This is an optimization exercise on Yosys and OpenROAD, whose aim is small area, not a production implementation.
Only simulation tests tie the RTL to the original design; equivalence was not proved.
Some runs may be left out. An edit can pass the tests and still lose a function that they never use.

File: run.sh
#!/bin/bash
# synth_recipe.tcl (not shown) runs the flow's synth.tcl, then flattens the netlist and writes it again
# the make line also repeats each setting of config.mk as NAME=value (left out here)
make -C /OpenROAD-flow-scripts/flow DESIGN_CONFIG=/design/flow/config.mk WORK_HOME=/design/flow/orfs CLKGATE_MAP_FILE= SYNTH_SCRIPT=/design/flow/synth_recipe.tcl finish
File: constraint.sdc
create_clock -name core_clock -period 10.0 [get_ports {CLK}]
set_input_delay 2.0000 -clock core_clock [delete_from_list [all_inputs] [get_ports {CLK}]]
set_output_delay 2.0000 -clock core_clock [all_outputs]
set_load 0.01 [all_outputs]
File: config.mk
export PLATFORM = sky130hd
export DESIGN_NAME = Controller_FIR
export DESIGN_NICKNAME = Controller_FIR
export VERILOG_FILES = /design/flow/design.v
export SDC_FILE = /design/flow/constraint.sdc
export NUM_CORES = 4
export LEC_CHECK = 0
export CAP_MARGIN = 20
export CORE_MARGIN = 2
export CORE_UTILIZATION = 40
export SLEW_MARGIN = 20
File: design.v
module Controller(Vppg, Find_Setting, CLK, rst_n, DC_Comp, PGA_Gain, CLK_Filter, LED_IR, LED_RED, IR_ADC_Value, RED_ADC_Value, LED_Drive);
input 		CLK;							 
input 		rst_n;							 
input 		Find_Setting;					 
input[7:0] 	Vppg;							 
output reg 			LED_IR;					 
output reg 			LED_RED;				 
output reg			CLK_Filter;				 
output reg  [3:0] 	LED_Drive;				 
output reg  [3:0] 	PGA_Gain;				 
output reg  [6:0] 	DC_Comp;				 
output reg  [7:0]   IR_ADC_Value;			 
output reg  [7:0]   RED_ADC_Value;			 
parameter 		 MAX_RAND_VOLTAGE = 250;
parameter 		 MIN_RAND_VOLTAGE = 5;
parameter		 MITTEL_VOLTAGE   = 127;
localparam[2:0]  INITIAL 			    = 3'b001;  
localparam[2:0]  IDLE         		    = 3'b010;  
localparam[2:0]  FIND_SETTING			= 3'b000;
localparam[2:0]  SWEEP_DC_COMP  		= 3'b011;  
localparam[2:0]  INCREASE_PGA_GAIN      = 3'b100;  
localparam[2:0]  OSCILLATE   	     	= 3'b101;  
localparam[2:0]  FIRST_DC_COMP   		= 3'b110;  
reg [9:0]  	counter;						 
reg [3:0] 	gaintemp;						
reg [3:0] 	PGA_Gain_IR;					 
reg [3:0] 	PGA_Gain_RED;					 
reg [2:0]   currentState, nextState;		 
reg [7:0]   DC_left, DC_right, DC_Comp_temp;  
reg [6:0]   DC_Comp_IR;						 
reg [6:0]   DC_Comp_RED; 				     
reg [1:0]	red_on_flag; 					 
reg [9:0]   min_index;						 
reg [9:0]   max_index;						 
reg [7:0]  	temp_min;						 
reg [7:0]  	temp_max;						 
reg [3:0]   gaintemp_max;
reg [3:0]   gaintemp_min;
reg 		start;
always@(posedge CLK or negedge rst_n) begin
	if(~rst_n)begin
		currentState  <= INITIAL;	
	end
    else begin 
		currentState  <= nextState;
	end
end
always@(posedge CLK) begin
	if(counter == 999) begin
			counter <= 0;
		end
		else if(counter >= 0) begin
		counter <= counter + 1;
		end
	 case(currentState)
		INITIAL: begin  
			nextState          <= FIND_SETTING;
			counter		       <= 0;
			PGA_Gain_RED 	   <= 0;
			PGA_Gain_IR		   <= 0;
			DC_Comp_temp	   <= 0;
			DC_Comp_IR 	       <= 0;
			DC_Comp_RED        <= 0; 
			red_on_flag        <= 1;  
			temp_min		   <= 255;
			temp_max           <= 0;
			min_index		   <= 0;
			max_index 		   <= 0;
			LED_IR			   <= 0;
			LED_RED			   <= 1;
			PGA_Gain		   <= 4'd0;
			gaintemp  		   <= 15;
			LED_Drive 	       <= 8;
			CLK_Filter         <= 0;
			gaintemp_max       <= 0;
			gaintemp_min       <= 0;
			start <= 0;
			DC_Comp            <= 0;
			IR_ADC_Value       <= 0;
			RED_ADC_Value      <= 0;
		end
		FIND_SETTING: begin  
		if(Find_Setting) begin
			nextState <= IDLE;
			end
		end
		IDLE: begin  
			DC_left	  <= 0;
			DC_right  <= MITTEL_VOLTAGE; 
            case(red_on_flag)   
                0: begin   
					nextState <= FIRST_DC_COMP;
		   		    LED_IR    <= 1;
		            LED_RED   <= 0;
                    DC_Comp   <= 0;
					temp_min  <= 255;
					temp_max  <= 0;
				end
				1: begin   
					nextState <= FIRST_DC_COMP;
		   			LED_IR    <= 0;
		   		    LED_RED   <= 1;
                    DC_Comp   <= 0; 	
					temp_min  <= 255;
					temp_max  <= 0;
				end 
				2: begin   
					if (Vppg < temp_min && LED_RED == 1) begin
		 				temp_min  <= Vppg;
		 				min_index <= counter;  
		 				nextState <= IDLE;
					end
					if (Vppg > temp_max && LED_RED == 1) begin
		 				temp_max  <= Vppg;
		 				max_index <= counter;  
						nextState <= IDLE;
					end
					if (counter == 999 && LED_RED == 1)begin  
						nextState <= SWEEP_DC_COMP;  
					end	
					if(LED_IR == 1) begin
						nextState <= SWEEP_DC_COMP;
					end				    
				end
                default:;
            endcase
		end 
		FIRST_DC_COMP:begin	 
			if ((DC_right - DC_left) > 1)begin 
				if(Vppg < MITTEL_VOLTAGE)begin
					DC_right 	    <= 	DC_Comp;
					DC_Comp_temp	<=  DC_Comp + DC_left;
					DC_Comp  		<=  DC_Comp_temp >>1;
				end else if(Vppg > MITTEL_VOLTAGE)begin
					DC_left 	    <=	DC_Comp;
					DC_Comp_temp 	<=  DC_Comp + DC_right;
					DC_Comp 	    <=  DC_Comp_temp >> 1;
				end else begin
					DC_left			<=	DC_Comp;
					DC_right		<=	DC_Comp;
				end	
			end else begin
				red_on_flag     	<=	 2;
				nextState			<= 	IDLE;					
			end
	    end
		SWEEP_DC_COMP: begin   
				if (counter < (((min_index +max_index) >> 1) + 7) && counter >= (((min_index + max_index) >> 1) - 7))begin 
					if(Vppg < MITTEL_VOLTAGE)begin
						DC_right 	    <= 	DC_Comp;
						DC_Comp_temp	<=  DC_Comp + DC_left;
						DC_Comp  		<=  DC_Comp_temp >>1;
					end else if(Vppg > MITTEL_VOLTAGE)begin
						DC_left 	    <=	DC_Comp;
						DC_Comp_temp    <=  DC_Comp + DC_right;
						DC_Comp 	    <=  DC_Comp_temp >> 1;
					end else begin
						DC_left			<=	DC_Comp;
						DC_right		<=	DC_Comp;
						nextState 		<= INCREASE_PGA_GAIN;
					end	
				end else if (counter >= (((min_index +max_index) >> 1) + 7)) begin 
					nextState	    <= INCREASE_PGA_GAIN;
				end         
		end
		INCREASE_PGA_GAIN: begin  
			if((counter >= max_index) && counter <= (max_index + 4'd15)) begin  
				if(Vppg < MAX_RAND_VOLTAGE) begin
					PGA_Gain <= PGA_Gain + 4'd1;
				end
				else begin
					gaintemp_max <= PGA_Gain;   
				end
				if(counter == (max_index + 4'd15)) begin   
					PGA_Gain <= 4'd0;
					start <= 1;
				end
			end
			if(start) begin
				start <= 0;
				if(2000 < gaintemp_max) begin
					red_on_flag    <= 0 ;
					counter    	   <= 0;  
					if(LED_IR) begin					 
						DC_Comp_IR    <= DC_Comp;		 
						PGA_Gain_IR   <= gaintemp_min; 	 
						nextState     <= OSCILLATE;
						PGA_Gain      <= 4'd0;  
						gaintemp      <= 15;
						gaintemp_max  <= 0;
						gaintemp_min  <= 0;
					end
					if(LED_RED) begin
						DC_Comp_RED   <= DC_Comp;		 
						PGA_Gain_RED  <= gaintemp_min;   
						nextState  	  <= IDLE; 			 
						PGA_Gain   	  <= 4'd0; 			 
						gaintemp      <= 15;
						gaintemp_max  <= 0;
						gaintemp_min  <= 0;
						LED_RED	      <= 0;
						LED_IR	      <= 1;
					end
				end
				else begin	
					red_on_flag 	  <= 0 ;
					counter    	      <= 0;  
					if(LED_IR) begin
						DC_Comp_IR    <= DC_Comp;		     
						PGA_Gain_IR   <= gaintemp_max; 		 
						nextState     <= OSCILLATE;			 
						PGA_Gain      <= 4'd0;  
						gaintemp      <= 15;
						gaintemp_max  <= 0;
						gaintemp_min  <= 0;
						LED_RED	      <= 1;
						LED_IR	      <= 0;
					end
					if(LED_RED) begin
						DC_Comp_RED   <= DC_Comp;			 
						PGA_Gain_RED  <= gaintemp_max;		 
						nextState     <= IDLE; 				 
						PGA_Gain      <= 4'd0; 				 
						gaintemp      <= 15;
						gaintemp_max  <= 0;
						gaintemp_min  <= 0;
						LED_RED	  	  <= 0;
						LED_IR	      <= 1;
					end
				end
			end
		end 
		OSCILLATE: begin  
			CLK_Filter <=~CLK_Filter;  
			if(counter == 9) begin	  
				LED_RED <= ~LED_RED; 
				LED_IR  <= ~LED_IR;
				counter <= 0;  
				if(LED_IR) begin
					DC_Comp  	  <= DC_Comp_RED;
					PGA_Gain 	  <= PGA_Gain_RED;
					IR_ADC_Value  <= Vppg;  
				end
				if(LED_RED) begin
					DC_Comp 	  <= DC_Comp_IR;
					PGA_Gain 	  <= PGA_Gain_IR;
					RED_ADC_Value <= Vppg;  
				end
			end	
		end
		default: nextState <= IDLE;
	endcase
end
endmodule
module FIR_Filter(
    input wire CLK,                  
    input wire CLK_Filter,           
    input wire [7:0] input_data,     
    input wire rst_n,                
    output reg [19:0] output_data    
);
parameter NUM_SHI_REGS = 22;	 
parameter NUM_ADD_REGS = 11;     
reg     [7:0]   shift_regs   [NUM_SHI_REGS-1:0];   
reg     [8:0]   add_regs     [NUM_ADD_REGS-1:0];   
reg 	[16:0]  order[NUM_ADD_REGS-1:0];  
wire    [7:0]   COEFFICIENTS [NUM_ADD_REGS-1:0];   
assign COEFFICIENTS[0]  =    8'd2;
assign COEFFICIENTS[1]  =    8'd10;
assign COEFFICIENTS[2]  =    8'd16;
assign COEFFICIENTS[3]  =    8'd28;
assign COEFFICIENTS[4]  =    8'd43;
assign COEFFICIENTS[5]  =    8'd60;
assign COEFFICIENTS[6]  =    8'd78;
assign COEFFICIENTS[7]  =    8'd95;
assign COEFFICIENTS[8]  =    8'd111;
assign COEFFICIENTS[9]  =    8'd122;
assign COEFFICIENTS[10] =    8'd128;
always @(posedge CLK or negedge rst_n) begin
    if (!rst_n) begin
        shift_regs[0]  <= 8'b0;
        shift_regs[1]  <= 8'b0;
        shift_regs[2]  <= 8'b0;
        shift_regs[3]  <= 8'b0;
        shift_regs[4]  <= 8'b0;
        shift_regs[5]  <= 8'b0;
        shift_regs[6]  <= 8'b0;
        shift_regs[7]  <= 8'b0;
        shift_regs[8]  <= 8'b0;
        shift_regs[9]  <= 8'b0;
        shift_regs[10] <= 8'b0;
        shift_regs[11] <= 8'b0;
        shift_regs[12] <= 8'b0;
        shift_regs[13] <= 8'b0;
        shift_regs[14] <= 8'b0;
        shift_regs[15] <= 8'b0;
        shift_regs[16] <= 8'b0;
        shift_regs[17] <= 8'b0;
        shift_regs[18] <= 8'b0;
        shift_regs[19] <= 8'b0;
        shift_regs[20] <= 8'b0;
        shift_regs[21] <= 8'b0;
        add_regs[0]  <= 9'b0;
        add_regs[1]  <= 9'b0;
        add_regs[2]  <= 9'b0;
        add_regs[3]  <= 9'b0;
        add_regs[4]  <= 9'b0;
        add_regs[5]  <= 9'b0;
        add_regs[6]  <= 9'b0;
        add_regs[7]  <= 9'b0;
        add_regs[8]  <= 9'b0;
        add_regs[9]  <= 9'b0;
        add_regs[10] <= 9'b0;
        order[0]  <= 17'b0;
        order[1]  <= 17'b0;
        order[2]  <= 17'b0;
        order[3]  <= 17'b0;
        order[4]  <= 17'b0;
        order[5]  <= 17'b0;
        order[6]  <= 17'b0;
        order[7]  <= 17'b0;
        order[8]  <= 17'b0;
        order[9]  <= 17'b0;
        order[10] <= 17'b0;
        output_data <= 20'd0;
    end else if (CLK_Filter) begin
        shift_regs[0]  <= input_data;
        shift_regs[1]  <= shift_regs[0];
        shift_regs[2]  <= shift_regs[1];
        shift_regs[3]  <= shift_regs[2];
        shift_regs[4]  <= shift_regs[3];
        shift_regs[5]  <= shift_regs[4];
        shift_regs[6]  <= shift_regs[5];
        shift_regs[7]  <= shift_regs[6];
        shift_regs[8]  <= shift_regs[7];
        shift_regs[9]  <= shift_regs[8];
        shift_regs[10] <= shift_regs[9];
        shift_regs[11] <= shift_regs[10];
        shift_regs[12] <= shift_regs[11];
        shift_regs[13] <= shift_regs[12];
        shift_regs[14] <= shift_regs[13];
        shift_regs[15] <= shift_regs[14];
        shift_regs[16] <= shift_regs[15];
        shift_regs[17] <= shift_regs[16];
        shift_regs[18] <= shift_regs[17];
        shift_regs[19] <= shift_regs[18];
        shift_regs[20] <= shift_regs[19];
        shift_regs[21] <= shift_regs[20];
        add_regs[0]     <= shift_regs[0] + shift_regs[21];
        add_regs[1]     <= shift_regs[1] + shift_regs[20];
        add_regs[2]     <= shift_regs[2] + shift_regs[19];
        add_regs[3]     <= shift_regs[3] + shift_regs[18];
        add_regs[4]     <= shift_regs[4] + shift_regs[17];
        add_regs[5]     <= shift_regs[5] + shift_regs[16];
        add_regs[6]     <= shift_regs[6] + shift_regs[15];
        add_regs[7]     <= shift_regs[7] + shift_regs[14];
        add_regs[8]     <= shift_regs[8] + shift_regs[13];
        add_regs[9]     <= shift_regs[9] + shift_regs[12];
        add_regs[10]    <= shift_regs[10] + shift_regs[11];
        order[0]    <= COEFFICIENTS[0] * add_regs[0];
        order[1]    <= COEFFICIENTS[1] * add_regs[1];
        order[2]    <= COEFFICIENTS[2] * add_regs[2];
        order[3]    <= COEFFICIENTS[3] * add_regs[3];
        order[4]    <= COEFFICIENTS[4] * add_regs[4];
        order[5]    <= COEFFICIENTS[5] * add_regs[5];
        order[6]    <= COEFFICIENTS[6] * add_regs[6];
        order[7]    <= COEFFICIENTS[7] * add_regs[7];
        order[8]    <= COEFFICIENTS[8] * add_regs[8];
        order[9]    <= COEFFICIENTS[9] * add_regs[9];
        order[10]   <= COEFFICIENTS[10] * add_regs[10];
	    output_data <=   order[0] + order[1] + order[2] + order[3] 
                       + order[4] + order[5] + order[6] + order[7] 
                       + order[8] + order[9] + order[10];
    end
end
endmodule
module Controller_FIR (
	input	[7:0] 	VPPG,             
	input 		  	Find_Setting,     
	input 		  	CLK,              
	input 		  	rst_n,            
	output 	[6:0] 	DC_Comp,          
	output 	[3:0] 	pga_Gain,         
	output 		  	LED_IR,           
	output 		  	LED_RED,          
	output  [19:0] 	Out_RED_Filtered, 
	output  [19:0] 	Out_IR_Filtered,  
	output  [3:0] 	LED_Drive         
);
	wire [7:0] IR_ADC_Value, RED_ADC_Value;
	wire 	   CLK_Filter;
	reg        CLK_Filter_q;    
	wire       Filter_En;       
	always @(posedge CLK or negedge rst_n) begin
		if (!rst_n) CLK_Filter_q <= 1'b0;
		else        CLK_Filter_q <= CLK_Filter;
	end
	assign Filter_En = CLK_Filter & ~CLK_Filter_q;
    Controller ct(  .Vppg(VPPG), 
                    .Find_Setting(Find_Setting), 
                    .CLK(CLK), 
                    .rst_n(rst_n), 
                    .DC_Comp(DC_Comp), 
                    .PGA_Gain(pga_Gain), 
                    .CLK_Filter(CLK_Filter), 
                    .LED_IR(LED_IR), 
                    .LED_RED(LED_RED),
                    .IR_ADC_Value(IR_ADC_Value), 
                    .RED_ADC_Value(RED_ADC_Value), 
                    .LED_Drive(LED_Drive)); 
	FIR_Filter red( .CLK(CLK),
                    .CLK_Filter(Filter_En), 
                    .input_data(RED_ADC_Value),
                    .rst_n(rst_n),  
                    .output_data(Out_RED_Filtered));
	FIR_Filter ir(  .CLK(CLK),
                    .CLK_Filter(Filter_En), 
                    .input_data(IR_ADC_Value),
                    .rst_n(rst_n),  
                    .output_data(Out_IR_Filtered));
endmodule
Fig. 1: run 1, M2 wires
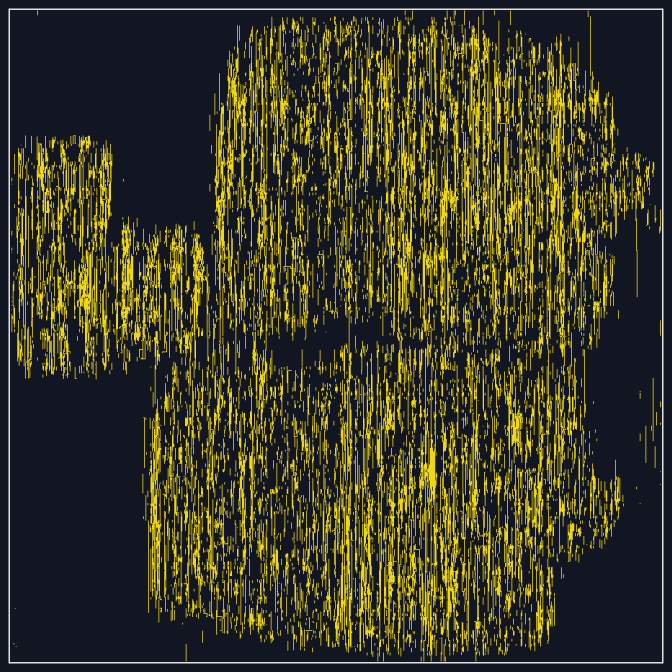
longest straight run = 187 um
main direction = vertical
DR vias: 46,200
WL final: 157 mm
GR Util met2: 28.9%

Fig. 2: run 1, placement view
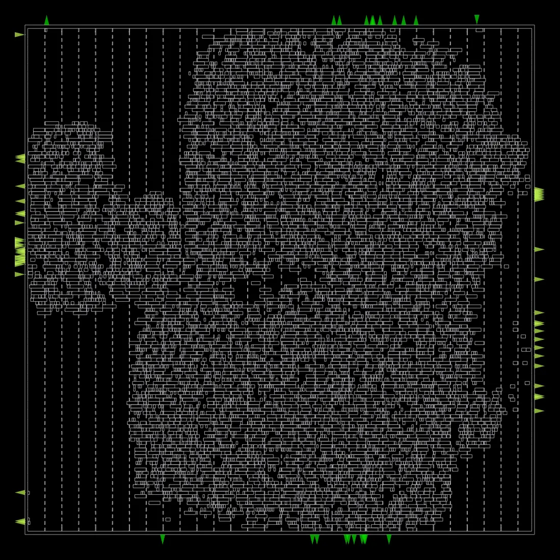
Final Core Density: 44.3%
Post-Layout Cell Count: 9,379
fillcell total: 16,100
Core ar.: 169,000 um^2
Site Rows: 151

==> results.json, run 1 <==
{
  "critPathBufInv": 5,
  "diodes": 0,
  "async_flop_share_pct": 87.0,
  "ant_nets": 0,
  "cp.depth": 30,
  "critical_path.most_common_cell": "fa_1",
  "tns_ns": 0,
  "worstPathArrival_ns": 7.54,
  "timing.rr.start": "red.order[1][1]",
  "die_h_um": 416,
  "clock_skew_ns": 0.0537,
  "insertion_delay_ns": 0.77,
  "status": "finished clean",
  "drc_errors": 0,
  "setup_slack_ns": 3.09,
  "endpoint": "red.output_data[18]",
  "critPathSlowestCell": "o41ai_1",
  "end_kind": "flip-flop",
  "synthXorXnorAreaFrac_pct": 4.72,
  "synth_edf_count": 121,
  "worst_pin_slew_ns": 1.06,
  "avgSynthCellArea_um2": 9.62,
  "clock_path_buffers": 3,
  "period_needed_ns": 6.91,
  "r2r_slack_ns": 3.09,
  "clockRootBuffer": "clkbuf_16",
  "min_path_type": "reg2reg",
  "crit_required_ns": 10.62,
  "stdcell_area_um2": 75000,
  "regArea_um2": 25800,
  "ys_warn_count": 6,
  "port_buffers": 63,
  "wl_per_cell_um": 16.8,
  "antenna_found_initial": 1,
  "io_pins": 68,
  "syn-instance-count": 7069,
  "gp_congestion": 0.872,
  "ys_seq_area_share_pct": 37.9,
  "yosys.area_share.simple_pct": 12.8,
  "htreeDepth": 3,
  "grt_pass1_wl_mm": 260,
  "synth_mux_area_share_pct": 0.375,
  "cts_sinks": 1007,
  "final_cell_mix": "nand2_1 (1,810), dfrtp_1 (875), inv_1 (843)",
  "startpoint_type": "flip-flop",
  "vias_per_cell": 4.93,
  "ys_ff_latch": 1007,
  "finalSetupViolCount": 0,
  "crit_fanout": 3,
  "synth_flop_cell": "dfrtp_1",
  "finalMaxSlewViolations": 0,
  "fin_hold_ws_ns": 0.346,
  "grt_usage_pct": 18.7,
  "critical_path.top_delay_family": "adder cells",
  "pre_cts_slack_ns": 3.11,
  "drive_above_1_share_pct": 3.76,
  "drt_first_pass_iters": 5,
  "drt_iter0_drc": 2434,
  "synth-compound-area-share_pct": 10.6,
  "place_inst": 9164,
  "path_clk_slew_ns": 0.06,
  "multi_input_area_um2": 38300,
  "max_freq_ghz": 0.145,
  "hold_buffers": 0,
  "synth_fa_ha_area_share_pct": 27.7,
  "layout_commonest_cell": "nand2_1",
  "critPathKind": "reg2reg",
  "final_nets": 8298,
  "rr_worst_depth": 30,
  "grt_pass1_vias": 47200,
  "overflow": 0,
  "grt_max_degree": 239,
  "cts_tree": "yes",
  "cts_resized": 0,
  "synth_area_um2": 68000,
  "start_util_pct": 40.2,
  "dieWidth_um": 416,
  "maxSlewHeadroom_pct": 28.7,
  "synth_top_family_by_area": "adder cells",
  "grt_setup_unrepaired": "false",
  "crit_start": "red.order[1][1]",
  "post-route-period-util_pct": 69.1,
  "reg2reg_to": "red.output_data[18]",
  "die_area_um2": 173000,
  "synth_cell_types": 80,
  "syn2layout_area_growth_pct": 10.3,
  "cts_buffers": 116,
  "slowest_delay_ns": 0.56
}
Fig. 3: run 1, supply voltage drop heat map
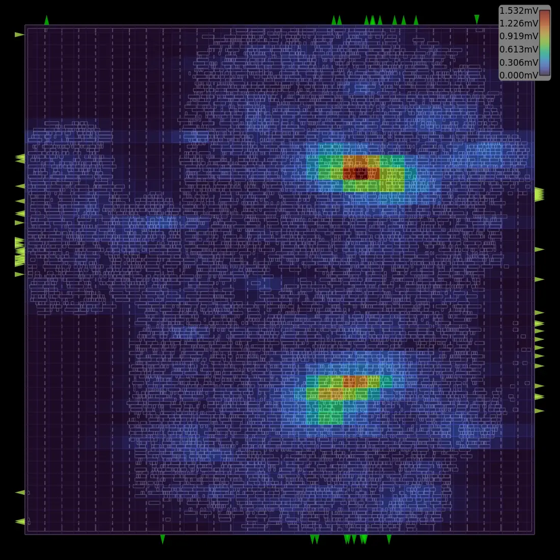

## run 1: cell type report
class                      instances  area share (%)
inverter                         843            4.22
sequential                      1007            34.3
multi-input combinational       5001            51.0
clock buffer                     159            4.36
tap                             2218            3.70
clock inverter                    56            1.08
timing repair buffer              95            1.27
## run 1: synth_stat cells (all sizes together) (12+ instances only)
master | number | share of area [%]
a31oi | 15 | 0.14
a211oi | 12 | 0.13
clkbuf | 209 | 1.2
dfrtp | 875 | 32
nand2b | 26 | 0.24
a21oi | 321 | 2.4
o21ai | 508 | 3.7
edfxtp | 121 | 5.3
and2 | 36 | 0.33
mux2i | 21 | 0.31
nor2 | 111 | 0.61
nand3 | 32 | 0.24
o21bai | 144 | 1.6
or3 | 16 | 0.15
xor2 | 132 | 1.7
fa | 472 | 14
inv | 843 | 4.7
a21o | 113 | 1.2
xnor2 | 233 | 3.0
nand4 | 14 | 0.13
nor3 | 34 | 0.26
nand2 | 1810 | 10
o211ai | 14 | 0.16
and3 | 21 | 0.19
ha | 751 | 14
nor2b | 30 | 0.28
## run 1: routing by layer
layer  vias to the layer above  routed length (um)  GRT usage (%)
met5                         -                   7              0
met4                         2                2720           4.20
met3                       196                5920           2.58
met2                       596               69900           28.9
met1                     22600               79000           27.8
li1                      22900                   -              -
## run 1: flip-flops by register name (all words and copies together) (netlist names), 10 cells and up
name and count:
red.add_regs 99, ir.add_regs 99, ir.output_data 20, ir.shift_regs 176
red.order 141, ir.order 141, ct.max_index 10, red.shift_regs 176
red.output_data 20, ct.min_index 10, ct.counter 10
## run 1: worst min-delay path by stage
stage	start	endpoint	cells past startpoint
3_3_place_gp	ct.nextState[2]	ct.currentState[2]	0
2_1_floorplan	ct.nextState[1]	ct.currentState[1]	0
4_1_cts	ct.nextState[2]	ct.currentState[2]	0
3_5_place_dp	ct.nextState[0]	ct.currentState[0]	0
5_1_grt	ct.nextState[2]	ct.currentState[2]	0
6_report	ct.nextState[2]	ct.currentState[2]	0
Fig. 4: run 1, placement by cell class
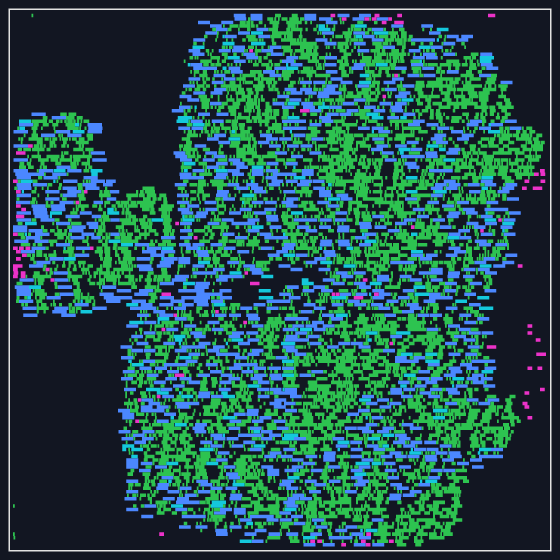

--- run 2 (changed files replaced; the others as in run 1) ---
==> design.v <==
module Controller(Vppg, Find_Setting, CLK, rst_n, DC_Comp, PGA_Gain, LED_RED, osc, cnt);
input        CLK;
input        rst_n;
input        Find_Setting;
input  [7:0] Vppg;
output reg       LED_RED;        
output reg [3:0] PGA_Gain;
output reg [6:0] DC_Comp;
output           osc;            
output     [3:0] cnt;            
localparam [2:0] INITIAL           = 3'b001;
localparam [2:0] IDLE              = 3'b010;
localparam [2:0] FIND_SETTING      = 3'b000;
localparam [2:0] SWEEP_DC_COMP     = 3'b011;
localparam [2:0] INCREASE_PGA_GAIN = 3'b100;
localparam [2:0] OSCILLATE         = 3'b101;
localparam [2:0] FIRST_DC_COMP     = 3'b110;
reg [9:0] counter;
reg [3:0] PGA_Gain_IR, PGA_Gain_RED;
reg [2:0] currentState, nextState;
reg [6:0] DC_left, DC_right;
reg [6:0] DC_half;               
reg [6:0] DC_Comp_IR, DC_Comp_RED;
reg [1:0] red_on_flag;
reg [9:0] min_index, max_index;
reg [7:0] temp_min, temp_max;
reg [3:0] gaintemp_max;
reg       start;
wire LED_IR = ~LED_RED;
assign osc = (currentState == OSCILLATE);
assign cnt = counter[3:0];
always @(posedge CLK or negedge rst_n) begin
    if (~rst_n) currentState <= INITIAL;
    else        currentState <= nextState;
end
wire [9:0]  idx_s;
wire        idx_co;
rc_add #(10) add_mid(.a(min_index), .b(max_index), .ci(1'b0), .s(idx_s), .co(idx_co));
wire [9:0]  mid = {idx_co, idx_s[9:1]};
wire [9:0]  e_s;
wire        e_co;
rc_add #(10) sub_e(.a(counter), .b(~mid), .ci(1'b1), .s(e_s), .co(e_co));
wire [10:0] e = {~e_co, e_s};
wire        e_ge7  = ~e[10] & ((|e[9:3]) | (&e[2:0]));
wire        e_gem7 = ~e[10] | ((&e[9:3]) & (|e[2:0]));
wire        mid_ge7 = (|mid[9:3]) | (&mid[2:0]);
wire        sw_in   = ~e_ge7 & e_gem7 & mid_ge7;
wire        sw_past = e_ge7;
wire [9:0]  f_s;
wire        f_co;
rc_add #(10) sub_f(.a(counter), .b(~max_index), .ci(1'b1), .s(f_s), .co(f_co));
wire        pg_in  = f_co & ~(|f_s[9:4]);
wire        pg_end = pg_in & (&f_s[3:0]);
wire [6:0]  dd_s;
wire        dd_co;
rc_add #(7) sub_dd(.a(DC_right), .b(~DC_left), .ci(1'b1), .s(dd_s), .co(dd_co));
wire        dc_go = ~dd_co | (|dd_s[6:1]);
wire        v_hi  = Vppg[7];
wire        v_lo  = ~Vppg[7] & ~(&Vppg[6:0]);
wire [6:0]  dcs_s;
wire        dcs_co;
rc_add #(7) add_dcs(.a(DC_Comp), .b(v_lo ? DC_left : DC_right), .ci(1'b0), .s(dcs_s), .co(dcs_co));
wire [7:0]  dc_sum = {dcs_co, dcs_s};
wire [7:0]  tmin_s, tmax_s;
wire        tmin_co, tmax_co;
rc_add #(8) cmp_min(.a(Vppg), .b(~temp_min), .ci(1'b1), .s(tmin_s), .co(tmin_co));   
rc_add #(8) cmp_max(.a(temp_max), .b(~Vppg), .ci(1'b1), .s(tmax_s), .co(tmax_co));   
wire        lt_min = ~tmin_co;
wire        gt_max = ~tmax_co;
wire [9:0]  cnt_inc;
wire        cnt_co;
rc_add #(10) inc_cnt(.a(counter), .b(10'd0), .ci(1'b1), .s(cnt_inc), .co(cnt_co));
wire [3:0]  pga_inc;
wire        pga_co;
rc_add #(4) inc_pga(.a(PGA_Gain), .b(4'd0), .ci(1'b1), .s(pga_inc), .co(pga_co));
wire        v_lt250 = ~(&Vppg[7:3] & (Vppg[2:1] != 2'b00));
always @(posedge CLK) begin
    if (counter == 10'd999) counter <= 10'd0;
    else                    counter <= cnt_inc;
    case (currentState)
    INITIAL: begin
        nextState    <= FIND_SETTING;
        counter      <= 10'd0;
        PGA_Gain_RED <= 4'd0;
        PGA_Gain_IR  <= 4'd0;
        DC_half      <= 7'd0;
        DC_Comp_IR   <= 7'd0;
        DC_Comp_RED  <= 7'd0;
        red_on_flag  <= 2'd1;
        temp_min     <= 8'd255;
        temp_max     <= 8'd0;
        min_index    <= 10'd0;
        max_index    <= 10'd0;
        LED_RED      <= 1'b1;
        PGA_Gain     <= 4'd0;
        gaintemp_max <= 4'd0;
        start        <= 1'b0;
        DC_Comp      <= 7'd0;
    end
    FIND_SETTING: begin
        if (Find_Setting) nextState <= IDLE;
    end
    IDLE: begin
        DC_left  <= 7'd0;
        DC_right <= 7'd127;
        case (red_on_flag)
        2'd0: begin
            nextState <= FIRST_DC_COMP;
            LED_RED   <= 1'b0;
            DC_Comp   <= 7'd0;
            temp_min  <= 8'd255;
            temp_max  <= 8'd0;
        end
        2'd1: begin
            nextState <= FIRST_DC_COMP;
            LED_RED   <= 1'b1;
            DC_Comp   <= 7'd0;
            temp_min  <= 8'd255;
            temp_max  <= 8'd0;
        end
        2'd2: begin
            if (lt_min && LED_RED) begin
                temp_min  <= Vppg;
                min_index <= counter;
                nextState <= IDLE;
            end
            if (gt_max && LED_RED) begin
                temp_max  <= Vppg;
                max_index <= counter;
                nextState <= IDLE;
            end
            if (counter == 10'd999 && LED_RED) nextState <= SWEEP_DC_COMP;
            if (LED_IR) nextState <= SWEEP_DC_COMP;
        end
        default: ;
        endcase
    end
    FIRST_DC_COMP: begin
        if (dc_go) begin
            if (v_lo) begin
                DC_right <= DC_Comp;
                DC_half  <= dc_sum[7:1];
                DC_Comp  <= DC_half;
            end else if (v_hi) begin
                DC_left  <= DC_Comp;
                DC_half  <= dc_sum[7:1];
                DC_Comp  <= DC_half;
            end else begin
                DC_left  <= DC_Comp;
                DC_right <= DC_Comp;
            end
        end else begin
            red_on_flag <= 2'd2;
            nextState   <= IDLE;
        end
    end
    SWEEP_DC_COMP: begin
        if (sw_in) begin
            if (v_lo) begin
                DC_right <= DC_Comp;
                DC_half  <= dc_sum[7:1];
                DC_Comp  <= DC_half;
            end else if (v_hi) begin
                DC_left  <= DC_Comp;
                DC_half  <= dc_sum[7:1];
                DC_Comp  <= DC_half;
            end else begin
                DC_left   <= DC_Comp;
                DC_right  <= DC_Comp;
                nextState <= INCREASE_PGA_GAIN;
            end
        end else if (sw_past) begin
            nextState <= INCREASE_PGA_GAIN;
        end
    end
    INCREASE_PGA_GAIN: begin
        if (pg_in) begin
            if (v_lt250) PGA_Gain <= pga_inc;
            else               gaintemp_max <= PGA_Gain;
            if (pg_end) begin
                PGA_Gain <= 4'd0;
                start    <= 1'b1;
            end
        end
        if (start) begin
            start        <= 1'b0;
            red_on_flag  <= 2'd0;
            counter      <= 10'd0;
            PGA_Gain     <= 4'd0;
            gaintemp_max <= 4'd0;
            if (LED_IR) begin
                DC_Comp_IR  <= DC_Comp;
                PGA_Gain_IR <= gaintemp_max;
                nextState   <= OSCILLATE;
                LED_RED     <= 1'b1;
            end else begin
                DC_Comp_RED  <= DC_Comp;
                PGA_Gain_RED <= gaintemp_max;
                nextState    <= IDLE;
                LED_RED      <= 1'b0;
            end
        end
    end
    OSCILLATE: begin
        if (counter == 10'd9) begin
            LED_RED <= ~LED_RED;
            counter <= 10'd0;
            if (LED_IR) begin
                DC_Comp  <= DC_Comp_RED;
                PGA_Gain <= PGA_Gain_RED;
            end else begin
                DC_Comp  <= DC_Comp_IR;
                PGA_Gain <= PGA_Gain_IR;
            end
        end
    end
    default: nextState <= IDLE;
    endcase
end
endmodule
module rc_add #(parameter W = 8) (
    input  [W-1:0] a,
    input  [W-1:0] b,
    input          ci,
    output [W-1:0] s,
    output         co
);
    wire [W:0] c;
    assign c[0] = ci;
    genvar i;
    generate
        for (i = 0; i < W; i = i + 1) begin : bit_
            assign s[i]   = a[i] ^ b[i] ^ c[i];
            assign c[i+1] = (a[i] & b[i]) | (c[i] & (a[i] ^ b[i]));
        end
    endgenerate
    assign co = c[W];
endmodule
module FIR_Filter(CLK, rst_n, osc, own, cnt, vin, out);
input         CLK;
input         rst_n;
input         osc;      
input         own;      
input  [3:0]  cnt;      
input  [7:0]  vin;      
output [19:0] out;
reg [18:0] y;
reg [15:0] dl;         
reg [7:0]  R;          
reg [8:0]  a, b, c;    
wire latch = osc & own & (cnt == 4'd9);
wire odd   = cnt[0];
wire       u_b = ~own & ~cnt[3] & ~(cnt[2] & cnt[1]);    
wire       v_b = own | cnt[3];                           
wire [9:0] u   = u_b ? {b[8], b} : {a[8], a};
wire [9:0] v   = v_b ? {b[8], b} : {c[8], c};
wire [9:0] w;
wire       w_co;
rc_add #(10) sub_w(.a(u), .b(~v), .ci(1'b1), .s(w), .co(w_co));
wire [15:0] w1  = {{6{w[9]}}, w};
wire [15:0] w2  = {{5{w[9]}}, w, 1'b0};
wire [15:0] w4  = {{4{w[9]}}, w, 2'b0};
wire [15:0] w8  = {{3{w[9]}}, w, 3'b0};
wire [15:0] w16 = {{2{w[9]}}, w, 4'b0};
wire [15:0] a1  = {{7{a[8]}}, a};
wire [15:0] a2  = {{6{a[8]}}, a, 1'b0};
wire [15:0] b1  = {{7{b[8]}}, b};
wire [15:0] c1  = {{7{c[8]}}, c};
wire [15:0] c2  = {{6{c[8]}}, c, 1'b0};
reg [15:0] X, Y;
reg        neg;
always @* begin
    X = 16'd0; Y = 16'd0; neg = 1'b0;
    case ({own, cnt})
    5'h10: begin X = w8;  Y = w4; end
    5'h12: begin X = w16;         end
    5'h14: begin X = w16; Y = w1; end
    5'h16: begin X = w16; Y = w2; end
    5'h18: begin X = w16; Y = w1; end
    5'h00: begin X = w16;         end
    5'h02: begin X = w8;  Y = w4; end
    5'h04: begin X = w4;  Y = w2; end
    5'h06: begin X = w8;          end
    5'h08: begin X = w4;  Y = w2; end
    5'h11: begin X = b1;            end
    5'h13: begin X = ~a1; neg = 1'b1; end
    5'h01: begin X = c1;            end
    5'h03: begin X = ~b1; neg = 1'b1; end
    5'h05: begin X = a2;            end
    5'h09: begin X = ~c2; neg = 1'b1; end
    default: ;
    endcase
end
wire [15:0] cs_s = dl ^ X ^ Y;
wire [15:0] cs_c = (dl & X) | (dl & Y) | (X & Y);
wire [15:0] dl_n;
wire        dl_co;
rc_add #(16) add_dl(.a(cs_s), .b({cs_c[14:0], neg}), .ci(1'b0), .s(dl_n), .co(dl_co));
wire [18:0] yin = odd ? 19'd0 : {{3{dl[15]}}, dl};
wire [18:0] y_n;
wire        y_co;
rc_add #(19) add_y(.a(y), .b(yin), .ci(1'b0), .s(y_n), .co(y_co));
wire [8:0] d_n;
wire       d_co;
rc_add #(9) sub_d(.a({1'b0, vin}), .b(~{1'b0, R}), .ci(1'b1), .s(d_n), .co(d_co));
always @(posedge CLK or negedge rst_n) begin
    if (!rst_n) begin
        y  <= 19'd0;
        dl <= 16'd0;
        R  <= 8'd0;
        a  <= 9'd0;
        b  <= 9'd0;
        c  <= 9'd0;
    end else begin
        y  <= y_n;
        dl <= dl_n;
        if (latch) begin
            R <= vin;
            a <= d_n;
            b <= a;
            c <= b;
        end
    end
end
assign out = {1'b0, y};
endmodule
module Controller_FIR (
    input  [7:0]  VPPG,
    input         Find_Setting,
    input         CLK,
    input         rst_n,
    output [6:0]  DC_Comp,
    output [3:0]  pga_Gain,
    output        LED_IR,
    output        LED_RED,
    output [19:0] Out_RED_Filtered,
    output [19:0] Out_IR_Filtered,
    output [3:0]  LED_Drive
);
    wire       osc;
    wire [3:0] cnt;
    assign LED_IR    = ~LED_RED;
    assign LED_Drive = 4'd8;
    Controller ct(.Vppg(VPPG), .Find_Setting(Find_Setting), .CLK(CLK), .rst_n(rst_n),
                  .DC_Comp(DC_Comp), .PGA_Gain(pga_Gain), .LED_RED(LED_RED),
                  .osc(osc), .cnt(cnt));
    FIR_Filter red(.CLK(CLK), .rst_n(rst_n), .osc(osc), .own(LED_RED), .cnt(cnt),
                   .vin(VPPG), .out(Out_RED_Filtered));
    FIR_Filter ir (.CLK(CLK), .rst_n(rst_n), .osc(osc), .own(LED_IR), .cnt(cnt),
                   .vin(VPPG), .out(Out_IR_Filtered));
endmodule
Fig. 5: run 2, placement by cell class
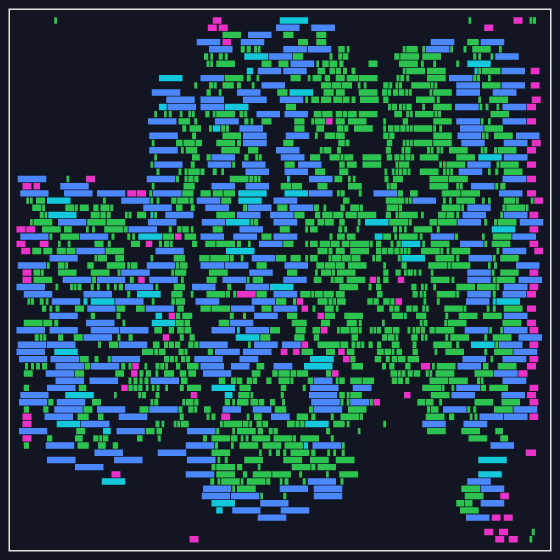
clock drivers and dummy loads -> cyan  # cells 52, share of their area 6.0%
flops -> blue  # cells 254, share of their area 39%
other buffers and delay cells -> magenta  # cells 88, share of their area 4.7%
combinational and other logic -> green  # cells 1,078, share of their area 50%
fin area: 18,200 um^2
Core ar.: 39,500 um^2
Site Rows: 73

Fig. 6: run 2, a small window of the routed layout
Bar = 10 um. Region (140, 140) to (165, 165) um. Cells in grey, sequential cells in the stronger grey; small squares are vias.
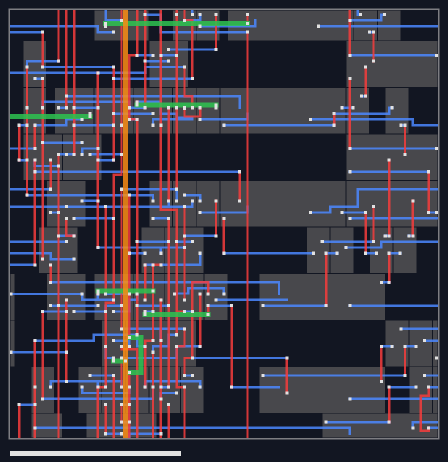
metal 4 -> orange
metal 2 -> red
metal 1 -> blue
metal 3 -> green
sequential cells in the window = 0
most frequent = nor2_1 (16), inv_1 (11)
cells with their middle in the window = 55

Fig. 7: run 2, clock wires, drivers and flops
Bar = 50 um.
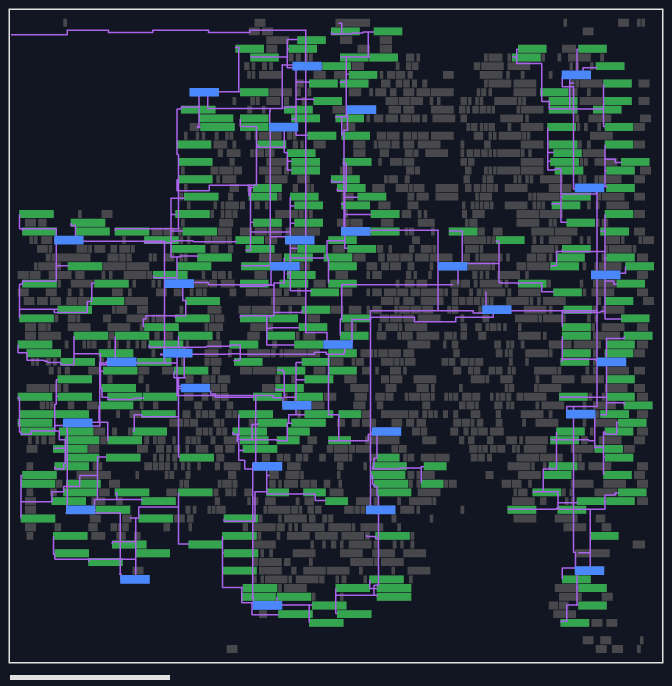
clock wires -> purple  # length 3,570 um
flip-flops -> green  # count 254
clock drivers -> blue  # count 29
routed clock nets = 30
flops lie = all over the die
clock skew: 0.00981 ns
clk latency of the worst-skew pair: 0.58 ns

==> run 2 against run 1 <==
  * Still clean on timing, DRC and antenna
  * Setup slack worse by 2.5 ns
  * Critical path depth is the same
  * First-iteration DRC count fell by 69%
  * Clock-buffer cell count fell by 127
  * Critical path type unchanged
  * Critical endpoint is now ir.dl[15]
  * Largest cell class unchanged
==> results.json, run 2 <==
{
  "status": "finished clean",
  "yosysMostFrequentCell": "inv_1",
  "cts_resized": 0,
  "ant_nets": 0,
  "finalMaxSlewViolations": 0,
  "drive_above_1_share_pct": 8.15,
  "synth-compound-area-share_pct": 8.83,
  "synth_common_cells": "inv_1 (171), fa_1 (161), dfrtp_1 (142)",
  "rr_worst_depth": 30,
  "cts_sinks": 254,
  "finalSetupViolCount": 0,
  "worstHoldPathCells": 0,
  "die_area_um2": 41600,
  "end_kind": "flip-flop",
  "vias": 10300,
  "diodes": 0,
  "dieWidth_um": 204,
  "min_path_type": "reg2reg",
  "largestRegisters": "ir.y (19), red.y (19)",
  "async_flop_share_pct": 56.3,
  "r2r_slack_ns": 0.59,
  "layout_commonest_cell": "inv_1",
  "clock_path_buffers": 3,
  "drt_first_pass_iters": 5,
  "cts_tree": "yes",
  "ys_warn_count": 2,
  "synthXorXnorAreaFrac_pct": 0.658,
  "synth_fa_ha_area_share_pct": 23.1,
  "endpoint": "ir.dl[15]",
  "timing.rr.start": "ct.LED_RED",
  "worst_pin_slew_ns": 0.984,
  "wl_per_cell_um": 17.1,
  "htreeDepth": 1,
  "max_freq_ghz": 0.106,
  "overflow": 0,
  "ys_seq_area_share_pct": 42.6,
  "yosysTopAreaCellShare_pct": 22.2,
  "port_buffers": 61,
  "synth_flop_cell": "dfrtp_1",
  "avgSynthCellArea_um2": 11.5,
  "syn2layout_area_growth_pct": 13.9,
  "gp_congestion": 0.879,
  "period_needed_ns": 9.41,
  "place_inst": 1944,
  "synth_mux_area_share_pct": 7.45,
  "crit_start": "ct.LED_RED",
  "max-cap-violations": 0,
  "worstHoldEndpoint": "ct.currentState[0]",
  "vias_per_cell": 5.14,
  "critPathKind": "reg2reg",
  "antenna_found_initial": 0,
  "synth_area_um2": 16000,
  "drt_iter0_drc": 756,
  "ys_ff_latch": 254,
  "worstHoldStart": "ct.nextState[0]",
  "post-route-period-util_pct": 94.1,
  "fin_cells": 1997,
  "grt_usage_pct": 17.0,
  "critPathSlowestCell": "fa_1",
  "tns_ns": 0,
  "hold_viol": 0,
  "crit_required_ns": 10.49,
  "drt_wl_total_mm": 34.2,
  "grt_pass1_wl_mm": 56.2,
  "synth_cell_types": 85,
  "crit_fanout": 20,
  "clockRootBuffer": "clkbuf_16",
  "cts_buffers": 29,
  "postCtsSetupBuffers": 0,
  "reg2reg_to": "ir.dl[15]",
  "start_util_pct": 40.4,
  "grt_pass1_vias": 10400,
  "dpl_cell_area_um2": 17100,
  "worstPathArrival_ns": 9.90,
  "io_pins": 68,
  "grt_max_degree": 74,
  "grt_setup_unrepaired": "false",
  "syn-instance-count": 1395,
  "maxSlewHeadroom_pct": 32.7,
  "final_cell_mix": "inv_1 (171), fa_1 (161), dfrtp_1 (142)",
  "dp_hpwl_mm": 25.7,
  "yosys.area_share.simple_pct": 11.1,
  "synth_top_family_by_area": "adder cells",
  "slowest_delay_ns": 0.51,
  "synth_top_area_cell": "dfrtp_1",
  "path_clk_slew_ns": 0.06,
  "synth_edf_count": 101,
  "die_h_um": 204,
  "critical_path.most_common_cell": "fa_1",
  "drc_errors": 0,
  "final_nets": 1660,
  "hold_buffers": 0,
  "synth.area.top_cells": "dfrtp_1 (22%), fa_1 (20%), edfxtp_1 (19%)",
  "startpoint_type": "flip-flop"
}
## run 2: cell count changes after synthesis, moves of 45 or more
cell      before  now
o21bai_1     144    1
xor2_1       131    3
xnor2_1      232    9
fa_1         472  161
ha_1         751   37
clkbuf_1     209   28
nand2_1     1810   91
dfrtp_1      875  142
o21ai_0      504   33
mux2_1         0   45
inv_1        843  171
a21o_1       113    5
a21oi_1      318   36
## run 2: stage by stage
| step | hold WS, ns | util (%) | worst slack [ns] |
|---|---|---|---|
| floorplan | 0.331 | - | 0.961 |
| global placement | 0.333 | 43.3 | 0.699 |
| detailed placement | 0.337 | 43.3 | 0.608 |
| CTS | 0.352 | 46.0 | 0.581 |
| global route | 0.351 | 46.0 | 0.177 |
| finish | 0.350 | 46.0 | 0.593 |
## run 2: area by class of cell
class | instances | area, um^2
Timing Repair Buffer | 88 | 827
Fill cell | 3664 | 21300
Clock buffer | 32 | 737
Inverter | 175 | 657
Sequential cell | 254 | 6810
Clock inverter | 20 | 314
Multi-Input combinational cell | 903 | 8200
Tap cell | 525 | 657
## run 2: layer usage
| metal | global-route usage, % | up-vias | part of all wire, % |
|---|---|---|---|
| met1 | 23.3 | 5114 | 45 |
| met2 | 28.5 | 236 | 48 |
| met3 | 2.39 | 61 | 4.2 |
| met5 | 0 | - | 0 |
| met4 | 4.69 | 0 | 3.0 |
| li1 | - | 4850 | - |
## run 2: cells by family (layout without fill, tap and decap cells)
group | count (synthesis) | after routing
compound gates | 213 | 213
xor+xnor | 12 | 12
fa+ha+maj | 198 | 198
buf+inv | 242 | 315
flops | 254 | 254
mux | 111 | 111
other cells | 2 | 6
simple gates | 363 | 363
## run 2: worst max-delay path: cells and delay by family (launching register included)
kind	cells	cell delay, ns
AOI/OAI and AO/OA	1	0.20
xor gates and xnor gates	3	0.49
buffers and inverters	5	0.66
and+or+nand+nor	3	0.69
DFF	1	0.41
muxes	1	0.23
adders and majority gates	17	6.64
Fig. 8: run 2, M2 wires
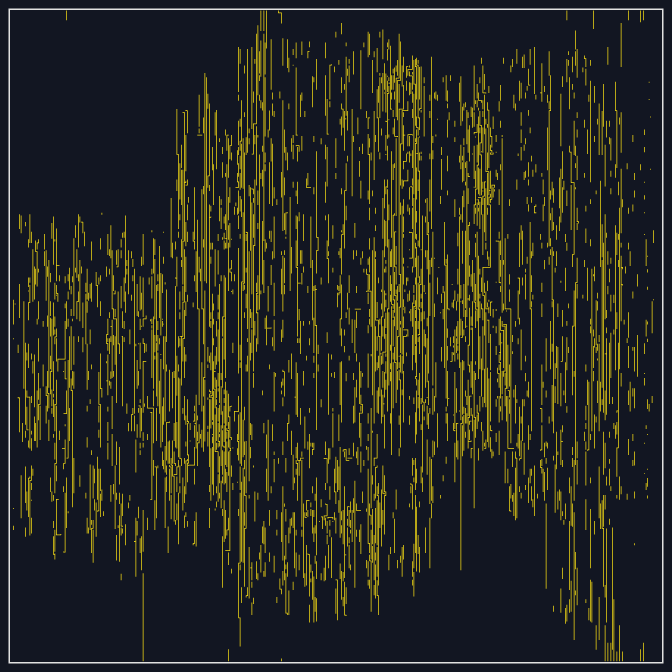

==> inputs of run 3 (changes only) <==
--- a/design.v
+++ b/design.v
@@ -236,93 +236,99 @@
     endgenerate
     assign co = c[W];
 endmodule
-module FIR_Filter(CLK, rst_n, osc, own, cnt, vin, out);
+module FIR_Filter(CLK, rst_n, osc, led_red, cnt, vin, out_red, out_ir);
 input         CLK;
 input         rst_n;
-input         osc;      
-input         own;      
-input  [3:0]  cnt;      
-input  [7:0]  vin;      
-output [19:0] out;
-reg [18:0] y;
-reg [15:0] dl;         
-reg [7:0]  R;          
-reg [8:0]  a, b, c;    
-wire latch = osc & own & (cnt == 4'd9);
+input         osc;       
+input         led_red;   
+input  [3:0]  cnt;       
+input  [7:0]  vin;       
+output [19:0] out_red;
+output [19:0] out_ir;
+reg [18:0] y_red, y_ir;
+reg [15:0] d0, d1;                
+reg [7:0]  s1, s2;
+reg [8:0]  a1, a2, b1, b2, c0;    
+wire latch = osc & (cnt == 4'd9);
 wire odd   = cnt[0];
-wire       u_b = ~own & ~cnt[3] & ~(cnt[2] & cnt[1]);    
-wire       v_b = own | cnt[3];                           
-wire [9:0] u   = u_b ? {b[8], b} : {a[8], a};
-wire [9:0] v   = v_b ? {b[8], b} : {c[8], c};
+wire own   = led_red ^ odd;       
+wire [2:0] p = cnt[3:1];
+wire [8:0] u = own ? a2 : ((p[2] | (p[1] & p[0])) ? a1 : b1);
+wire [8:0] v = own ? b2 : ((p == 3'd4) ? b1 : c0);
 wire [9:0] w;
 wire       w_co;
-rc_add #(10) sub_w(.a(u), .b(~v), .ci(1'b1), .s(w), .co(w_co));
+rc_add #(10) sub_w(.a({u[8], u}), .b(~{v[8], v}), .ci(1'b1), .s(w), .co(w_co));
 wire [15:0] w1  = {{6{w[9]}}, w};
 wire [15:0] w2  = {{5{w[9]}}, w, 1'b0};
 wire [15:0] w4  = {{4{w[9]}}, w, 2'b0};
 wire [15:0] w8  = {{3{w[9]}}, w, 3'b0};
 wire [15:0] w16 = {{2{w[9]}}, w, 4'b0};
-wire [15:0] a1  = {{7{a[8]}}, a};
-wire [15:0] a2  = {{6{a[8]}}, a, 1'b0};
-wire [15:0] b1  = {{7{b[8]}}, b};
-wire [15:0] c1  = {{7{c[8]}}, c};
-wire [15:0] c2  = {{6{c[8]}}, c, 1'b0};
-reg [15:0] X, Y;
+reg [15:0] X, Y, Z;
 reg        neg;
 always @* begin
-    X = 16'd0; Y = 16'd0; neg = 1'b0;
-    case ({own, cnt})
-    5'h10: begin X = w8;  Y = w4; end
-    5'h12: begin X = w16;         end
-    5'h14: begin X = w16; Y = w1; end
-    5'h16: begin X = w16; Y = w2; end
-    5'h18: begin X = w16; Y = w1; end
-    5'h00: begin X = w16;         end
-    5'h02: begin X = w8;  Y = w4; end
-    5'h04: begin X = w4;  Y = w2; end
-    5'h06: begin X = w8;          end
-    5'h08: begin X = w4;  Y = w2; end
-    5'h11: begin X = b1;            end
-    5'h13: begin X = ~a1; neg = 1'b1; end
-    5'h01: begin X = c1;            end
-    5'h03: begin X = ~b1; neg = 1'b1; end
-    5'h05: begin X = a2;            end
-    5'h09: begin X = ~c2; neg = 1'b1; end
+    X = 16'd0; Y = 16'd0; Z = 16'd0; neg = 1'b0;
+    case ({own, p})
+    4'b1_000: begin X = w8;  Y = w4; Z = {{7{b2[8]}}, b2}; end
+    4'b1_001: begin X = w16;         Z = ~{{7{a2[8]}}, a2}; neg = 1'b1; end
+    4'b1_010: begin X = w16; Y = w1; end
+    4'b1_011: begin X = w16; Y = w2; end
+    4'b1_100: begin X = w16; Y = w1; end
+    4'b0_000: begin X = w16;         Z = {{7{c0[8]}}, c0}; end
+    4'b0_001: begin X = w8;  Y = w4; Z = ~{{7{b1[8]}}, b1}; neg = 1'b1; end
+    4'b0_010: begin X = w4;  Y = w2; Z = {{6{a1[8]}}, a1, 1'b0}; end
+    4'b0_011: begin X = w8;          end
+    4'b0_100: begin X = w4;  Y = w2; Z = ~{{6{c0[8]}}, c0, 1'b0}; neg = 1'b1; end
     default: ;
     endcase
 end
-wire [15:0] cs_s = dl ^ X ^ Y;
-wire [15:0] cs_c = (dl & X) | (dl & Y) | (X & Y);
-wire [15:0] dl_n;
-wire        dl_co;
-rc_add #(16) add_dl(.a(cs_s), .b({cs_c[14:0], neg}), .ci(1'b0), .s(dl_n), .co(dl_co));
-wire [18:0] yin = odd ? 19'd0 : {{3{dl[15]}}, dl};
-wire [18:0] y_n;
-wire        y_co;
-rc_add #(19) add_y(.a(y), .b(yin), .ci(1'b0), .s(y_n), .co(y_co));
-wire [8:0] d_n;
-wire       d_co;
-rc_add #(9) sub_d(.a({1'b0, vin}), .b(~{1'b0, R}), .ci(1'b1), .s(d_n), .co(d_co));
+wire [15:0] s_1 = d0 ^ X ^ Y;
+wire [15:0] c_1 = (d0 & X) | (d0 & Y) | (X & Y);
+wire [15:0] c_1s = {c_1[14:0], neg};
+wire [15:0] s_2 = s_1 ^ c_1s ^ Z;
+wire [15:0] c_2 = (s_1 & c_1s) | (s_1 & Z) | (c_1s & Z);
+wire [15:0] d_n;
+wire        d_co;
+rc_add #(16) add_d(.a(s_2), .b({c_2[14:0], 1'b0}), .ci(1'b0), .s(d_n), .co(d_co));
+wire [18:0] yr_in = odd ? 19'd0 : {{3{d0[15]}}, d0};
+wire [18:0] yi_in = odd ? 19'd0 : {{3{d1[15]}}, d1};
+wire [18:0] yr_n, yi_n;
+wire        yr_co, yi_co;
+rc_add #(19) add_yr(.a(y_red), .b(yr_in), .ci(1'b0), .s(yr_n), .co(yr_co));
+rc_add #(19) add_yi(.a(y_ir),  .b(yi_in), .ci(1'b0), .s(yi_n), .co(yi_co));
+wire [8:0] e_n;
+wire       e_co;
+rc_add #(9) sub_e(.a({1'b0, vin}), .b(~{1'b0, s2}), .ci(1'b1), .s(e_n), .co(e_co));
 always @(posedge CLK or negedge rst_n) begin
     if (!rst_n) begin
-        y  <= 19'd0;
-        dl <= 16'd0;
-        R  <= 8'd0;
-        a  <= 9'd0;
-        b  <= 9'd0;
-        c  <= 9'd0;
+        y_red <= 19'd0;
+        y_ir  <= 19'd0;
+        d0    <= 16'd0;
+        d1    <= 16'd0;
+        s1    <= 8'd0;
+        s2    <= 8'd0;
+        a1    <= 9'd0;
+        a2    <= 9'd0;
+        b1    <= 9'd0;
+        b2    <= 9'd0;
+        c0    <= 9'd0;
     end else begin
-        y  <= y_n;
-        dl <= dl_n;
+        y_red <= yr_n;
+        y_ir  <= yi_n;
+        d0    <= d1;
+        d1    <= d_n;
         if (latch) begin
-            R <= vin;
-            a <= d_n;
-            b <= a;
-            c <= b;
+            s1 <= vin;
+            s2 <= s1;
+            a1 <= e_n;
+            a2 <= a1;
+            b1 <= a2;
+            b2 <= b1;
+            c0 <= b2;
         end
     end
 end
-assign out = {1'b0, y};
+assign out_red = {1'b0, y_red};
+assign out_ir  = {1'b0, y_ir};
 endmodule
 module Controller_FIR (
     input  [7:0]  VPPG,
@@ -344,8 +350,6 @@
     Controller ct(.Vppg(VPPG), .Find_Setting(Find_Setting), .CLK(CLK), .rst_n(rst_n),
                   .DC_Comp(DC_Comp), .PGA_Gain(pga_Gain), .LED_RED(LED_RED),
                   .osc(osc), .cnt(cnt));
-    FIR_Filter red(.CLK(CLK), .rst_n(rst_n), .osc(osc), .own(LED_RED), .cnt(cnt),
-                   .vin(VPPG), .out(Out_RED_Filtered));
-    FIR_Filter ir (.CLK(CLK), .rst_n(rst_n), .osc(osc), .own(LED_IR), .cnt(cnt),
-                   .vin(VPPG), .out(Out_IR_Filtered));
+    FIR_Filter fir(.CLK(CLK), .rst_n(rst_n), .osc(osc), .led_red(LED_RED), .cnt(cnt),
+                   .vin(VPPG), .out_red(Out_RED_Filtered), .out_ir(Out_IR_Filtered));
 endmodule
--- a/config.mk
+++ b/config.mk
@@ -7,5 +7,8 @@
 export LEC_CHECK = 0
 export CAP_MARGIN = 20
 export CORE_MARGIN = 2
-export CORE_UTILIZATION = 40
+export CORE_UTILIZATION = 50
+export CTS_BUF_LIST = sky130_fd_sc_hd__clkbuf_8
+export CTS_CLUSTER_DIAMETER = 60
+export CTS_CLUSTER_SIZE = 30
 export SLEW_MARGIN = 20
Fig. 9: run 3, M2 wires
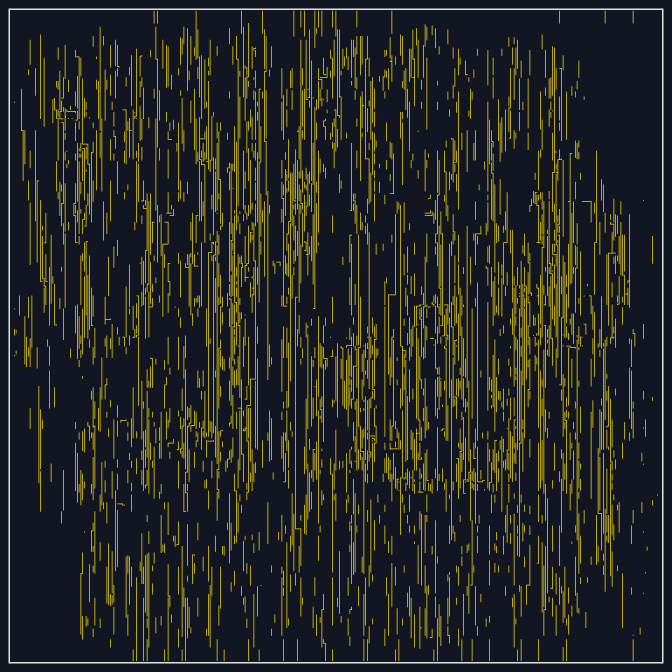
main direction = vertical
longest straight run = 61.0 um
WL final: 29.3 mm
GR Util met2: 33.4%
DR vias: 9,059

Fig. 10: run 3, placement view
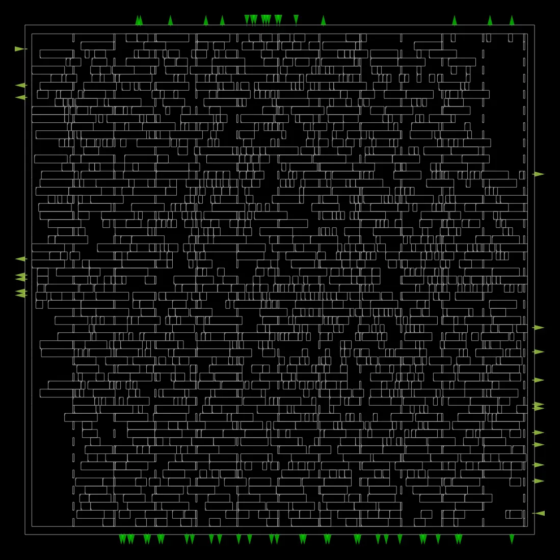
seq_cells: 245
Final Core Density: 56.8%
fillcell total: 2,403
fraction of area in registers: 41.9%
Core ar.: 27,700 um^2

Fig. 11: run 3, clock wires, drivers and flops
Bar = 50 um.
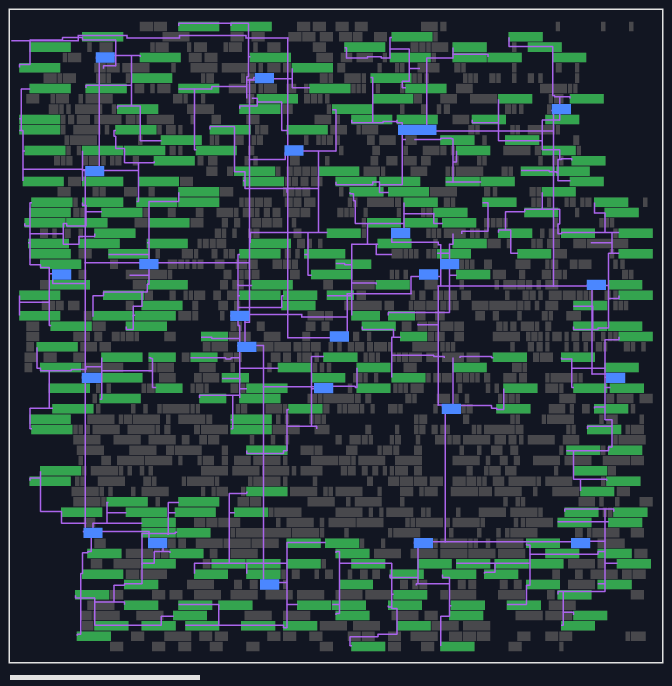
clock drivers -> blue  # count 25
clock wires -> purple  # length 3,200 um
flip-flops -> green  # count 245
routed clock nets = 26
flops lie = all over the die
clk latency of the worst-skew pair: 0.57 ns
clock skew: 0.0229 ns

==> run 3 against run 2 <==
  * Die area fell by 29%
  * Critical path depth fell by 1
  * Via count fell by 12%
  * Clock skew rose by 0.013 ns
  * Sequential share of layout area rose by 4.5 points
  * Hold slack improved by 0.0063 ns
  * Wire length fell by 14%
  * Still clean
  * Design area fell by 14%
  * Sequential cell count fell by 9
  * Register-to-register slack got worse by 0.17 ns
  * Global-route usage rose by 4.0 points
  * Clock-buffer cell count fell by 7
==> results.json, run 3 <==
{
  "slowest_delay_ns": 0.61,
  "grt_max_degree": 72,
  "drt_iter0_drc": 700,
  "grt_usage_pct": 21.0,
  "cts_sinks": 245,
  "critPathSlowestCell": "fa_2",
  "postCtsSetupBuffers": 0,
  "cts_buffers": 25,
  "drt_first_pass_iters": 7,
  "grt_pass1_wl_mm": 48.7,
  "start_util_pct": 50.7,
  "syn2layout_area_growth_pct": 12.0,
  "htreeDepth": 1,
  "status": "finished clean",
  "drc_errors": 0,
  "yosysMostFrequentCell": "nand2_1",
  "gp_congestion": 0.868,
  "grt_setup_unrepaired": "false",
  "worstHoldPathCells": 0,
  "fin_cells": 1717,
  "synth_top_area_cell": "dfrtp_1",
  "syn-instance-count": 1256,
  "finalSetupViolCount": 0,
  "period_needed_ns": 9.58,
  "diodes": 0,
  "rr_worst_depth": 29,
  "dieWidth_um": 172,
  "synth_area_um2": 14000,
  "min_path_type": "reg2reg",
  "max-cap-violations": 0,
  "synth_common_cells": "nand2_1 (188), inv_1 (149), dfrtp_1 (133)",
  "ys_seq_area_share_pct": 46.9,
  "finalMaxSlewViolations": 0,
  "grt_pass1_vias": 9010,
  "startpoint_type": "flip-flop",
  "critical_path.most_common_cell": "fa_1",
  "die_h_um": 172,
  "overflow": 0,
  "yosysTopAreaCellShare_pct": 23.7,
  "largestRegisters": "fir.y_ir (19), fir.y_red (19)",
  "clock_path_buffers": 3,
  "path_clk_slew_ns": 0.10,
  "wl_per_cell_um": 17.1,
  "post-route-period-util_pct": 95.8,
  "ys_ff_latch": 245,
  "cts_tree": "yes",
  "synth_flop_cell": "dfrtp_1",
  "dp_hpwl_mm": 21.4,
  "crit_fanout": 20,
  "antenna_found_initial": 0,
  "rows": 61,
  "stdcell_area_um2": 15700,
  "critPathKind": "reg2reg",
  "ys_warn_count": 2,
  "io_pins": 68,
  "max_freq_ghz": 0.104,
  "vias_per_cell": 5.28,
  "die_area_um2": 29500,
  "tns_ns": 0,
  "layout_commonest_cell": "nand2_1",
  "synth.area.top_cells": "dfrtp_1 (24%), edfxtp_1 (22%), fa_1 (18%)",
  "crit_required_ns": 10.45,
  "synth_edf_count": 101,
  "drive_above_1_share_pct": 6.80,
  "ant_nets": 0,
  "worst_pin_slew_ns": 0.943,
  "worstPathArrival_ns": 10.03,
  "final_cell_mix": "nand2_1 (188), inv_1 (151), dfrtp_1 (133)",
  "end_kind": "flip-flop",
  "final_nets": 1494,
  "avgSynthCellArea_um2": 11.2,
  "hold_viol": 0,
  "synth_cell_types": 64,
  "dpl_cell_area_um2": 15100,
  "port_buffers": 61,
  "place_inst": 1671,
  "clockRootBuffer": "clkbuf_8",
  "async_flop_share_pct": 54.7,
  "maxSlewHeadroom_pct": 36.7
}
[run 3: kinds of logic (layout without fill, tap and decap cells)]
group | Yosys count | in the layout | share of synthesized area, %
adders and majority gates | 163 | 163 | 21.4
and+or+nand+nor | 377 | 377 | 12.0
AOI/OAI and AO/OA | 193 | 193 | 8.75
other | 2 | 6 | 0.0535
muxes | 54 | 54 | 3.95
DFF | 245 | 245 | 46.9
xor gates and xnor gates | 16 | 16 | 1.18
buffers and inverters | 206 | 285 | 5.74
[run 3: area by class of cell]
type	count	area, um^2
sequential	245	6590
clock inverter	21	246
timing repair buffer	86	800
inverter	153	574
fill	2403	12000
clock buffer	25	344
multi-input combinational	809	6700
tap	378	473
[run 3: per-layer routing]
metal / GRT usage (%) / wire (um) / share of wire (%)
met2: 33.4 / 14000 / 48
met5: 0 / 0 / 0
met1: 30.9 / 13500 / 46
met4: 5.42 / 733 / 2.5
met3: 2.46 / 1050 / 3.6
[run 3: timing repair]
item,4_1_cts,5_1_grt
hold buffers,0,0
resized for setup,0,5
setup endpoints to repair,0,1
[run 3: worst paths after layout]
check,from,to,slack [ns]
max in group asynchronous,rst_n,fir.c0[1],7.29
hold reg to reg,ct.nextState[2],ct.currentState[2],0.36
min in group asynchronous,rst_n,fir.y_red[4],1.38
setup reg to reg,ct.LED_RED,fir.d1[15],0.42
setup / recovery,ct.LED_RED,fir.d1[15],0.42
hold / removal,ct.nextState[2],ct.currentState[2],0.36
[run 3: per-stage QoR]
| step | hold WS [ns] | setup WS (ns) |
|---|---|---|
| after CTS | 0.358 | 0.306 |
| after global routing | 0.364 | 0.0188 |
| final | 0.357 | 0.425 |
| after floorplan | 0.331 | 0.253 |
| after global placement | 0.333 | 0.533 |
| after detailed placement | 0.336 | 0.290 |
[run 3: critical path, delay by kind of cell (launching register included)]
kind	cells	cell delay, ns
AND/OR/NAND/NOR	1	0.12
adder cells (fa/ha/maj)	17	7.30
XOR/XNOR	6	0.98
AO/OA/AOI/OAI	2	0.21
buffers and inverters	3	0.32
flip-flops	1	0.53
Fig. 12: run 3, supply voltage drop heat map
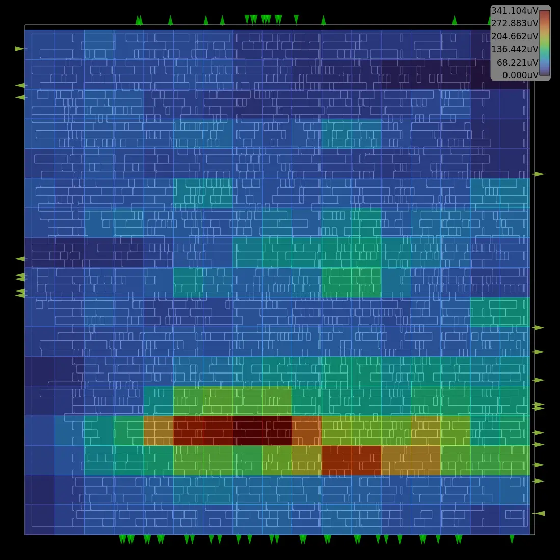

==> inputs of run 4 (changes only) <==
--- a/config.mk
+++ b/config.mk
@@ -7,8 +7,6 @@
 export LEC_CHECK = 0
 export CAP_MARGIN = 20
 export CORE_MARGIN = 2
-export CORE_UTILIZATION = 50
-export CTS_BUF_LIST = sky130_fd_sc_hd__clkbuf_8
-export CTS_CLUSTER_DIAMETER = 60
-export CTS_CLUSTER_SIZE = 30
+export CORE_UTILIZATION = 40
+export CTS_BUF_LIST = sky130_fd_sc_hd__clkbuf_4
 export SLEW_MARGIN = 20
Fig. 13: run 4, supply voltage drop heat map
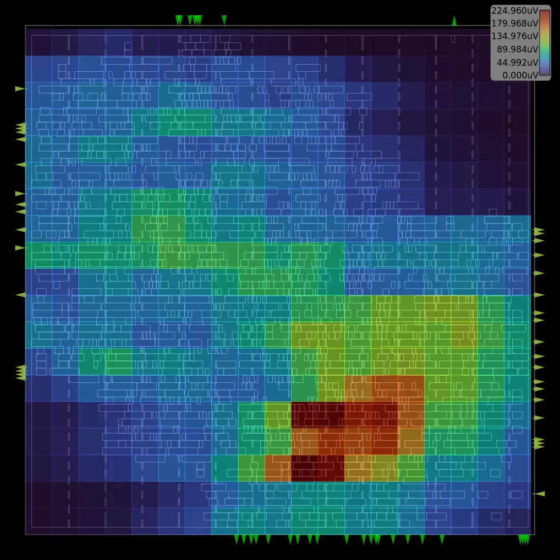

Fig. 14: run 4, M2 wires
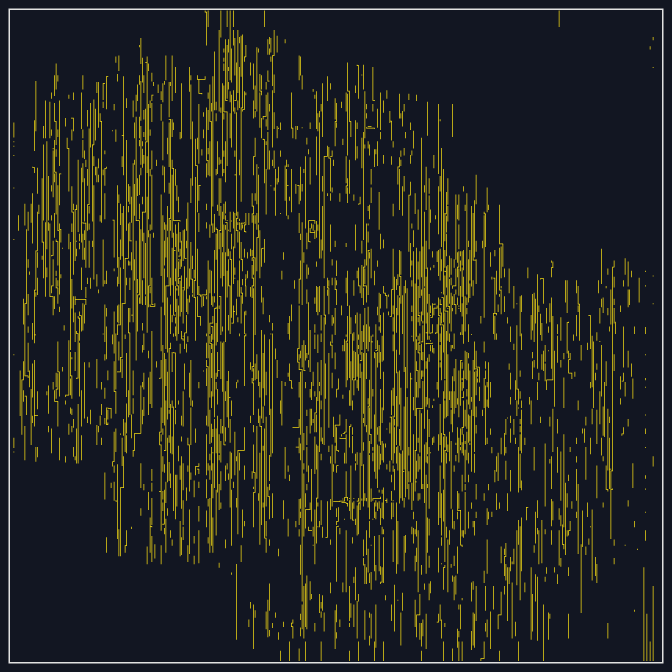
wire length on this layer = 14,500 um
share of all routed wire = 48%
main direction = vertical
longest straight run = 68.0 um
nets with wire on the layer = 1,281
WL final: 30.0 mm
DR vias: 9,346
GR Util met2: 28.2%

==> run 4 against run 3 <==
  * Area after synthesis is the same
  * Setup slack gained 0.022 ns
  * Synthesized cell count is the same
  * Sequential share of layout area shrank 1.1 points
  * Core utilization shrank 10 points
  * Hold slack lost 0.0043 ns
  * Critical path depth is the same
  * Via count grew 3.2%
  * Critical path type unchanged
  * Critical endpoint unchanged
  * Highest routed layer unchanged
==> results.json, run 4 <==
{
  "cts_buffers": 70,
  "io_pins": 68,
  "insertion_delay_ns": 0.74,
  "ys_seq_area_share_pct": 46.9,
  "htreeDepth": 3,
  "die_h_um": 191,
  "period_needed_ns": 9.55,
  "finalMaxSlewViolations": 0,
  "grt_pass1_wl_mm": 50.2,
  "antenna_found_initial": 2,
  "overflow": 0,
  "path_clk_slew_ns": 0.07,
  "crit_fanout": 21,
  "status": "finished clean",
  "synth_edf_count": 101,
  "critPathSlowestCell": "fa_2",
  "synth_common_cells": "nand2_1 (188), inv_1 (149), dfrtp_1 (133)",
  "slowest_delay_ns": 0.59,
  "ys_warn_count": 2,
  "grt_usage_pct": 17.4,
  "vias_per_cell": 5.01,
  "grt_setup_unrepaired": "false",
  "startpoint_type": "flip-flop",
  "ys_ff_latch": 245,
  "clock_path_buffers": 3,
  "cts_tree": "yes",
  "critical_path.most_common_cell": "fa_1",
  "ant_nets": 0,
  "post-route-period-util_pct": 95.5,
  "async_flop_share_pct": 54.7,
  "finalSetupViolCount": 0,
  "worstPathArrival_ns": 10.16,
  "rows": 68,
  "drc_errors": 0,
  "core_um2": 34500,
  "fin_hold_ws_ns": 0.352,
  "end_kind": "flip-flop",
  "dieWidth_um": 191,
  "maxSlewHeadroom_pct": 35.7,
  "synth.area.top_cells": "dfrtp_1 (24%), edfxtp_1 (22%), fa_1 (18%)",
  "drive_above_1_share_pct": 10.9,
  "critPathBufInv": 3,
  "start_util_pct": 40.7,
  "hold_viol": 0
}
Fig. 15: run 4, a small window of the routed layout
Bar = 10 um. Region (131, 131) to (156, 156) um. Cells in grey, sequential cells in the stronger grey; small squares are vias.
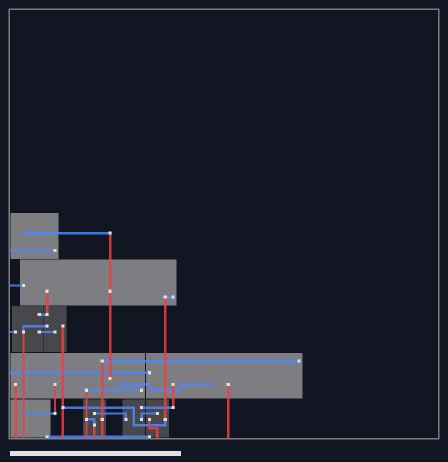
metal 1 -> blue
metal 2 -> red
netlist names of flops here include = fir.b1 (2), fir.b2 (1)
cells with their middle in the window = 8
most frequent = nand2_1 (4), dfrtp_1 (3), o21ai_0 (1)
sequential cells in the window = 3

[run 4: metal layers]
| metal | GRT usage [%] | wire [um] | vias up |
|---|---|---|---|
| met5 | 0 | 0 | - |
| met4 | 8.17 | 1060 | 0 |
| met3 | 3.56 | 1330 | 80 |
| met2 | 28.2 | 14500 | 238 |
| met1 | 22.5 | 13100 | 4593 |
| li1 | - | - | 4435 |
[run 4: through the flow]
stage,instances,instance area (um^2)
3_3_place_gp,1749,15200
6_report,1865,16200
3_5_place_dp,1749,15200
4_1_cts,1864,16100
5_1_grt,1865,16200
2_1_floorplan,1260,14100
[run 4: worst paths after layout]
path | start | end | cells past startpoint
hold reg to reg | ct.nextState[2] | ct.currentState[2] | 0
hold / removal | ct.nextState[2] | ct.currentState[2] | 0
setup / recovery | ct.LED_RED | fir.d1[15] | 29
setup reg to reg | ct.LED_RED | fir.d1[15] | 29
min in group asynchronous | rst_n | fir.c0[0] | 1
max in group asynchronous | rst_n | fir.a1[2] | 2
[run 4: worst reg2reg max path, delay by kind of cell, from the launching register on]
family / cells / cell delay (ns)
fa+ha+maj: 17 / 7.21
xor+xnor: 6 / 1.05
flops: 1 / 0.52
buf+inv: 3 / 0.32
compound gates: 2 / 0.27
simple gates: 1 / 0.08
[run 4: final cells by class]
type	count	area, um^2
antenna	1	2.50
inverter	153	574
sequential	245	6590
multi-input combinational	809	6700
clock buffer	94	706
timing repair buffer	87	811
tap	455	569
fill	3263	18400
clock inverter	21	218
[run 4: kinds of logic (layout without fill, tap and decap cells)]
logic type	after synthesis	in the layout	synth area share, %
DFF	245	245	46.9
other	2	7	0.0535
buffers and inverters	206	355	5.74
AOI/OAI and AO/OA	193	193	8.75
adders and majority gates	163	163	21.4
and+or+nand+nor	377	377	12.0
muxes	54	54	3.95
xor gates and xnor gates	16	16	1.18
Fig. 16: run 4, placement by cell class
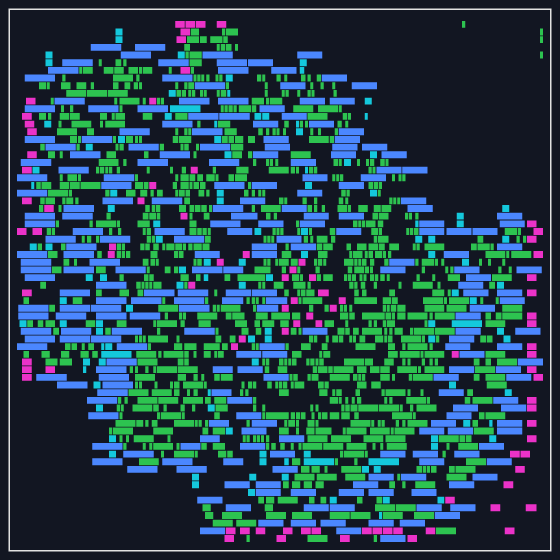

==> inputs of run 5 (changes only) <==
--- a/config.mk
+++ b/config.mk
@@ -8,5 +8,4 @@
 export CAP_MARGIN = 20
 export CORE_MARGIN = 2
 export CORE_UTILIZATION = 40
-export CTS_BUF_LIST = sky130_fd_sc_hd__clkbuf_4
 export SLEW_MARGIN = 20
Fig. 17: run 5, placement by cell class
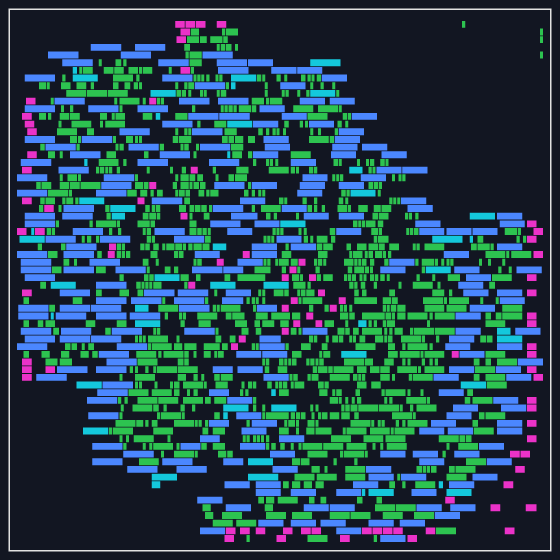
clock drivers and dummy loads -> cyan  # cells 50, share of their area 6.0%
other buffers and delay cells -> magenta  # cells 87, share of their area 5.2%
flops -> blue  # cells 245, share of their area 42%
combinational and other logic -> green  # cells 962, share of their area 47%
Site Rows: 68
fraction of area in registers: 40.8%
fin area: 16,200 um^2
Final Core Density: 46.8%
Core ar.: 34,500 um^2

Fig. 18: run 5, M2 wires
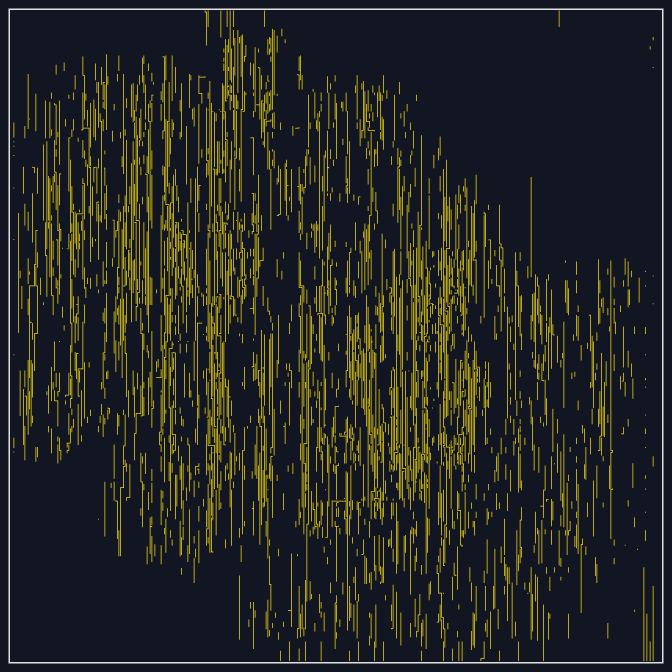
main direction = vertical
wire length on this layer = 14,500 um
longest straight run = 64.6 um
share of all routed wire = 49%
nets with wire on the layer = 1,236
DR vias: 9,091
WL final: 29.5 mm
GR Util met2: 28.5%

Fig. 19: run 5, clock wires, drivers and flops
Bar = 50 um.
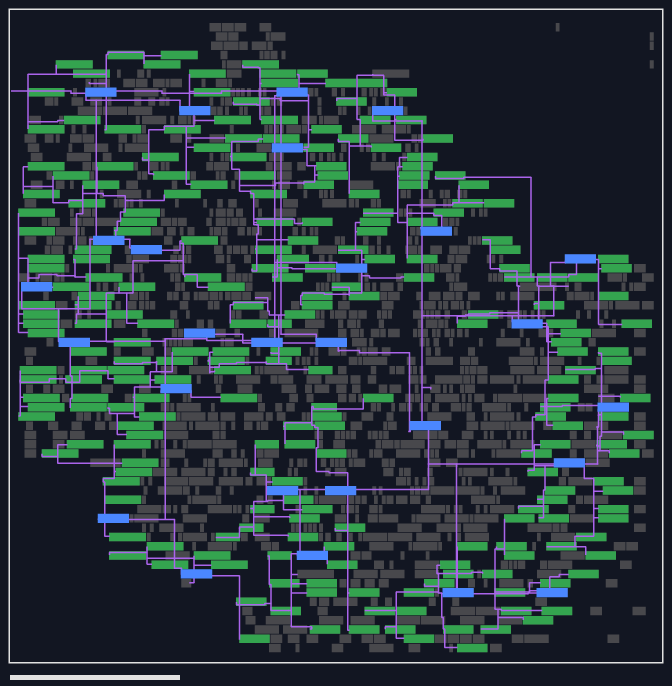
flip-flops -> green  # count 245
clock wires -> purple  # length 3,410 um
clock drivers -> blue  # count 27
flops lie = all over the die
routed clock nets = 28
clock skew: 0.0121 ns

==> run 5 against run 4 <==
  * Core utilization hardly changed
  * Critical path depth is the same
  * Highest routed layer unchanged
  * Maximum frequency grew 0.13%
  * Critical endpoint unchanged
  * Wire length decreased by 1.8%
  * Area after synthesis stayed put
  * Still clean on timing, DRC and antenna
  * First-iteration DRC count increased by 11%
  * Via count fell by 2.7%
  * Hold slack better by 0.0067 ns
==> results.json, run 5 <==
{
  "dieWidth_um": 191,
  "synth_cell_types": 64,
  "end_kind": "flip-flop",
  "yosysTopAreaCellShare_pct": 23.7,
  "antenna_found_initial": 1,
  "synth_top_family_by_area": "adder cells",
  "worstHoldEndpoint": "ct.currentState[1]",
  "grt_pass1_vias": 9362,
  "ys_ff_latch": 245,
  "finalMaxSlewViolations": 0,
  "diodes": 0,
  "min_path_type": "reg2reg",
  "worst_pin_slew_ns": 0.973,
  "synth_flop_cell": "dfrtp_1",
  "port_buffers": 61,
  "async_flop_share_pct": 54.7,
  "max_freq_ghz": 0.105,
  "die_h_um": 191,
  "worstHoldStart": "ct.nextState[1]",
  "status": "finished clean",
  "io_pins": 68,
  "synth_area_um2": 14000,
  "vias_per_cell": 5.05,
  "finalSetupViolCount": 0,
  "tns_ns": 0,
  "yosys.area_share.simple_pct": 12.0,
  "final_nets": 1497,
  "cts_sinks": 245,
  "synthXorXnorAreaFrac_pct": 1.18,
  "rr_worst_depth": 29,
  "start_util_pct": 40.7,
  "grt_pass1_wl_mm": 49.4,
  "startpoint_type": "flip-flop",
  "critPathSlowestCell": "fa_2",
  "syn2layout_area_growth_pct": 15.1,
  "gp_congestion": 0.922,
  "final_cell_mix": "nand2_1 (188), inv_1 (149), dfrtp_1 (133)",
  "worstPathArrival_ns": 10.00,
  "cts_tree": "yes",
  "synth-compound-area-share_pct": 8.75,
  "clockRootBuffer": "clkbuf_16",
  "insertion_delay_ns": 0.55,
  "cts_buffers": 27,
  "synth_common_cells": "nand2_1 (188), inv_1 (149), dfrtp_1 (133)",
  "clock_path_buffers": 3,
  "dp_hpwl_mm": 21.8,
  "crit_fanout": 8,
  "avgSynthCellArea_um2": 11.2,
  "grt_max_degree": 72,
  "grt_setup_unrepaired": "false",
  "path_clk_slew_ns": 0.06,
  "slowest_delay_ns": 0.59,
  "post-route-period-util_pct": 95.4,
  "hold_buffers": 0,
  "drive_above_1_share_pct": 6.92,
  "overflow": 0,
  "critPathKind": "reg2reg",
  "drc_errors": 0,
  "period_needed_ns": 9.54,
  "drt_first_pass_iters": 5,
  "crit_required_ns": 10.46,
  "maxSlewHeadroom_pct": 34.6,
  "synth_edf_count": 101,
  "die_area_um2": 36600,
  "synth_mux_area_share_pct": 3.95,
  "critical_path.most_common_cell": "fa_1"
}
==> run 5: cell count changes in the layout (fill, tap and decap cells not counted), sizes merged <==
cell      delta
clkbuf      -55
bufinv       -2
inv          +1
clkinv       -8
clkinvlp     -1
diode        -1
==> run 5: metal layers <==
metal / GRT usage, % / vias to the layer above / part of all wire [%] / wire [um]
met3: 2.33 / 49 / 4.0 / 1170
met5: 0 / - / 0 / 0
met4: 4.70 / 0 / 2.7 / 785
met1: 22.8 / 4537 / 44 / 13100
li1: - / 4314 / - / -
met2: 28.5 / 191 / 49 / 14500
==> run 5: layout make-up <==
class,instances,area [um^2]
Sequential cell,245,6590
Timing Repair Buffer,87,807
Tap cell,455,569
Fill cell,3214,18400
Multi-Input combinational cell,809,6700
Inverter,153,574
Clock inverter,11,138
Clock buffer,39,792
==> run 5: what timing repair did <==
item	in CTS	in global routing
buffers inserted	0	0
setup endpoints to repair	0	1
gates resized for setup	0	7
==> run 5: worst max path at each step <==
stage                             start         end  slack, ns  cells past startpoint
after global placement    ct.counter[3]  fir.d1[15]       0.44                     29
after global routing      ct.counter[2]  fir.d1[15]      0.008                     29
after detailed placement  ct.counter[3]  fir.d1[15]       0.26                     29
after floorplan           ct.counter[3]  fir.d1[15]       0.25                     31
final                     ct.counter[3]  fir.d1[15]       0.46                     29
after CTS                 ct.counter[3]  fir.d1[15]       0.25                     29
==> run 5: worst max-delay path: cells and delay by family, from the launching register on <==
kind | cells | cell delay (ns)
flip-flops | 1 | 0.39
adder cells (fa/ha/maj) | 17 | 7.20
XOR/XNOR | 5 | 0.82
AND/OR/NAND/NOR | 1 | 0.28
AO/OA/AOI/OAI | 2 | 0.27
buffers and inverters | 3 | 0.31
multiplexers | 1 | 0.17
==> run 5: through the flow <==
stage	instances	cell area [um^2]	hold slack [ns]	worst slack [ns]	utilization, %
after CTS	1799	16100	0.360	0.253	46.7
after global routing	1799	16200	0.361	0.00760	46.8
after floorplan	1260	14100	0.331	0.253	-
final	1799	16200	0.359	0.459	46.8
after global placement	1749	15200	0.335	0.440	44.0
after detailed placement	1749	15200	0.340	0.257	44.0
==> run 5: cell families after synthesis <==
group                      Yosys count
DFF                                245
adders and majority gates          163
other                                2
muxes                               54
and+or+nand+nor                    377
buffers and inverters              206
xor gates and xnor gates            16
AOI/OAI and AO/OA                  193
Fig. 20: run 5, a small window of the routed layout
Bar = 10 um. Region (131, 131) to (156, 156) um. Cells in grey, sequential cells in the stronger grey; small squares are vias.
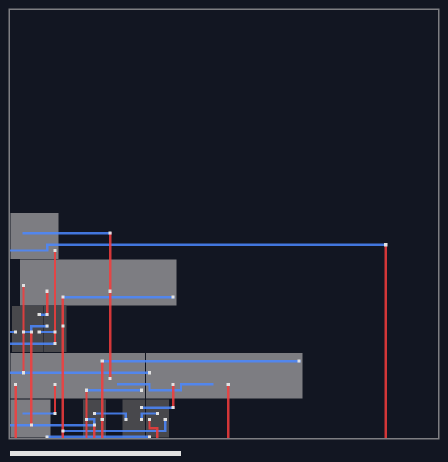

==> run 6: a larger rewrite; changed files in full <==
==> design.v <==
module Controller(Vppg, Find_Setting, CLK, rst_n, DC_Comp, PGA_Gain, LED_RED, osc, cnt, smp, dnew, hist);
input        CLK;
input        rst_n;
input        Find_Setting;
input  [7:0] Vppg;
output reg       LED_RED;        
output reg [3:0] PGA_Gain;
output reg [6:0] DC_Comp;
output           osc;            
output     [3:0] cnt;            
output     [7:0] smp;            
input      [8:0] dnew;           
output    [44:0] hist;           
localparam [2:0] INITIAL           = 3'b001;
localparam [2:0] IDLE              = 3'b010;
localparam [2:0] FIND_SETTING      = 3'b000;
localparam [2:0] SWEEP_DC_COMP     = 3'b011;
localparam [2:0] INCREASE_PGA_GAIN = 3'b100;
localparam [2:0] OSCILLATE         = 3'b101;
localparam [2:0] FIRST_DC_COMP     = 3'b110;
reg [9:0] counter;
reg [3:0] PGA_Gain_IR, PGA_Gain_RED;
reg [2:0] currentState, nextState;
reg [6:0] DC_Comp_RED;           
reg [1:0] red_on_flag;
reg [7:0] temp_min, temp_max;    
reg [8:0] h0, h1, h2, h3, h4;    
reg       min9, max9;
wire [6:0] DC_left      = h0[6:0];
wire       start        = h0[7];
wire [6:0] DC_right     = h1[6:0];
wire [6:0] DC_half      = h2[6:0];    
wire [3:0] gaintemp_max = {h2[8:7], h1[8:7]};
wire [9:0] min_index    = {min9, h3};
wire [9:0] max_index    = {max9, h4};
reg [9:0] counter_n;
reg [3:0] PGA_Gain_IR_n;
reg [3:0] PGA_Gain_RED_n;
reg [2:0] nextState_n;
reg [6:0] DC_left_n;
reg [6:0] DC_right_n;
reg [6:0] DC_half_n;
reg [6:0] DC_Comp_RED_n;
reg [1:0] red_on_flag_n;
reg [9:0] min_index_n;
reg [9:0] max_index_n;
reg [7:0] temp_min_n;
reg [7:0] temp_max_n;
reg [3:0] gaintemp_max_n;
reg [0:0] start_n;
reg [0:0] LED_RED_n;
reg [3:0] PGA_Gain_n;
reg [6:0] DC_Comp_n;
wire LED_IR = ~LED_RED;
assign osc = (currentState == OSCILLATE);
assign cnt = counter[3:0];
assign smp = temp_min;
assign hist = {h4, h3, h2, h1, h0};
always @(posedge CLK or negedge rst_n) begin
    if (~rst_n) currentState <= INITIAL;
    else        currentState <= nextState;
end
wire [9:0]  idx_s;
wire        idx_co;
rc_add #(10) add_mid(.a(min_index), .b(max_index), .ci(1'b0), .s(idx_s), .co(idx_co));
wire [9:0]  mid = {idx_co, idx_s[9:1]};
wire [9:0]  e_s;
wire        e_co;
rc_add #(10) sub_e(.a(counter), .b(~mid), .ci(1'b1), .s(e_s), .co(e_co));
wire [10:0] e = {~e_co, e_s};
wire        e_ge7  = ~e[10] & ((|e[9:3]) | (&e[2:0]));
wire        e_gem7 = ~e[10] | ((&e[9:3]) & (|e[2:0]));
wire        mid_ge7 = (|mid[9:3]) | (&mid[2:0]);
wire        sw_in   = ~e_ge7 & e_gem7 & mid_ge7;
wire        sw_past = e_ge7;
wire [9:0]  f_s;
wire        f_co;
rc_add #(10) sub_f(.a(counter), .b(~max_index), .ci(1'b1), .s(f_s), .co(f_co));
wire        pg_in  = f_co & ~(|f_s[9:4]);
wire        pg_end = pg_in & (&f_s[3:0]);
wire [6:0]  dd_s;
wire        dd_co;
rc_add #(7) sub_dd(.a(DC_right), .b(~DC_left), .ci(1'b1), .s(dd_s), .co(dd_co));
wire        dc_go = ~dd_co | (|dd_s[6:1]);
wire        v_hi  = Vppg[7];
wire        v_lo  = ~Vppg[7] & ~(&Vppg[6:0]);
wire [6:0]  dcs_s;
wire        dcs_co;
rc_add #(7) add_dcs(.a(DC_Comp), .b(v_lo ? DC_left : DC_right), .ci(1'b0), .s(dcs_s), .co(dcs_co));
wire [7:0]  dc_sum = {dcs_co, dcs_s};
wire [7:0]  tmin_s, tmax_s;
wire        tmin_co, tmax_co;
rc_add #(8) cmp_min(.a(Vppg), .b(~temp_min), .ci(1'b1), .s(tmin_s), .co(tmin_co));   
rc_add #(8) cmp_max(.a(temp_max), .b(~Vppg), .ci(1'b1), .s(tmax_s), .co(tmax_co));   
wire        lt_min = ~tmin_co;
wire        gt_max = ~tmax_co;
wire [9:0]  cnt_inc;
wire        cnt_co;
rc_add #(10) inc_cnt(.a(counter), .b(10'd0), .ci(1'b1), .s(cnt_inc), .co(cnt_co));
wire [3:0]  pga_inc;
wire        pga_co;
rc_add #(4) inc_pga(.a(PGA_Gain), .b(4'd0), .ci(1'b1), .s(pga_inc), .co(pga_co));
wire        v_lt250 = ~(&Vppg[7:3] & (Vppg[2:1] != 2'b00));
always @* begin
    counter_n = counter;
    PGA_Gain_IR_n = PGA_Gain_IR;
    PGA_Gain_RED_n = PGA_Gain_RED;
    nextState_n = nextState;
    DC_left_n = DC_left;
    DC_right_n = DC_right;
    DC_half_n = DC_half;
    DC_Comp_RED_n = DC_Comp_RED;
    red_on_flag_n = red_on_flag;
    min_index_n = min_index;
    max_index_n = max_index;
    temp_min_n = temp_min;
    temp_max_n = temp_max;
    gaintemp_max_n = gaintemp_max;
    start_n = start;
    LED_RED_n = LED_RED;
    PGA_Gain_n = PGA_Gain;
    DC_Comp_n = DC_Comp;
    if (counter == 10'd999) counter_n = 10'd0;
    else                    counter_n = cnt_inc;
    case (currentState)
    INITIAL: begin
        nextState_n    = FIND_SETTING;
        counter_n      = 10'd0;
        PGA_Gain_RED_n = 4'd0;
        PGA_Gain_IR_n  = 4'd0;
        DC_half_n      = 7'd0;
        DC_Comp_RED_n  = 7'd0;
        red_on_flag_n  = 2'd1;
        temp_min_n     = 8'd255;
        temp_max_n     = 8'd0;
        min_index_n    = 10'd0;
        max_index_n    = 10'd0;
        LED_RED_n      = 1'b1;
        PGA_Gain_n     = 4'd0;
        gaintemp_max_n = 4'd0;
        start_n        = 1'b0;
        DC_Comp_n      = 7'd0;
    end
    FIND_SETTING: begin
        if (Find_Setting) nextState_n = IDLE;
    end
    IDLE: begin
        DC_left_n  = 7'd0;
        DC_right_n = 7'd127;
        case (red_on_flag)
        2'd0: begin
            nextState_n = FIRST_DC_COMP;
            LED_RED_n   = 1'b0;
            DC_Comp_n   = 7'd0;
            temp_min_n  = 8'd0;
            temp_max_n  = 8'd0;
        end
        2'd1: begin
            nextState_n = FIRST_DC_COMP;
            LED_RED_n   = 1'b1;
            DC_Comp_n   = 7'd0;
            temp_min_n  = 8'd255;
            temp_max_n  = 8'd0;
        end
        2'd2: begin
            if (lt_min && LED_RED) begin
                temp_min_n  = Vppg;
                min_index_n = counter;
                nextState_n = IDLE;
            end
            if (gt_max && LED_RED) begin
                temp_max_n  = Vppg;
                max_index_n = counter;
                nextState_n = IDLE;
            end
            if (counter == 10'd999 && LED_RED) nextState_n = SWEEP_DC_COMP;
            if (LED_IR) nextState_n = SWEEP_DC_COMP;
        end
        default: ;
        endcase
    end
    FIRST_DC_COMP: begin
        if (dc_go) begin
            if (v_lo) begin
                DC_right_n = DC_Comp;
                DC_half_n  = dc_sum[7:1];
                DC_Comp_n  = DC_half;
            end else if (v_hi) begin
                DC_left_n  = DC_Comp;
                DC_half_n  = dc_sum[7:1];
                DC_Comp_n  = DC_half;
            end else begin
                DC_left_n  = DC_Comp;
                DC_right_n = DC_Comp;
            end
        end else begin
            red_on_flag_n = 2'd2;
            nextState_n   = IDLE;
        end
    end
    SWEEP_DC_COMP: begin
        if (sw_in) begin
            if (v_lo) begin
                DC_right_n = DC_Comp;
                DC_half_n  = dc_sum[7:1];
                DC_Comp_n  = DC_half;
            end else if (v_hi) begin
                DC_left_n  = DC_Comp;
                DC_half_n  = dc_sum[7:1];
                DC_Comp_n  = DC_half;
            end else begin
                DC_left_n   = DC_Comp;
                DC_right_n  = DC_Comp;
                nextState_n = INCREASE_PGA_GAIN;
            end
        end else if (sw_past) begin
            nextState_n = INCREASE_PGA_GAIN;
        end
    end
    INCREASE_PGA_GAIN: begin
        if (pg_in) begin
            if (v_lt250) PGA_Gain_n = pga_inc;
            else               gaintemp_max_n = PGA_Gain;
            if (pg_end) begin
                PGA_Gain_n = 4'd0;
                start_n    = 1'b1;
            end
        end
        if (start) begin
            start_n        = 1'b0;
            counter_n      = 10'd0;
            PGA_Gain_n     = 4'd0;
            gaintemp_max_n = 4'd0;
            if (LED_IR) begin
                red_on_flag_n = 2'd3;      
                PGA_Gain_IR_n = gaintemp_max;
                nextState_n   = OSCILLATE;
                LED_RED_n     = 1'b1;
            end else begin
                red_on_flag_n  = 2'd0;
                DC_Comp_RED_n  = DC_Comp;
                PGA_Gain_RED_n = gaintemp_max;
                nextState_n    = IDLE;
                LED_RED_n      = 1'b0;
            end
        end
    end
    OSCILLATE: begin
        if (counter == 10'd9) begin
            LED_RED_n  = ~LED_RED;
            counter_n  = 10'd0;
            temp_max_n = Vppg;
            temp_min_n = temp_max;
            if (LED_RED & red_on_flag[0]) begin
                red_on_flag_n = 2'd0;
            end else begin
                DC_Comp_n     = DC_Comp_RED;
                DC_Comp_RED_n = DC_Comp;
            end
            if (LED_IR) PGA_Gain_n = PGA_Gain_RED;
            else        PGA_Gain_n = PGA_Gain_IR;
        end
    end
    default: nextState_n = IDLE;
    endcase
end
wire latch = osc & (counter == 10'd9);
wire clr   = (currentState == INCREASE_PGA_GAIN) & (red_on_flag == 2'd3);
always @(posedge CLK) begin
    counter      <= counter_n;
    PGA_Gain_IR  <= PGA_Gain_IR_n;
    PGA_Gain_RED <= PGA_Gain_RED_n;
    nextState    <= nextState_n;
    DC_Comp_RED  <= DC_Comp_RED_n;
    red_on_flag  <= red_on_flag_n;
    temp_min     <= temp_min_n;
    temp_max     <= temp_max_n;
    LED_RED      <= LED_RED_n;
    PGA_Gain     <= PGA_Gain_n;
    DC_Comp      <= DC_Comp_n;
    min9         <= min_index_n[9];
    max9         <= max_index_n[9];
    if (osc) begin
        if (latch) begin
            h0 <= dnew;
            h1 <= h0;
            h2 <= h1;
            h3 <= h2;
            h4 <= h3;
        end
    end else if (clr) begin
        h0 <= 9'd0;
        h1 <= 9'd0;
        h2 <= 9'd0;
        h3 <= 9'd0;
        h4 <= 9'd0;
    end else begin
        h0 <= {h0[8], start_n, DC_left_n};
        h1 <= {gaintemp_max_n[1:0], DC_right_n};
        h2 <= {gaintemp_max_n[3:2], DC_half_n};
        h3 <= min_index_n[8:0];
        h4 <= max_index_n[8:0];
    end
end
endmodule
module rc_add #(parameter W = 8) (
    input  [W-1:0] a,
    input  [W-1:0] b,
    input          ci,
    output [W-1:0] s,
    output         co
);
    wire [W:0] c;
    assign c[0] = ci;
    genvar i;
    generate
        for (i = 0; i < W; i = i + 1) begin : bit_
            assign s[i]   = a[i] ^ b[i] ^ c[i];
            assign c[i+1] = (a[i] & b[i]) | (c[i] & (a[i] ^ b[i]));
        end
    endgenerate
    assign co = c[W];
endmodule
module FIR_Filter(CLK, rst_n, osc, led_red, cnt, vin, smp, hist, dnew, out_red, out_ir);
input         CLK;
input         rst_n;
input         osc;       
input         led_red;   
input  [3:0]  cnt;       
input  [7:0]  vin;       
input  [7:0]  smp;       
input  [44:0] hist;      
output [8:0]  dnew;      
output [19:0] out_red;
output [19:0] out_ir;
reg [18:0] y_red, y_ir;
reg [15:0] d0, d1;                
wire [8:0] a1 = hist[8:0];
wire [8:0] a2 = hist[17:9];
wire [8:0] b1 = hist[26:18];
wire [8:0] b2 = hist[35:27];
wire [8:0] c0 = hist[44:36];
wire odd   = cnt[0];
wire own   = led_red ^ odd;       
wire [2:0] p = cnt[3:1];
wire [8:0] u = own ? a2 : ((p[2] | (p[1] & p[0])) ? a1 : b1);
wire [8:0] v = own ? b2 : ((p == 3'd4) ? b1 : c0);
wire [9:0] w;
wire       w_co;
rc_add #(10) sub_w(.a({u[8], u}), .b(~{v[8], v}), .ci(1'b1), .s(w), .co(w_co));
wire [15:0] w1  = {{6{w[9]}}, w};
wire [15:0] w2  = {{5{w[9]}}, w, 1'b0};
wire [15:0] w4  = {{4{w[9]}}, w, 2'b0};
wire [15:0] w8  = {{3{w[9]}}, w, 3'b0};
wire [15:0] w16 = {{2{w[9]}}, w, 4'b0};
reg [15:0] X, Y, Z;
reg        neg;
always @* begin
    X = 16'd0; Y = 16'd0; Z = 16'd0; neg = 1'b0;
    case ({own, p})
    4'b1_000: begin X = w8;  Y = w4; Z = {{7{b2[8]}}, b2}; end
    4'b1_001: begin X = w16;         Z = ~{{7{a2[8]}}, a2}; neg = 1'b1; end
    4'b1_010: begin X = w16; Y = w1; end
    4'b1_011: begin X = w16; Y = w2; end
    4'b1_100: begin X = w16; Y = w1; end
    4'b0_000: begin X = w16;         Z = {{7{c0[8]}}, c0}; end
    4'b0_001: begin X = w8;  Y = w4; Z = ~{{7{b1[8]}}, b1}; neg = 1'b1; end
    4'b0_010: begin X = w4;  Y = w2; Z = {{6{a1[8]}}, a1, 1'b0}; end
    4'b0_011: begin X = w8;          end
    4'b0_100: begin X = w4;  Y = w2; Z = ~{{6{c0[8]}}, c0, 1'b0}; neg = 1'b1; end
    default: ;
    endcase
end
wire [15:0] s_1 = d0 ^ X ^ Y;
wire [15:0] c_1 = (d0 & X) | (d0 & Y) | (X & Y);
wire [15:0] c_1s = {c_1[14:0], neg};
wire [15:0] s_2 = s_1 ^ c_1s ^ Z;
wire [15:0] c_2 = (s_1 & c_1s) | (s_1 & Z) | (c_1s & Z);
wire [15:0] d_n;
wire        d_co;
rc_add #(16) add_d(.a(s_2), .b({c_2[14:0], 1'b0}), .ci(1'b0), .s(d_n), .co(d_co));
wire [18:0] yr_in = odd ? 19'd0 : {{3{d0[15]}}, d0};
wire [18:0] yi_in = odd ? 19'd0 : {{3{d1[15]}}, d1};
wire [18:0] yr_n, yi_n;
wire        yr_co, yi_co;
rc_add #(19) add_yr(.a(y_red), .b(yr_in), .ci(1'b0), .s(yr_n), .co(yr_co));
rc_add #(19) add_yi(.a(y_ir),  .b(yi_in), .ci(1'b0), .s(yi_n), .co(yi_co));
wire [8:0] e_n;
wire       e_co;
rc_add #(9) sub_e(.a({1'b0, vin}), .b(~{1'b0, smp}), .ci(1'b1), .s(e_n), .co(e_co));
assign dnew = e_n;
always @(posedge CLK or negedge rst_n) begin
    if (!rst_n) begin
        y_red <= 19'd0;
        y_ir  <= 19'd0;
    end else begin
        y_red <= yr_n;
        y_ir  <= yi_n;
    end
end
always @(posedge CLK) begin
    d0 <= d1;
    d1 <= osc ? d_n : 16'd0;
end
assign out_red = {1'b0, y_red};
assign out_ir  = {1'b0, y_ir};
endmodule
module Controller_FIR (
    input  [7:0]  VPPG,
    input         Find_Setting,
    input         CLK,
    input         rst_n,
    output [6:0]  DC_Comp,
    output [3:0]  pga_Gain,
    output        LED_IR,
    output        LED_RED,
    output [19:0] Out_RED_Filtered,
    output [19:0] Out_IR_Filtered,
    output [3:0]  LED_Drive
);
    wire       osc;
    wire [3:0] cnt;
    wire [7:0] smp;
    wire [8:0] dnew;
    wire [44:0] hist;
    assign LED_IR    = ~LED_RED;
    assign LED_Drive = 4'd8;
    Controller ct(.Vppg(VPPG), .Find_Setting(Find_Setting), .CLK(CLK), .rst_n(rst_n),
                  .DC_Comp(DC_Comp), .PGA_Gain(pga_Gain), .LED_RED(LED_RED),
                  .osc(osc), .cnt(cnt), .smp(smp), .dnew(dnew), .hist(hist));
    FIR_Filter fir(.CLK(CLK), .rst_n(rst_n), .osc(osc), .led_red(LED_RED), .cnt(cnt),
                   .vin(VPPG), .smp(smp), .hist(hist), .dnew(dnew), .out_red(Out_RED_Filtered), .out_ir(Out_IR_Filtered));
endmodule
==> config.mk <==
export PLATFORM = sky130hd
export DESIGN_NAME = Controller_FIR
export DESIGN_NICKNAME = Controller_FIR
export VERILOG_FILES = /design/flow/design.v
export SDC_FILE = /design/flow/constraint.sdc
export NUM_CORES = 4
export LEC_CHECK = 0
export CAP_MARGIN = 20
export CORE_MARGIN = 2
export CORE_UTILIZATION = 50
export CTS_BUF_LIST = sky130_fd_sc_hd__clkbuf_8
export CTS_CLUSTER_DIAMETER = 60
export CTS_CLUSTER_SIZE = 30
export SLEW_MARGIN = 20
Fig. 21: run 6, a small window of the routed layout
Bar = 10 um. Region (105, 105) to (130, 130) um. Cells in grey, sequential cells in the stronger grey; small squares are vias.
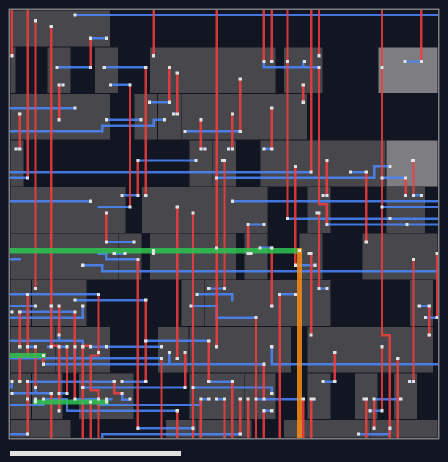
metal 4 -> orange
metal 2 -> red
metal 3 -> green
metal 1 -> blue
most frequent = inv_1 (16), fa_1 (11)
cells with their middle in the window = 40
sequential cells in the window = 0

Fig. 22: run 6, M2 wires
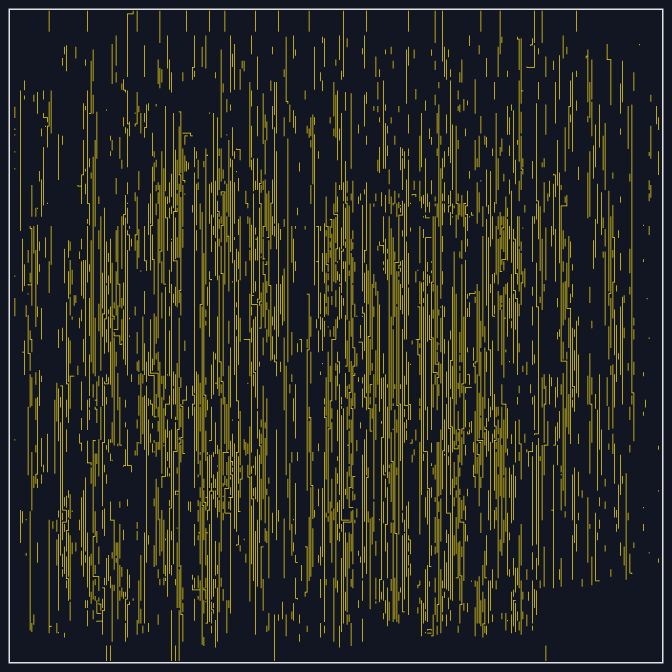
nets with wire on the layer = 1,123
wire length on this layer = 14,400 um
main direction = vertical
share of all routed wire = 47%
longest straight run = 69.4 um
GR Util met2: 42.2%
WL final: 30.5 mm
DR vias: 8,363

Fig. 23: run 6, supply voltage drop heat map
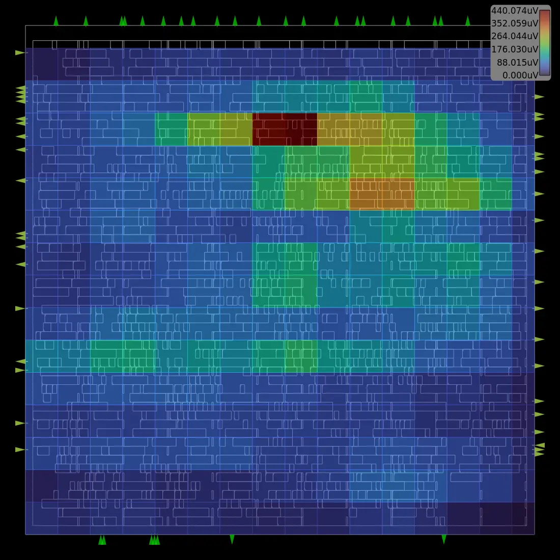

==> run 6 against run 5 <==
  * Largest cell class unchanged
  * Via count shrank 8.0%
  * Wire length rose by 3.3%
  * Hold slack worse by 0.021 ns
  * Sequential share of layout area fell by 4.7 points
  * Clock-buffer cell count shrank 22
==> results.json, run 6 <==
{
  "synth.area.top_cells": "edfxtp_1 (24%), fa_1 (22%), dfrtp_1 (8.6%)",
  "timing.rr.start": "ct.counter[2]",
  "drc_errors": 0,
  "synth_flop_cell": "edfxtp_1",
  "startpoint_type": "flip-flop",
  "drt_iter0_drc": 797,
  "die_area_um2": 24600,
  "stdcell_area_um2": 13100,
  "status": "finished clean",
  "drt_first_pass_iters": 5,
  "grt_usage_pct": 26.4,
  "synth_top_area_cell": "edfxtp_1",
  "crit_fanout": 6,
  "dpl_cell_area_um2": 12600,
  "overflow": 0,
  "critical_path.most_common_cell": "fa_1",
  "grt_setup_unrepaired": "false",
  "final_cell_mix": "inv_1 (129), fa_1 (125), nor2_1 (102)",
  "cts_sinks": 178,
  "yosysTopAreaCellShare_pct": 24.4,
  "synth_common_cells": "fa_1 (129), inv_1 (129), nor2_1 (103)",
  "gp_congestion": 0.942,
  "worstHoldPathCells": 0,
  "async_flop_share_pct": 23.0,
  "worstPathArrival_ns": 10.06,
  "clock_path_buffers": 2,
  "dieWidth_um": 157,
  "min_path_type": "reg2reg",
  "period_needed_ns": 9.63,
  "post-route-period-util_pct": 96.3,
  "worstHoldEndpoint": "fir.d0[8]",
  "antenna_found_initial": 0,
  "syn-instance-count": 1103,
  "worstHoldStart": "fir.d1[8]",
  "r2r_slack_ns": 0.37,
  "syn2layout_area_growth_pct": 12.0,
  "synth_area_um2": 11700,
  "tns_ns": 0,
  "hold_viol": 0,
  "reg2reg_to": "fir.d1[15]",
  "vias_per_cell": 5.66
}
==> run 6: layout make-up <==
| class | instances | area (um^2) |
|---|---|---|
| Fill cell | 2040 | 9670 |
| Multi-Input combinational cell | 744 | 6300 |
| Sequential cell | 178 | 4720 |
| Timing Repair Buffer | 81 | 758 |
| Inverter | 130 | 488 |
| Tap cell | 313 | 392 |
| Clock buffer | 17 | 234 |
| Clock inverter | 15 | 215 |
==> run 6: critical path, delay by kind of cell, from the launching register on <==
family,cells,cell delay (ns)
buffers and inverters,2,0.10
AO/OA/AOI/OAI,3,0.36
adder cells (fa/ha/maj),18,7.39
AND/OR/NAND/NOR,3,0.32
XOR/XNOR,4,0.72
flip-flops,1,0.46
multiplexers,1,0.19
==> run 6: how the worst max path moves through the flow <==
| stage | start | end | slack [ns] | cells after the start |
|---|---|---|---|---|
| finish | ct.counter[2] | fir.d1[15] | 0.37 | 31 |
| global route | ct.counter[3] | fir.d1[15] | 0.02 | 32 |
| CTS | ct.counter[1] | fir.d1[15] | 0.16 | 31 |
| detailed placement | ct.counter[1] | fir.d1[15] | 0.19 | 31 |
| global placement | ct.counter[1] | fir.d1[15] | 0.31 | 31 |
| floorplan | ct.LED_RED | fir.d1[15] | 0.01 | 33 |
==> run 6: stage by stage <==
step | setup slack, ns | util (%)
2_1_floorplan | 0.0130 | -
3_3_place_gp | 0.308 | 55.4
3_5_place_dp | 0.185 | 55.4
4_1_cts | 0.162 | 57.4
5_1_grt | 0.0164 | 57.5
6_report | 0.370 | 57.5
==> run 6: logic make-up after synthesis <==
group	after synthesis	share of synthesized area (%)
other cells	2	0.0642
simple gates	322	13.0
flops	178	40.3
fa+ha+maj	160	25.4
mux	11	1.05
xor+xnor	13	1.15
buf+inv	185	6.28
compound gates	232	12.7
==> run 6: layer usage <==
metal  vias up  track usage [%]
met2       285             42.2
li1       3809                -
met4         0             9.83
met3        55             4.02
met5         -                0
met1      4214             36.7
==> run 6: what timing repair did <==
item                                   in CTS  in global routing
hold buffers                                0                  0
resized for setup                           0                  9
setup endpoints to repair                   0                  1
buffers inserted                            0                  1
endpoints found under the hold margin       0                  0
Fig. 24: run 6, clock wires, drivers and flops
Bar = 50 um.
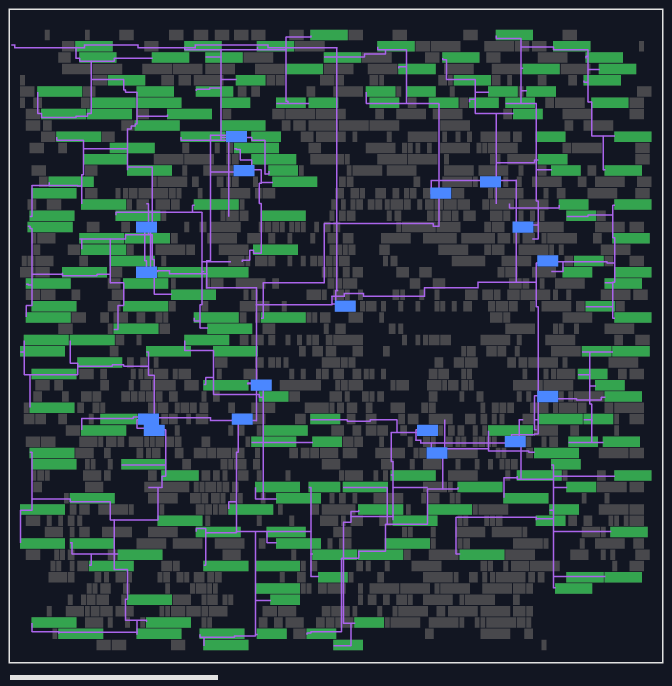

==> inputs of run 7 (changes only) <==
--- a/design.v
+++ b/design.v
@@ -64,20 +64,18 @@
 wire        idx_co;
 rc_add #(10) add_mid(.a(min_index), .b(max_index), .ci(1'b0), .s(idx_s), .co(idx_co));
 wire [9:0]  mid = {idx_co, idx_s[9:1]};
+wire [9:0]  e_b = currentState[2] ? max_index : mid;
 wire [9:0]  e_s;
 wire        e_co;
-rc_add #(10) sub_e(.a(counter), .b(~mid), .ci(1'b1), .s(e_s), .co(e_co));
+rc_add #(10) sub_e(.a(counter), .b(~e_b), .ci(1'b1), .s(e_s), .co(e_co));
 wire [10:0] e = {~e_co, e_s};
 wire        e_ge7  = ~e[10] & ((|e[9:3]) | (&e[2:0]));
 wire        e_gem7 = ~e[10] | ((&e[9:3]) & (|e[2:0]));
 wire        mid_ge7 = (|mid[9:3]) | (&mid[2:0]);
 wire        sw_in   = ~e_ge7 & e_gem7 & mid_ge7;
 wire        sw_past = e_ge7;
-wire [9:0]  f_s;
-wire        f_co;
-rc_add #(10) sub_f(.a(counter), .b(~max_index), .ci(1'b1), .s(f_s), .co(f_co));
-wire        pg_in  = f_co & ~(|f_s[9:4]);
-wire        pg_end = pg_in & (&f_s[3:0]);
+wire        pg_in  = e_co & ~(|e_s[9:4]);
+wire        pg_end = pg_in & (&e_s[3:0]);
 wire [6:0]  dd_s;
 wire        dd_co;
 rc_add #(7) sub_dd(.a(DC_right), .b(~DC_left), .ci(1'b1), .s(dd_s), .co(dd_co));
==> flow/run.sh (new file) <==
#!/bin/bash
# Standard layout, with the smallest plain buffer (buf_1) for the port buffers.
set -euo pipefail
export BUFFER_PORTS_ARGS="-buffer_cell sky130_fd_sc_hd__buf_1"
bash standard.sh finish > flow_make.log 2>&1
==> standard.sh (new file) <==
#!/bin/bash
# synth_recipe.tcl (not shown) runs the flow's synth.tcl, then flattens the netlist and writes it again
# the make line also repeats each setting of config.mk as NAME=value (left out here)
make -C /OpenROAD-flow-scripts/flow DESIGN_CONFIG=/design/flow/config.mk WORK_HOME=/design/flow/orfs CLKGATE_MAP_FILE= SYNTH_SCRIPT=/design/flow/synth_recipe.tcl "${@:-finish}"
removed: run.sh
Fig. 25: run 7, clock wires, drivers and flops
Bar = 50 um.
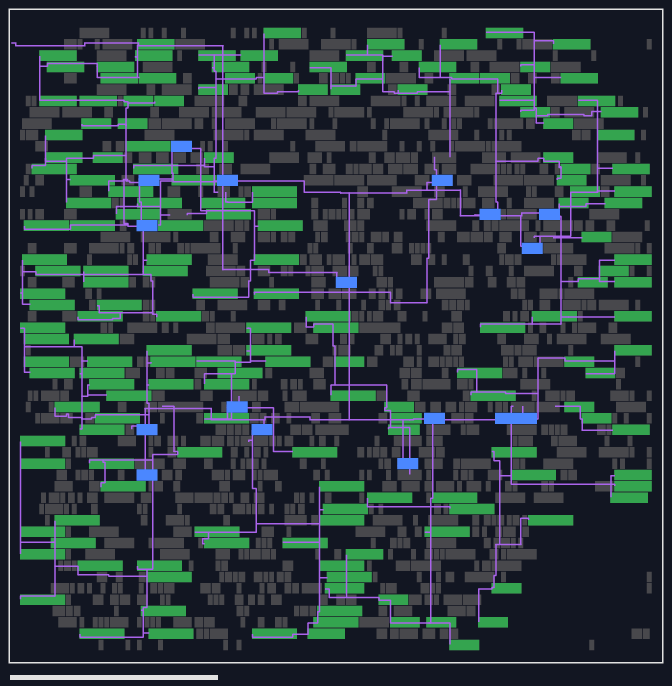
clock drivers -> blue  # count 17
clock wires -> purple  # length 2,450 um
flip-flops -> green  # count 178
routed clock nets = 18
clock skew: 0.0249 ns
clk latency of the worst-skew pair: 0.48 ns

Fig. 26: run 7, a small window of the routed layout
Bar = 10 um. Region (105, 105) to (130, 130) um. Cells in grey, sequential cells in the stronger grey; small squares are vias.
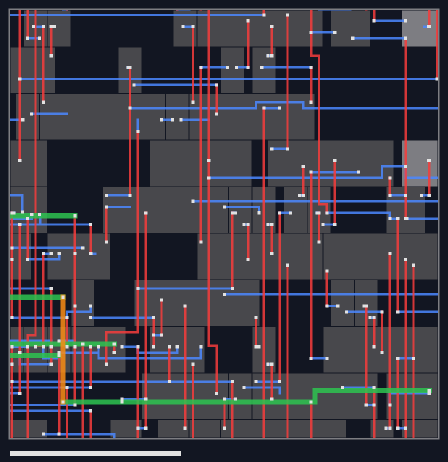
metal 1 -> blue
metal 3 -> green
metal 2 -> red
metal 4 -> orange
cells with their middle in the window = 38
sequential cells in the window = 0
most frequent = inv_1 (16), fa_1 (10)

Fig. 27: run 7, placement view
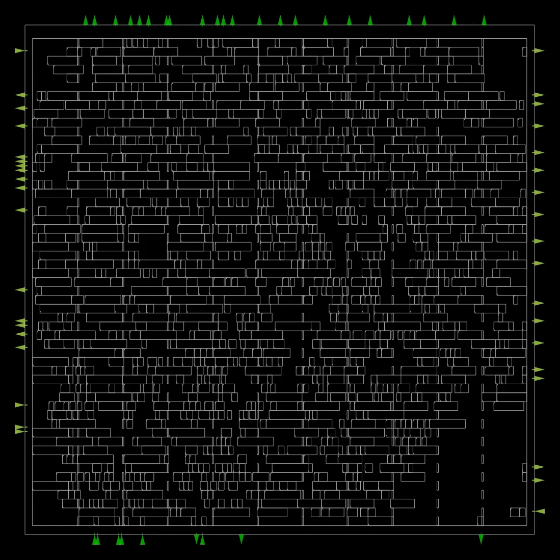
fraction of area in registers: 37.3%
tapcells inserted: 285

==> run 7 against run 6 <==
  * Clock skew increased by 0.0026 ns
  * Maximum frequency is 0.47% higher
  * Via count rose by 0.12%
  * Highest routed layer unchanged
  * Largest cell class unchanged
  * Clock-buffer cell count is the same
  * Still clean
==> results.json, run 7 <==
{
  "drt_first_pass_iters": 8,
  "syn-instance-count": 1099,
  "worst_pin_slew_ns": 1.10,
  "final_nets": 1312,
  "grt_max_degree": 48,
  "fin_hold_ws_ns": 0.337,
  "synth_top_area_cell": "edfxtp_1",
  "ant_nets": 0,
  "io_pins": 68,
  "critical_path.most_common_cell": "fa_1",
  "post-route-period-util_pct": 95.8,
  "gp_congestion": 0.920,
  "stdcell_area_um2": 12700,
  "startpoint_type": "flip-flop",
  "grt_usage_pct": 25.7,
  "finalSetupViolCount": 0,
  "path_clk_slew_ns": 0.11,
  "crit_fanout": 12,
  "ys_warn_count": 2,
  "htreeDepth": 4,
  "hold_viol": 0,
  "yosysTopAreaCellShare_pct": 24.5,
  "ys_seq_area_share_pct": 40.6,
  "finalMaxSlewViolations": 0,
  "avgSynthCellArea_um2": 10.6,
  "start_util_pct": 51.2,
  "critPathKind": "reg2reg",
  "clock_path_buffers": 2,
  "worstPathArrival_ns": 9.94,
  "min_path_type": "reg2reg",
  "largestRegisters": "fir.y_ir (19), fir.y_red (19)",
  "vias": 8373,
  "ys_ff_latch": 178,
  "die_area_um2": 24500,
  "syn2layout_area_growth_pct": 8.91,
  "async_flop_share_pct": 23.0,
  "grt_setup_unrepaired": "false",
  "maxSlewHeadroom_pct": 26.2,
  "status": "finished clean"
}
## run 7: through the flow
step                utilization [%]
detailed placement             53.6
finish                         55.7
CTS                            55.6
global placement               53.6
floorplan                         -
global route                   55.7
## run 7: critical path: cells and delay by family (launching register included)
kind | cells | cell delay (ns)
xor+xnor | 6 | 1.12
buf+inv | 3 | 0.17
flops | 1 | 0.49
fa+ha+maj | 18 | 7.25
compound gates | 2 | 0.28
simple gates | 2 | 0.15
## run 7: what timing repair did
item | CTS | global route
buffers inserted | 0 | 1
setup endpoints to repair | 0 | 1
gates resized for setup | 0 | 5
## run 7: layout make-up
class | instances | area, um^2 | area share, %
clock buffer | 17 | 234 | 1.85
clock inverter | 15 | 208 | 1.64
inverter | 128 | 480 | 3.80
multi-input combinational | 739 | 6230 | 49.2
sequential | 178 | 4720 | 37.3
tap | 285 | 357 | 2.82
timing repair buffer | 87 | 425 | 3.36
## run 7: path summary, 6_finish.rpt
| check | cells after the start | slack [ns] | start | endpoint |
|---|---|---|---|---|
| setup / recovery | 31 | 0.42 | ct.LED_RED | fir.d1[15] |
| hold / removal | 0 | 0.34 | fir.d1[7] | fir.d0[7] |
| setup reg to reg | 31 | 0.42 | ct.LED_RED | fir.d1[15] |
| hold reg to reg | 0 | 0.34 | fir.d1[7] | fir.d0[7] |
| max in group asynchronous | 2 | 8.02 | rst_n | fir.y_ir[9] |
| min in group asynchronous | 2 | 1.57 | rst_n | ct.currentState[2] |
## run 7: metal layers
layer	track usage, %	part of all wire [%]
met2	39.7	46
met3	5.04	6.3
met5	0	0
met1	37.1	45
met4	7.60	2.6
## run 7: cells by family after synthesis
logic type	after synthesis	share of synthesized area (%)
XOR/XNOR	15	1.13
adder cells (fa/ha/maj)	150	23.9
buffers and inverters	186	6.31
other	2	0.0646
AND/OR/NAND/NOR	302	12.4
flip-flops	178	40.6
AO/OA/AOI/OAI	244	13.6
multiplexers	22	2.00

==> layout pictures side by side <==
Placement by cell class.
panel A
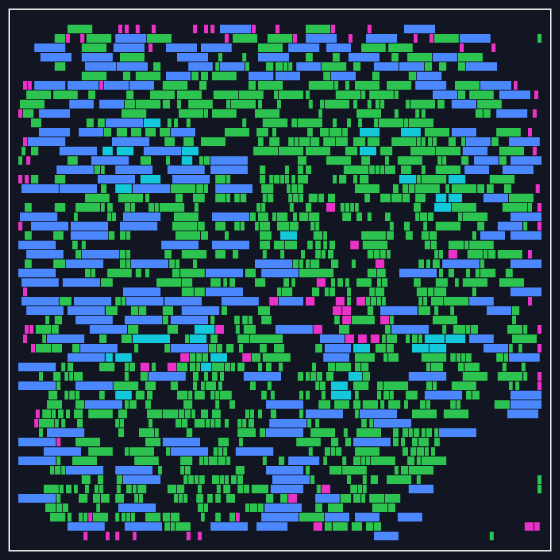
panel B
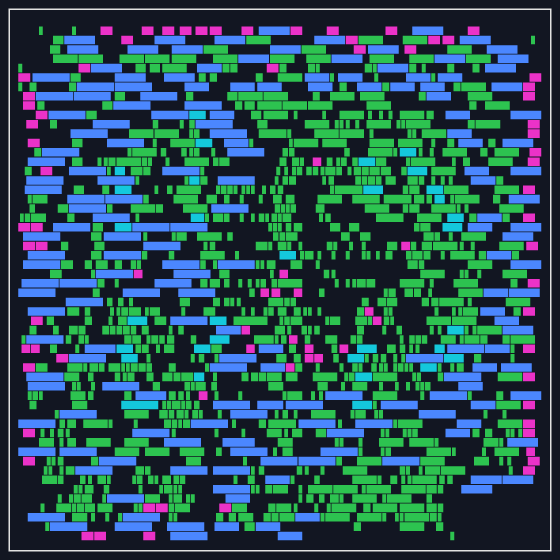
panel C
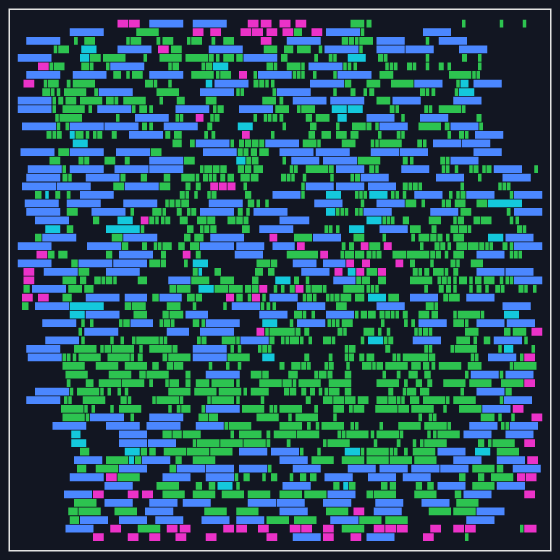
Panel A is run 7.
Panel B is run 6.
Panel C is run 3.
Of these, most cells: panel C

Key to panel C:
other buffers and delay cells -> magenta  # cells 86, share of their area 5.2%
flops -> blue  # cells 245, share of their area 43%
clock drivers and dummy loads -> cyan  # cells 46, share of their area 3.9%
combinational and other logic -> green  # cells 962, share of their area 48%


==> layout pictures side by side <==
Placement view.
shot_01.png
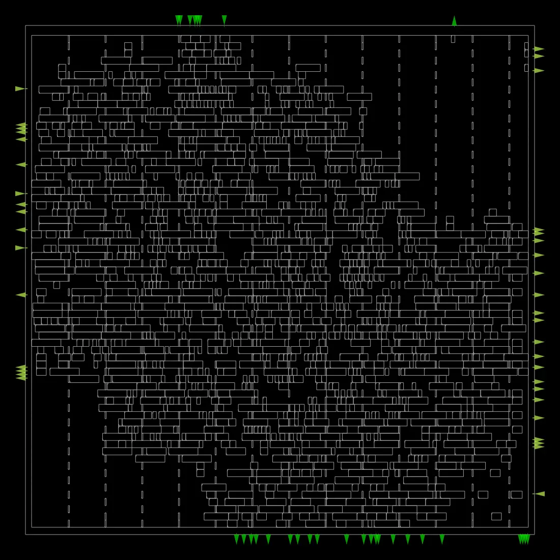
shot_02.png
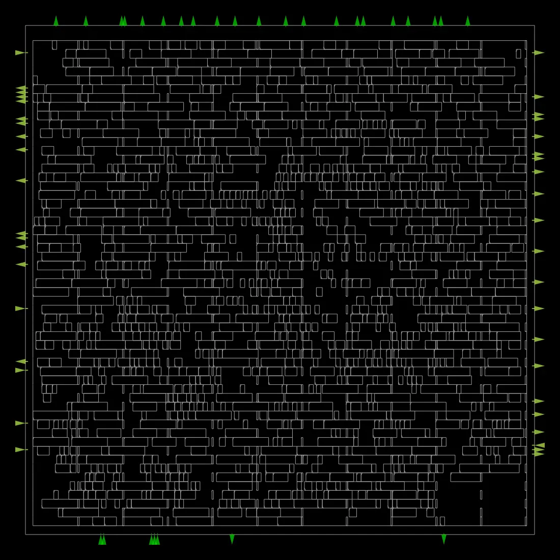
shot_03.png
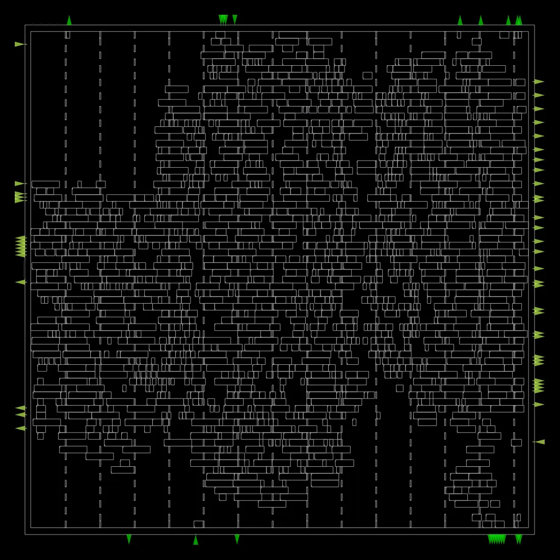
shot_03.png: run 2
shot_02.png: run 6
shot_01.png: run 4
Of these, fewest sequential cells: shot_02.png
Of these, highest utilization: shot_02.png

[port drivers added, routing unchanged]
Ports are ideal in the flow. The routed layouts listed here were re-timed in OpenROAD. Step 1 assumes that a clkbuf_16 drives the clock port and a buf_2 every other input. Step 2, shift: input delay + t, output delay - t, t = (earliest + latest rising clock arrival at the registers) / 2. This alone moves slack from input paths to output paths. Three values: ideal ports, drivers, drivers and shift; two values: the first two.
run	shift t [ns]	slack for setup (ns)	clock arrival spread, ns	worst register clock-pin slew, ns	worst data-port slew with drivers (ns)
run 1	0.829	3.088 / 3.088 / 3.088	0.054 / 0.054	0.07 / 0.07	0.05
run 2	0.625	0.593 / 0.593 / 0.593	0.012 / 0.012	0.07 / 0.07	0.07
run 3	0.611	0.425 / 0.425 / 0.425	0.023 / 0.023	0.11 / 0.11	0.04
run 4	0.754	0.447 / 0.447 / 0.447	0.057 / 0.057	0.07 / 0.07	0.04
run 5	0.593	0.459 / 0.459 / 0.459	0.012 / 0.012	0.06 / 0.06	0.04
run 6	0.524	0.370 / 0.370 / 0.370	0.022 / 0.023	0.12 / 0.12	0.03
run 7	0.512	0.415 / 0.415 / 0.415	0.025 / 0.024	0.12 / 0.12	0.03
After both steps setup and hold are still met in every run listed.
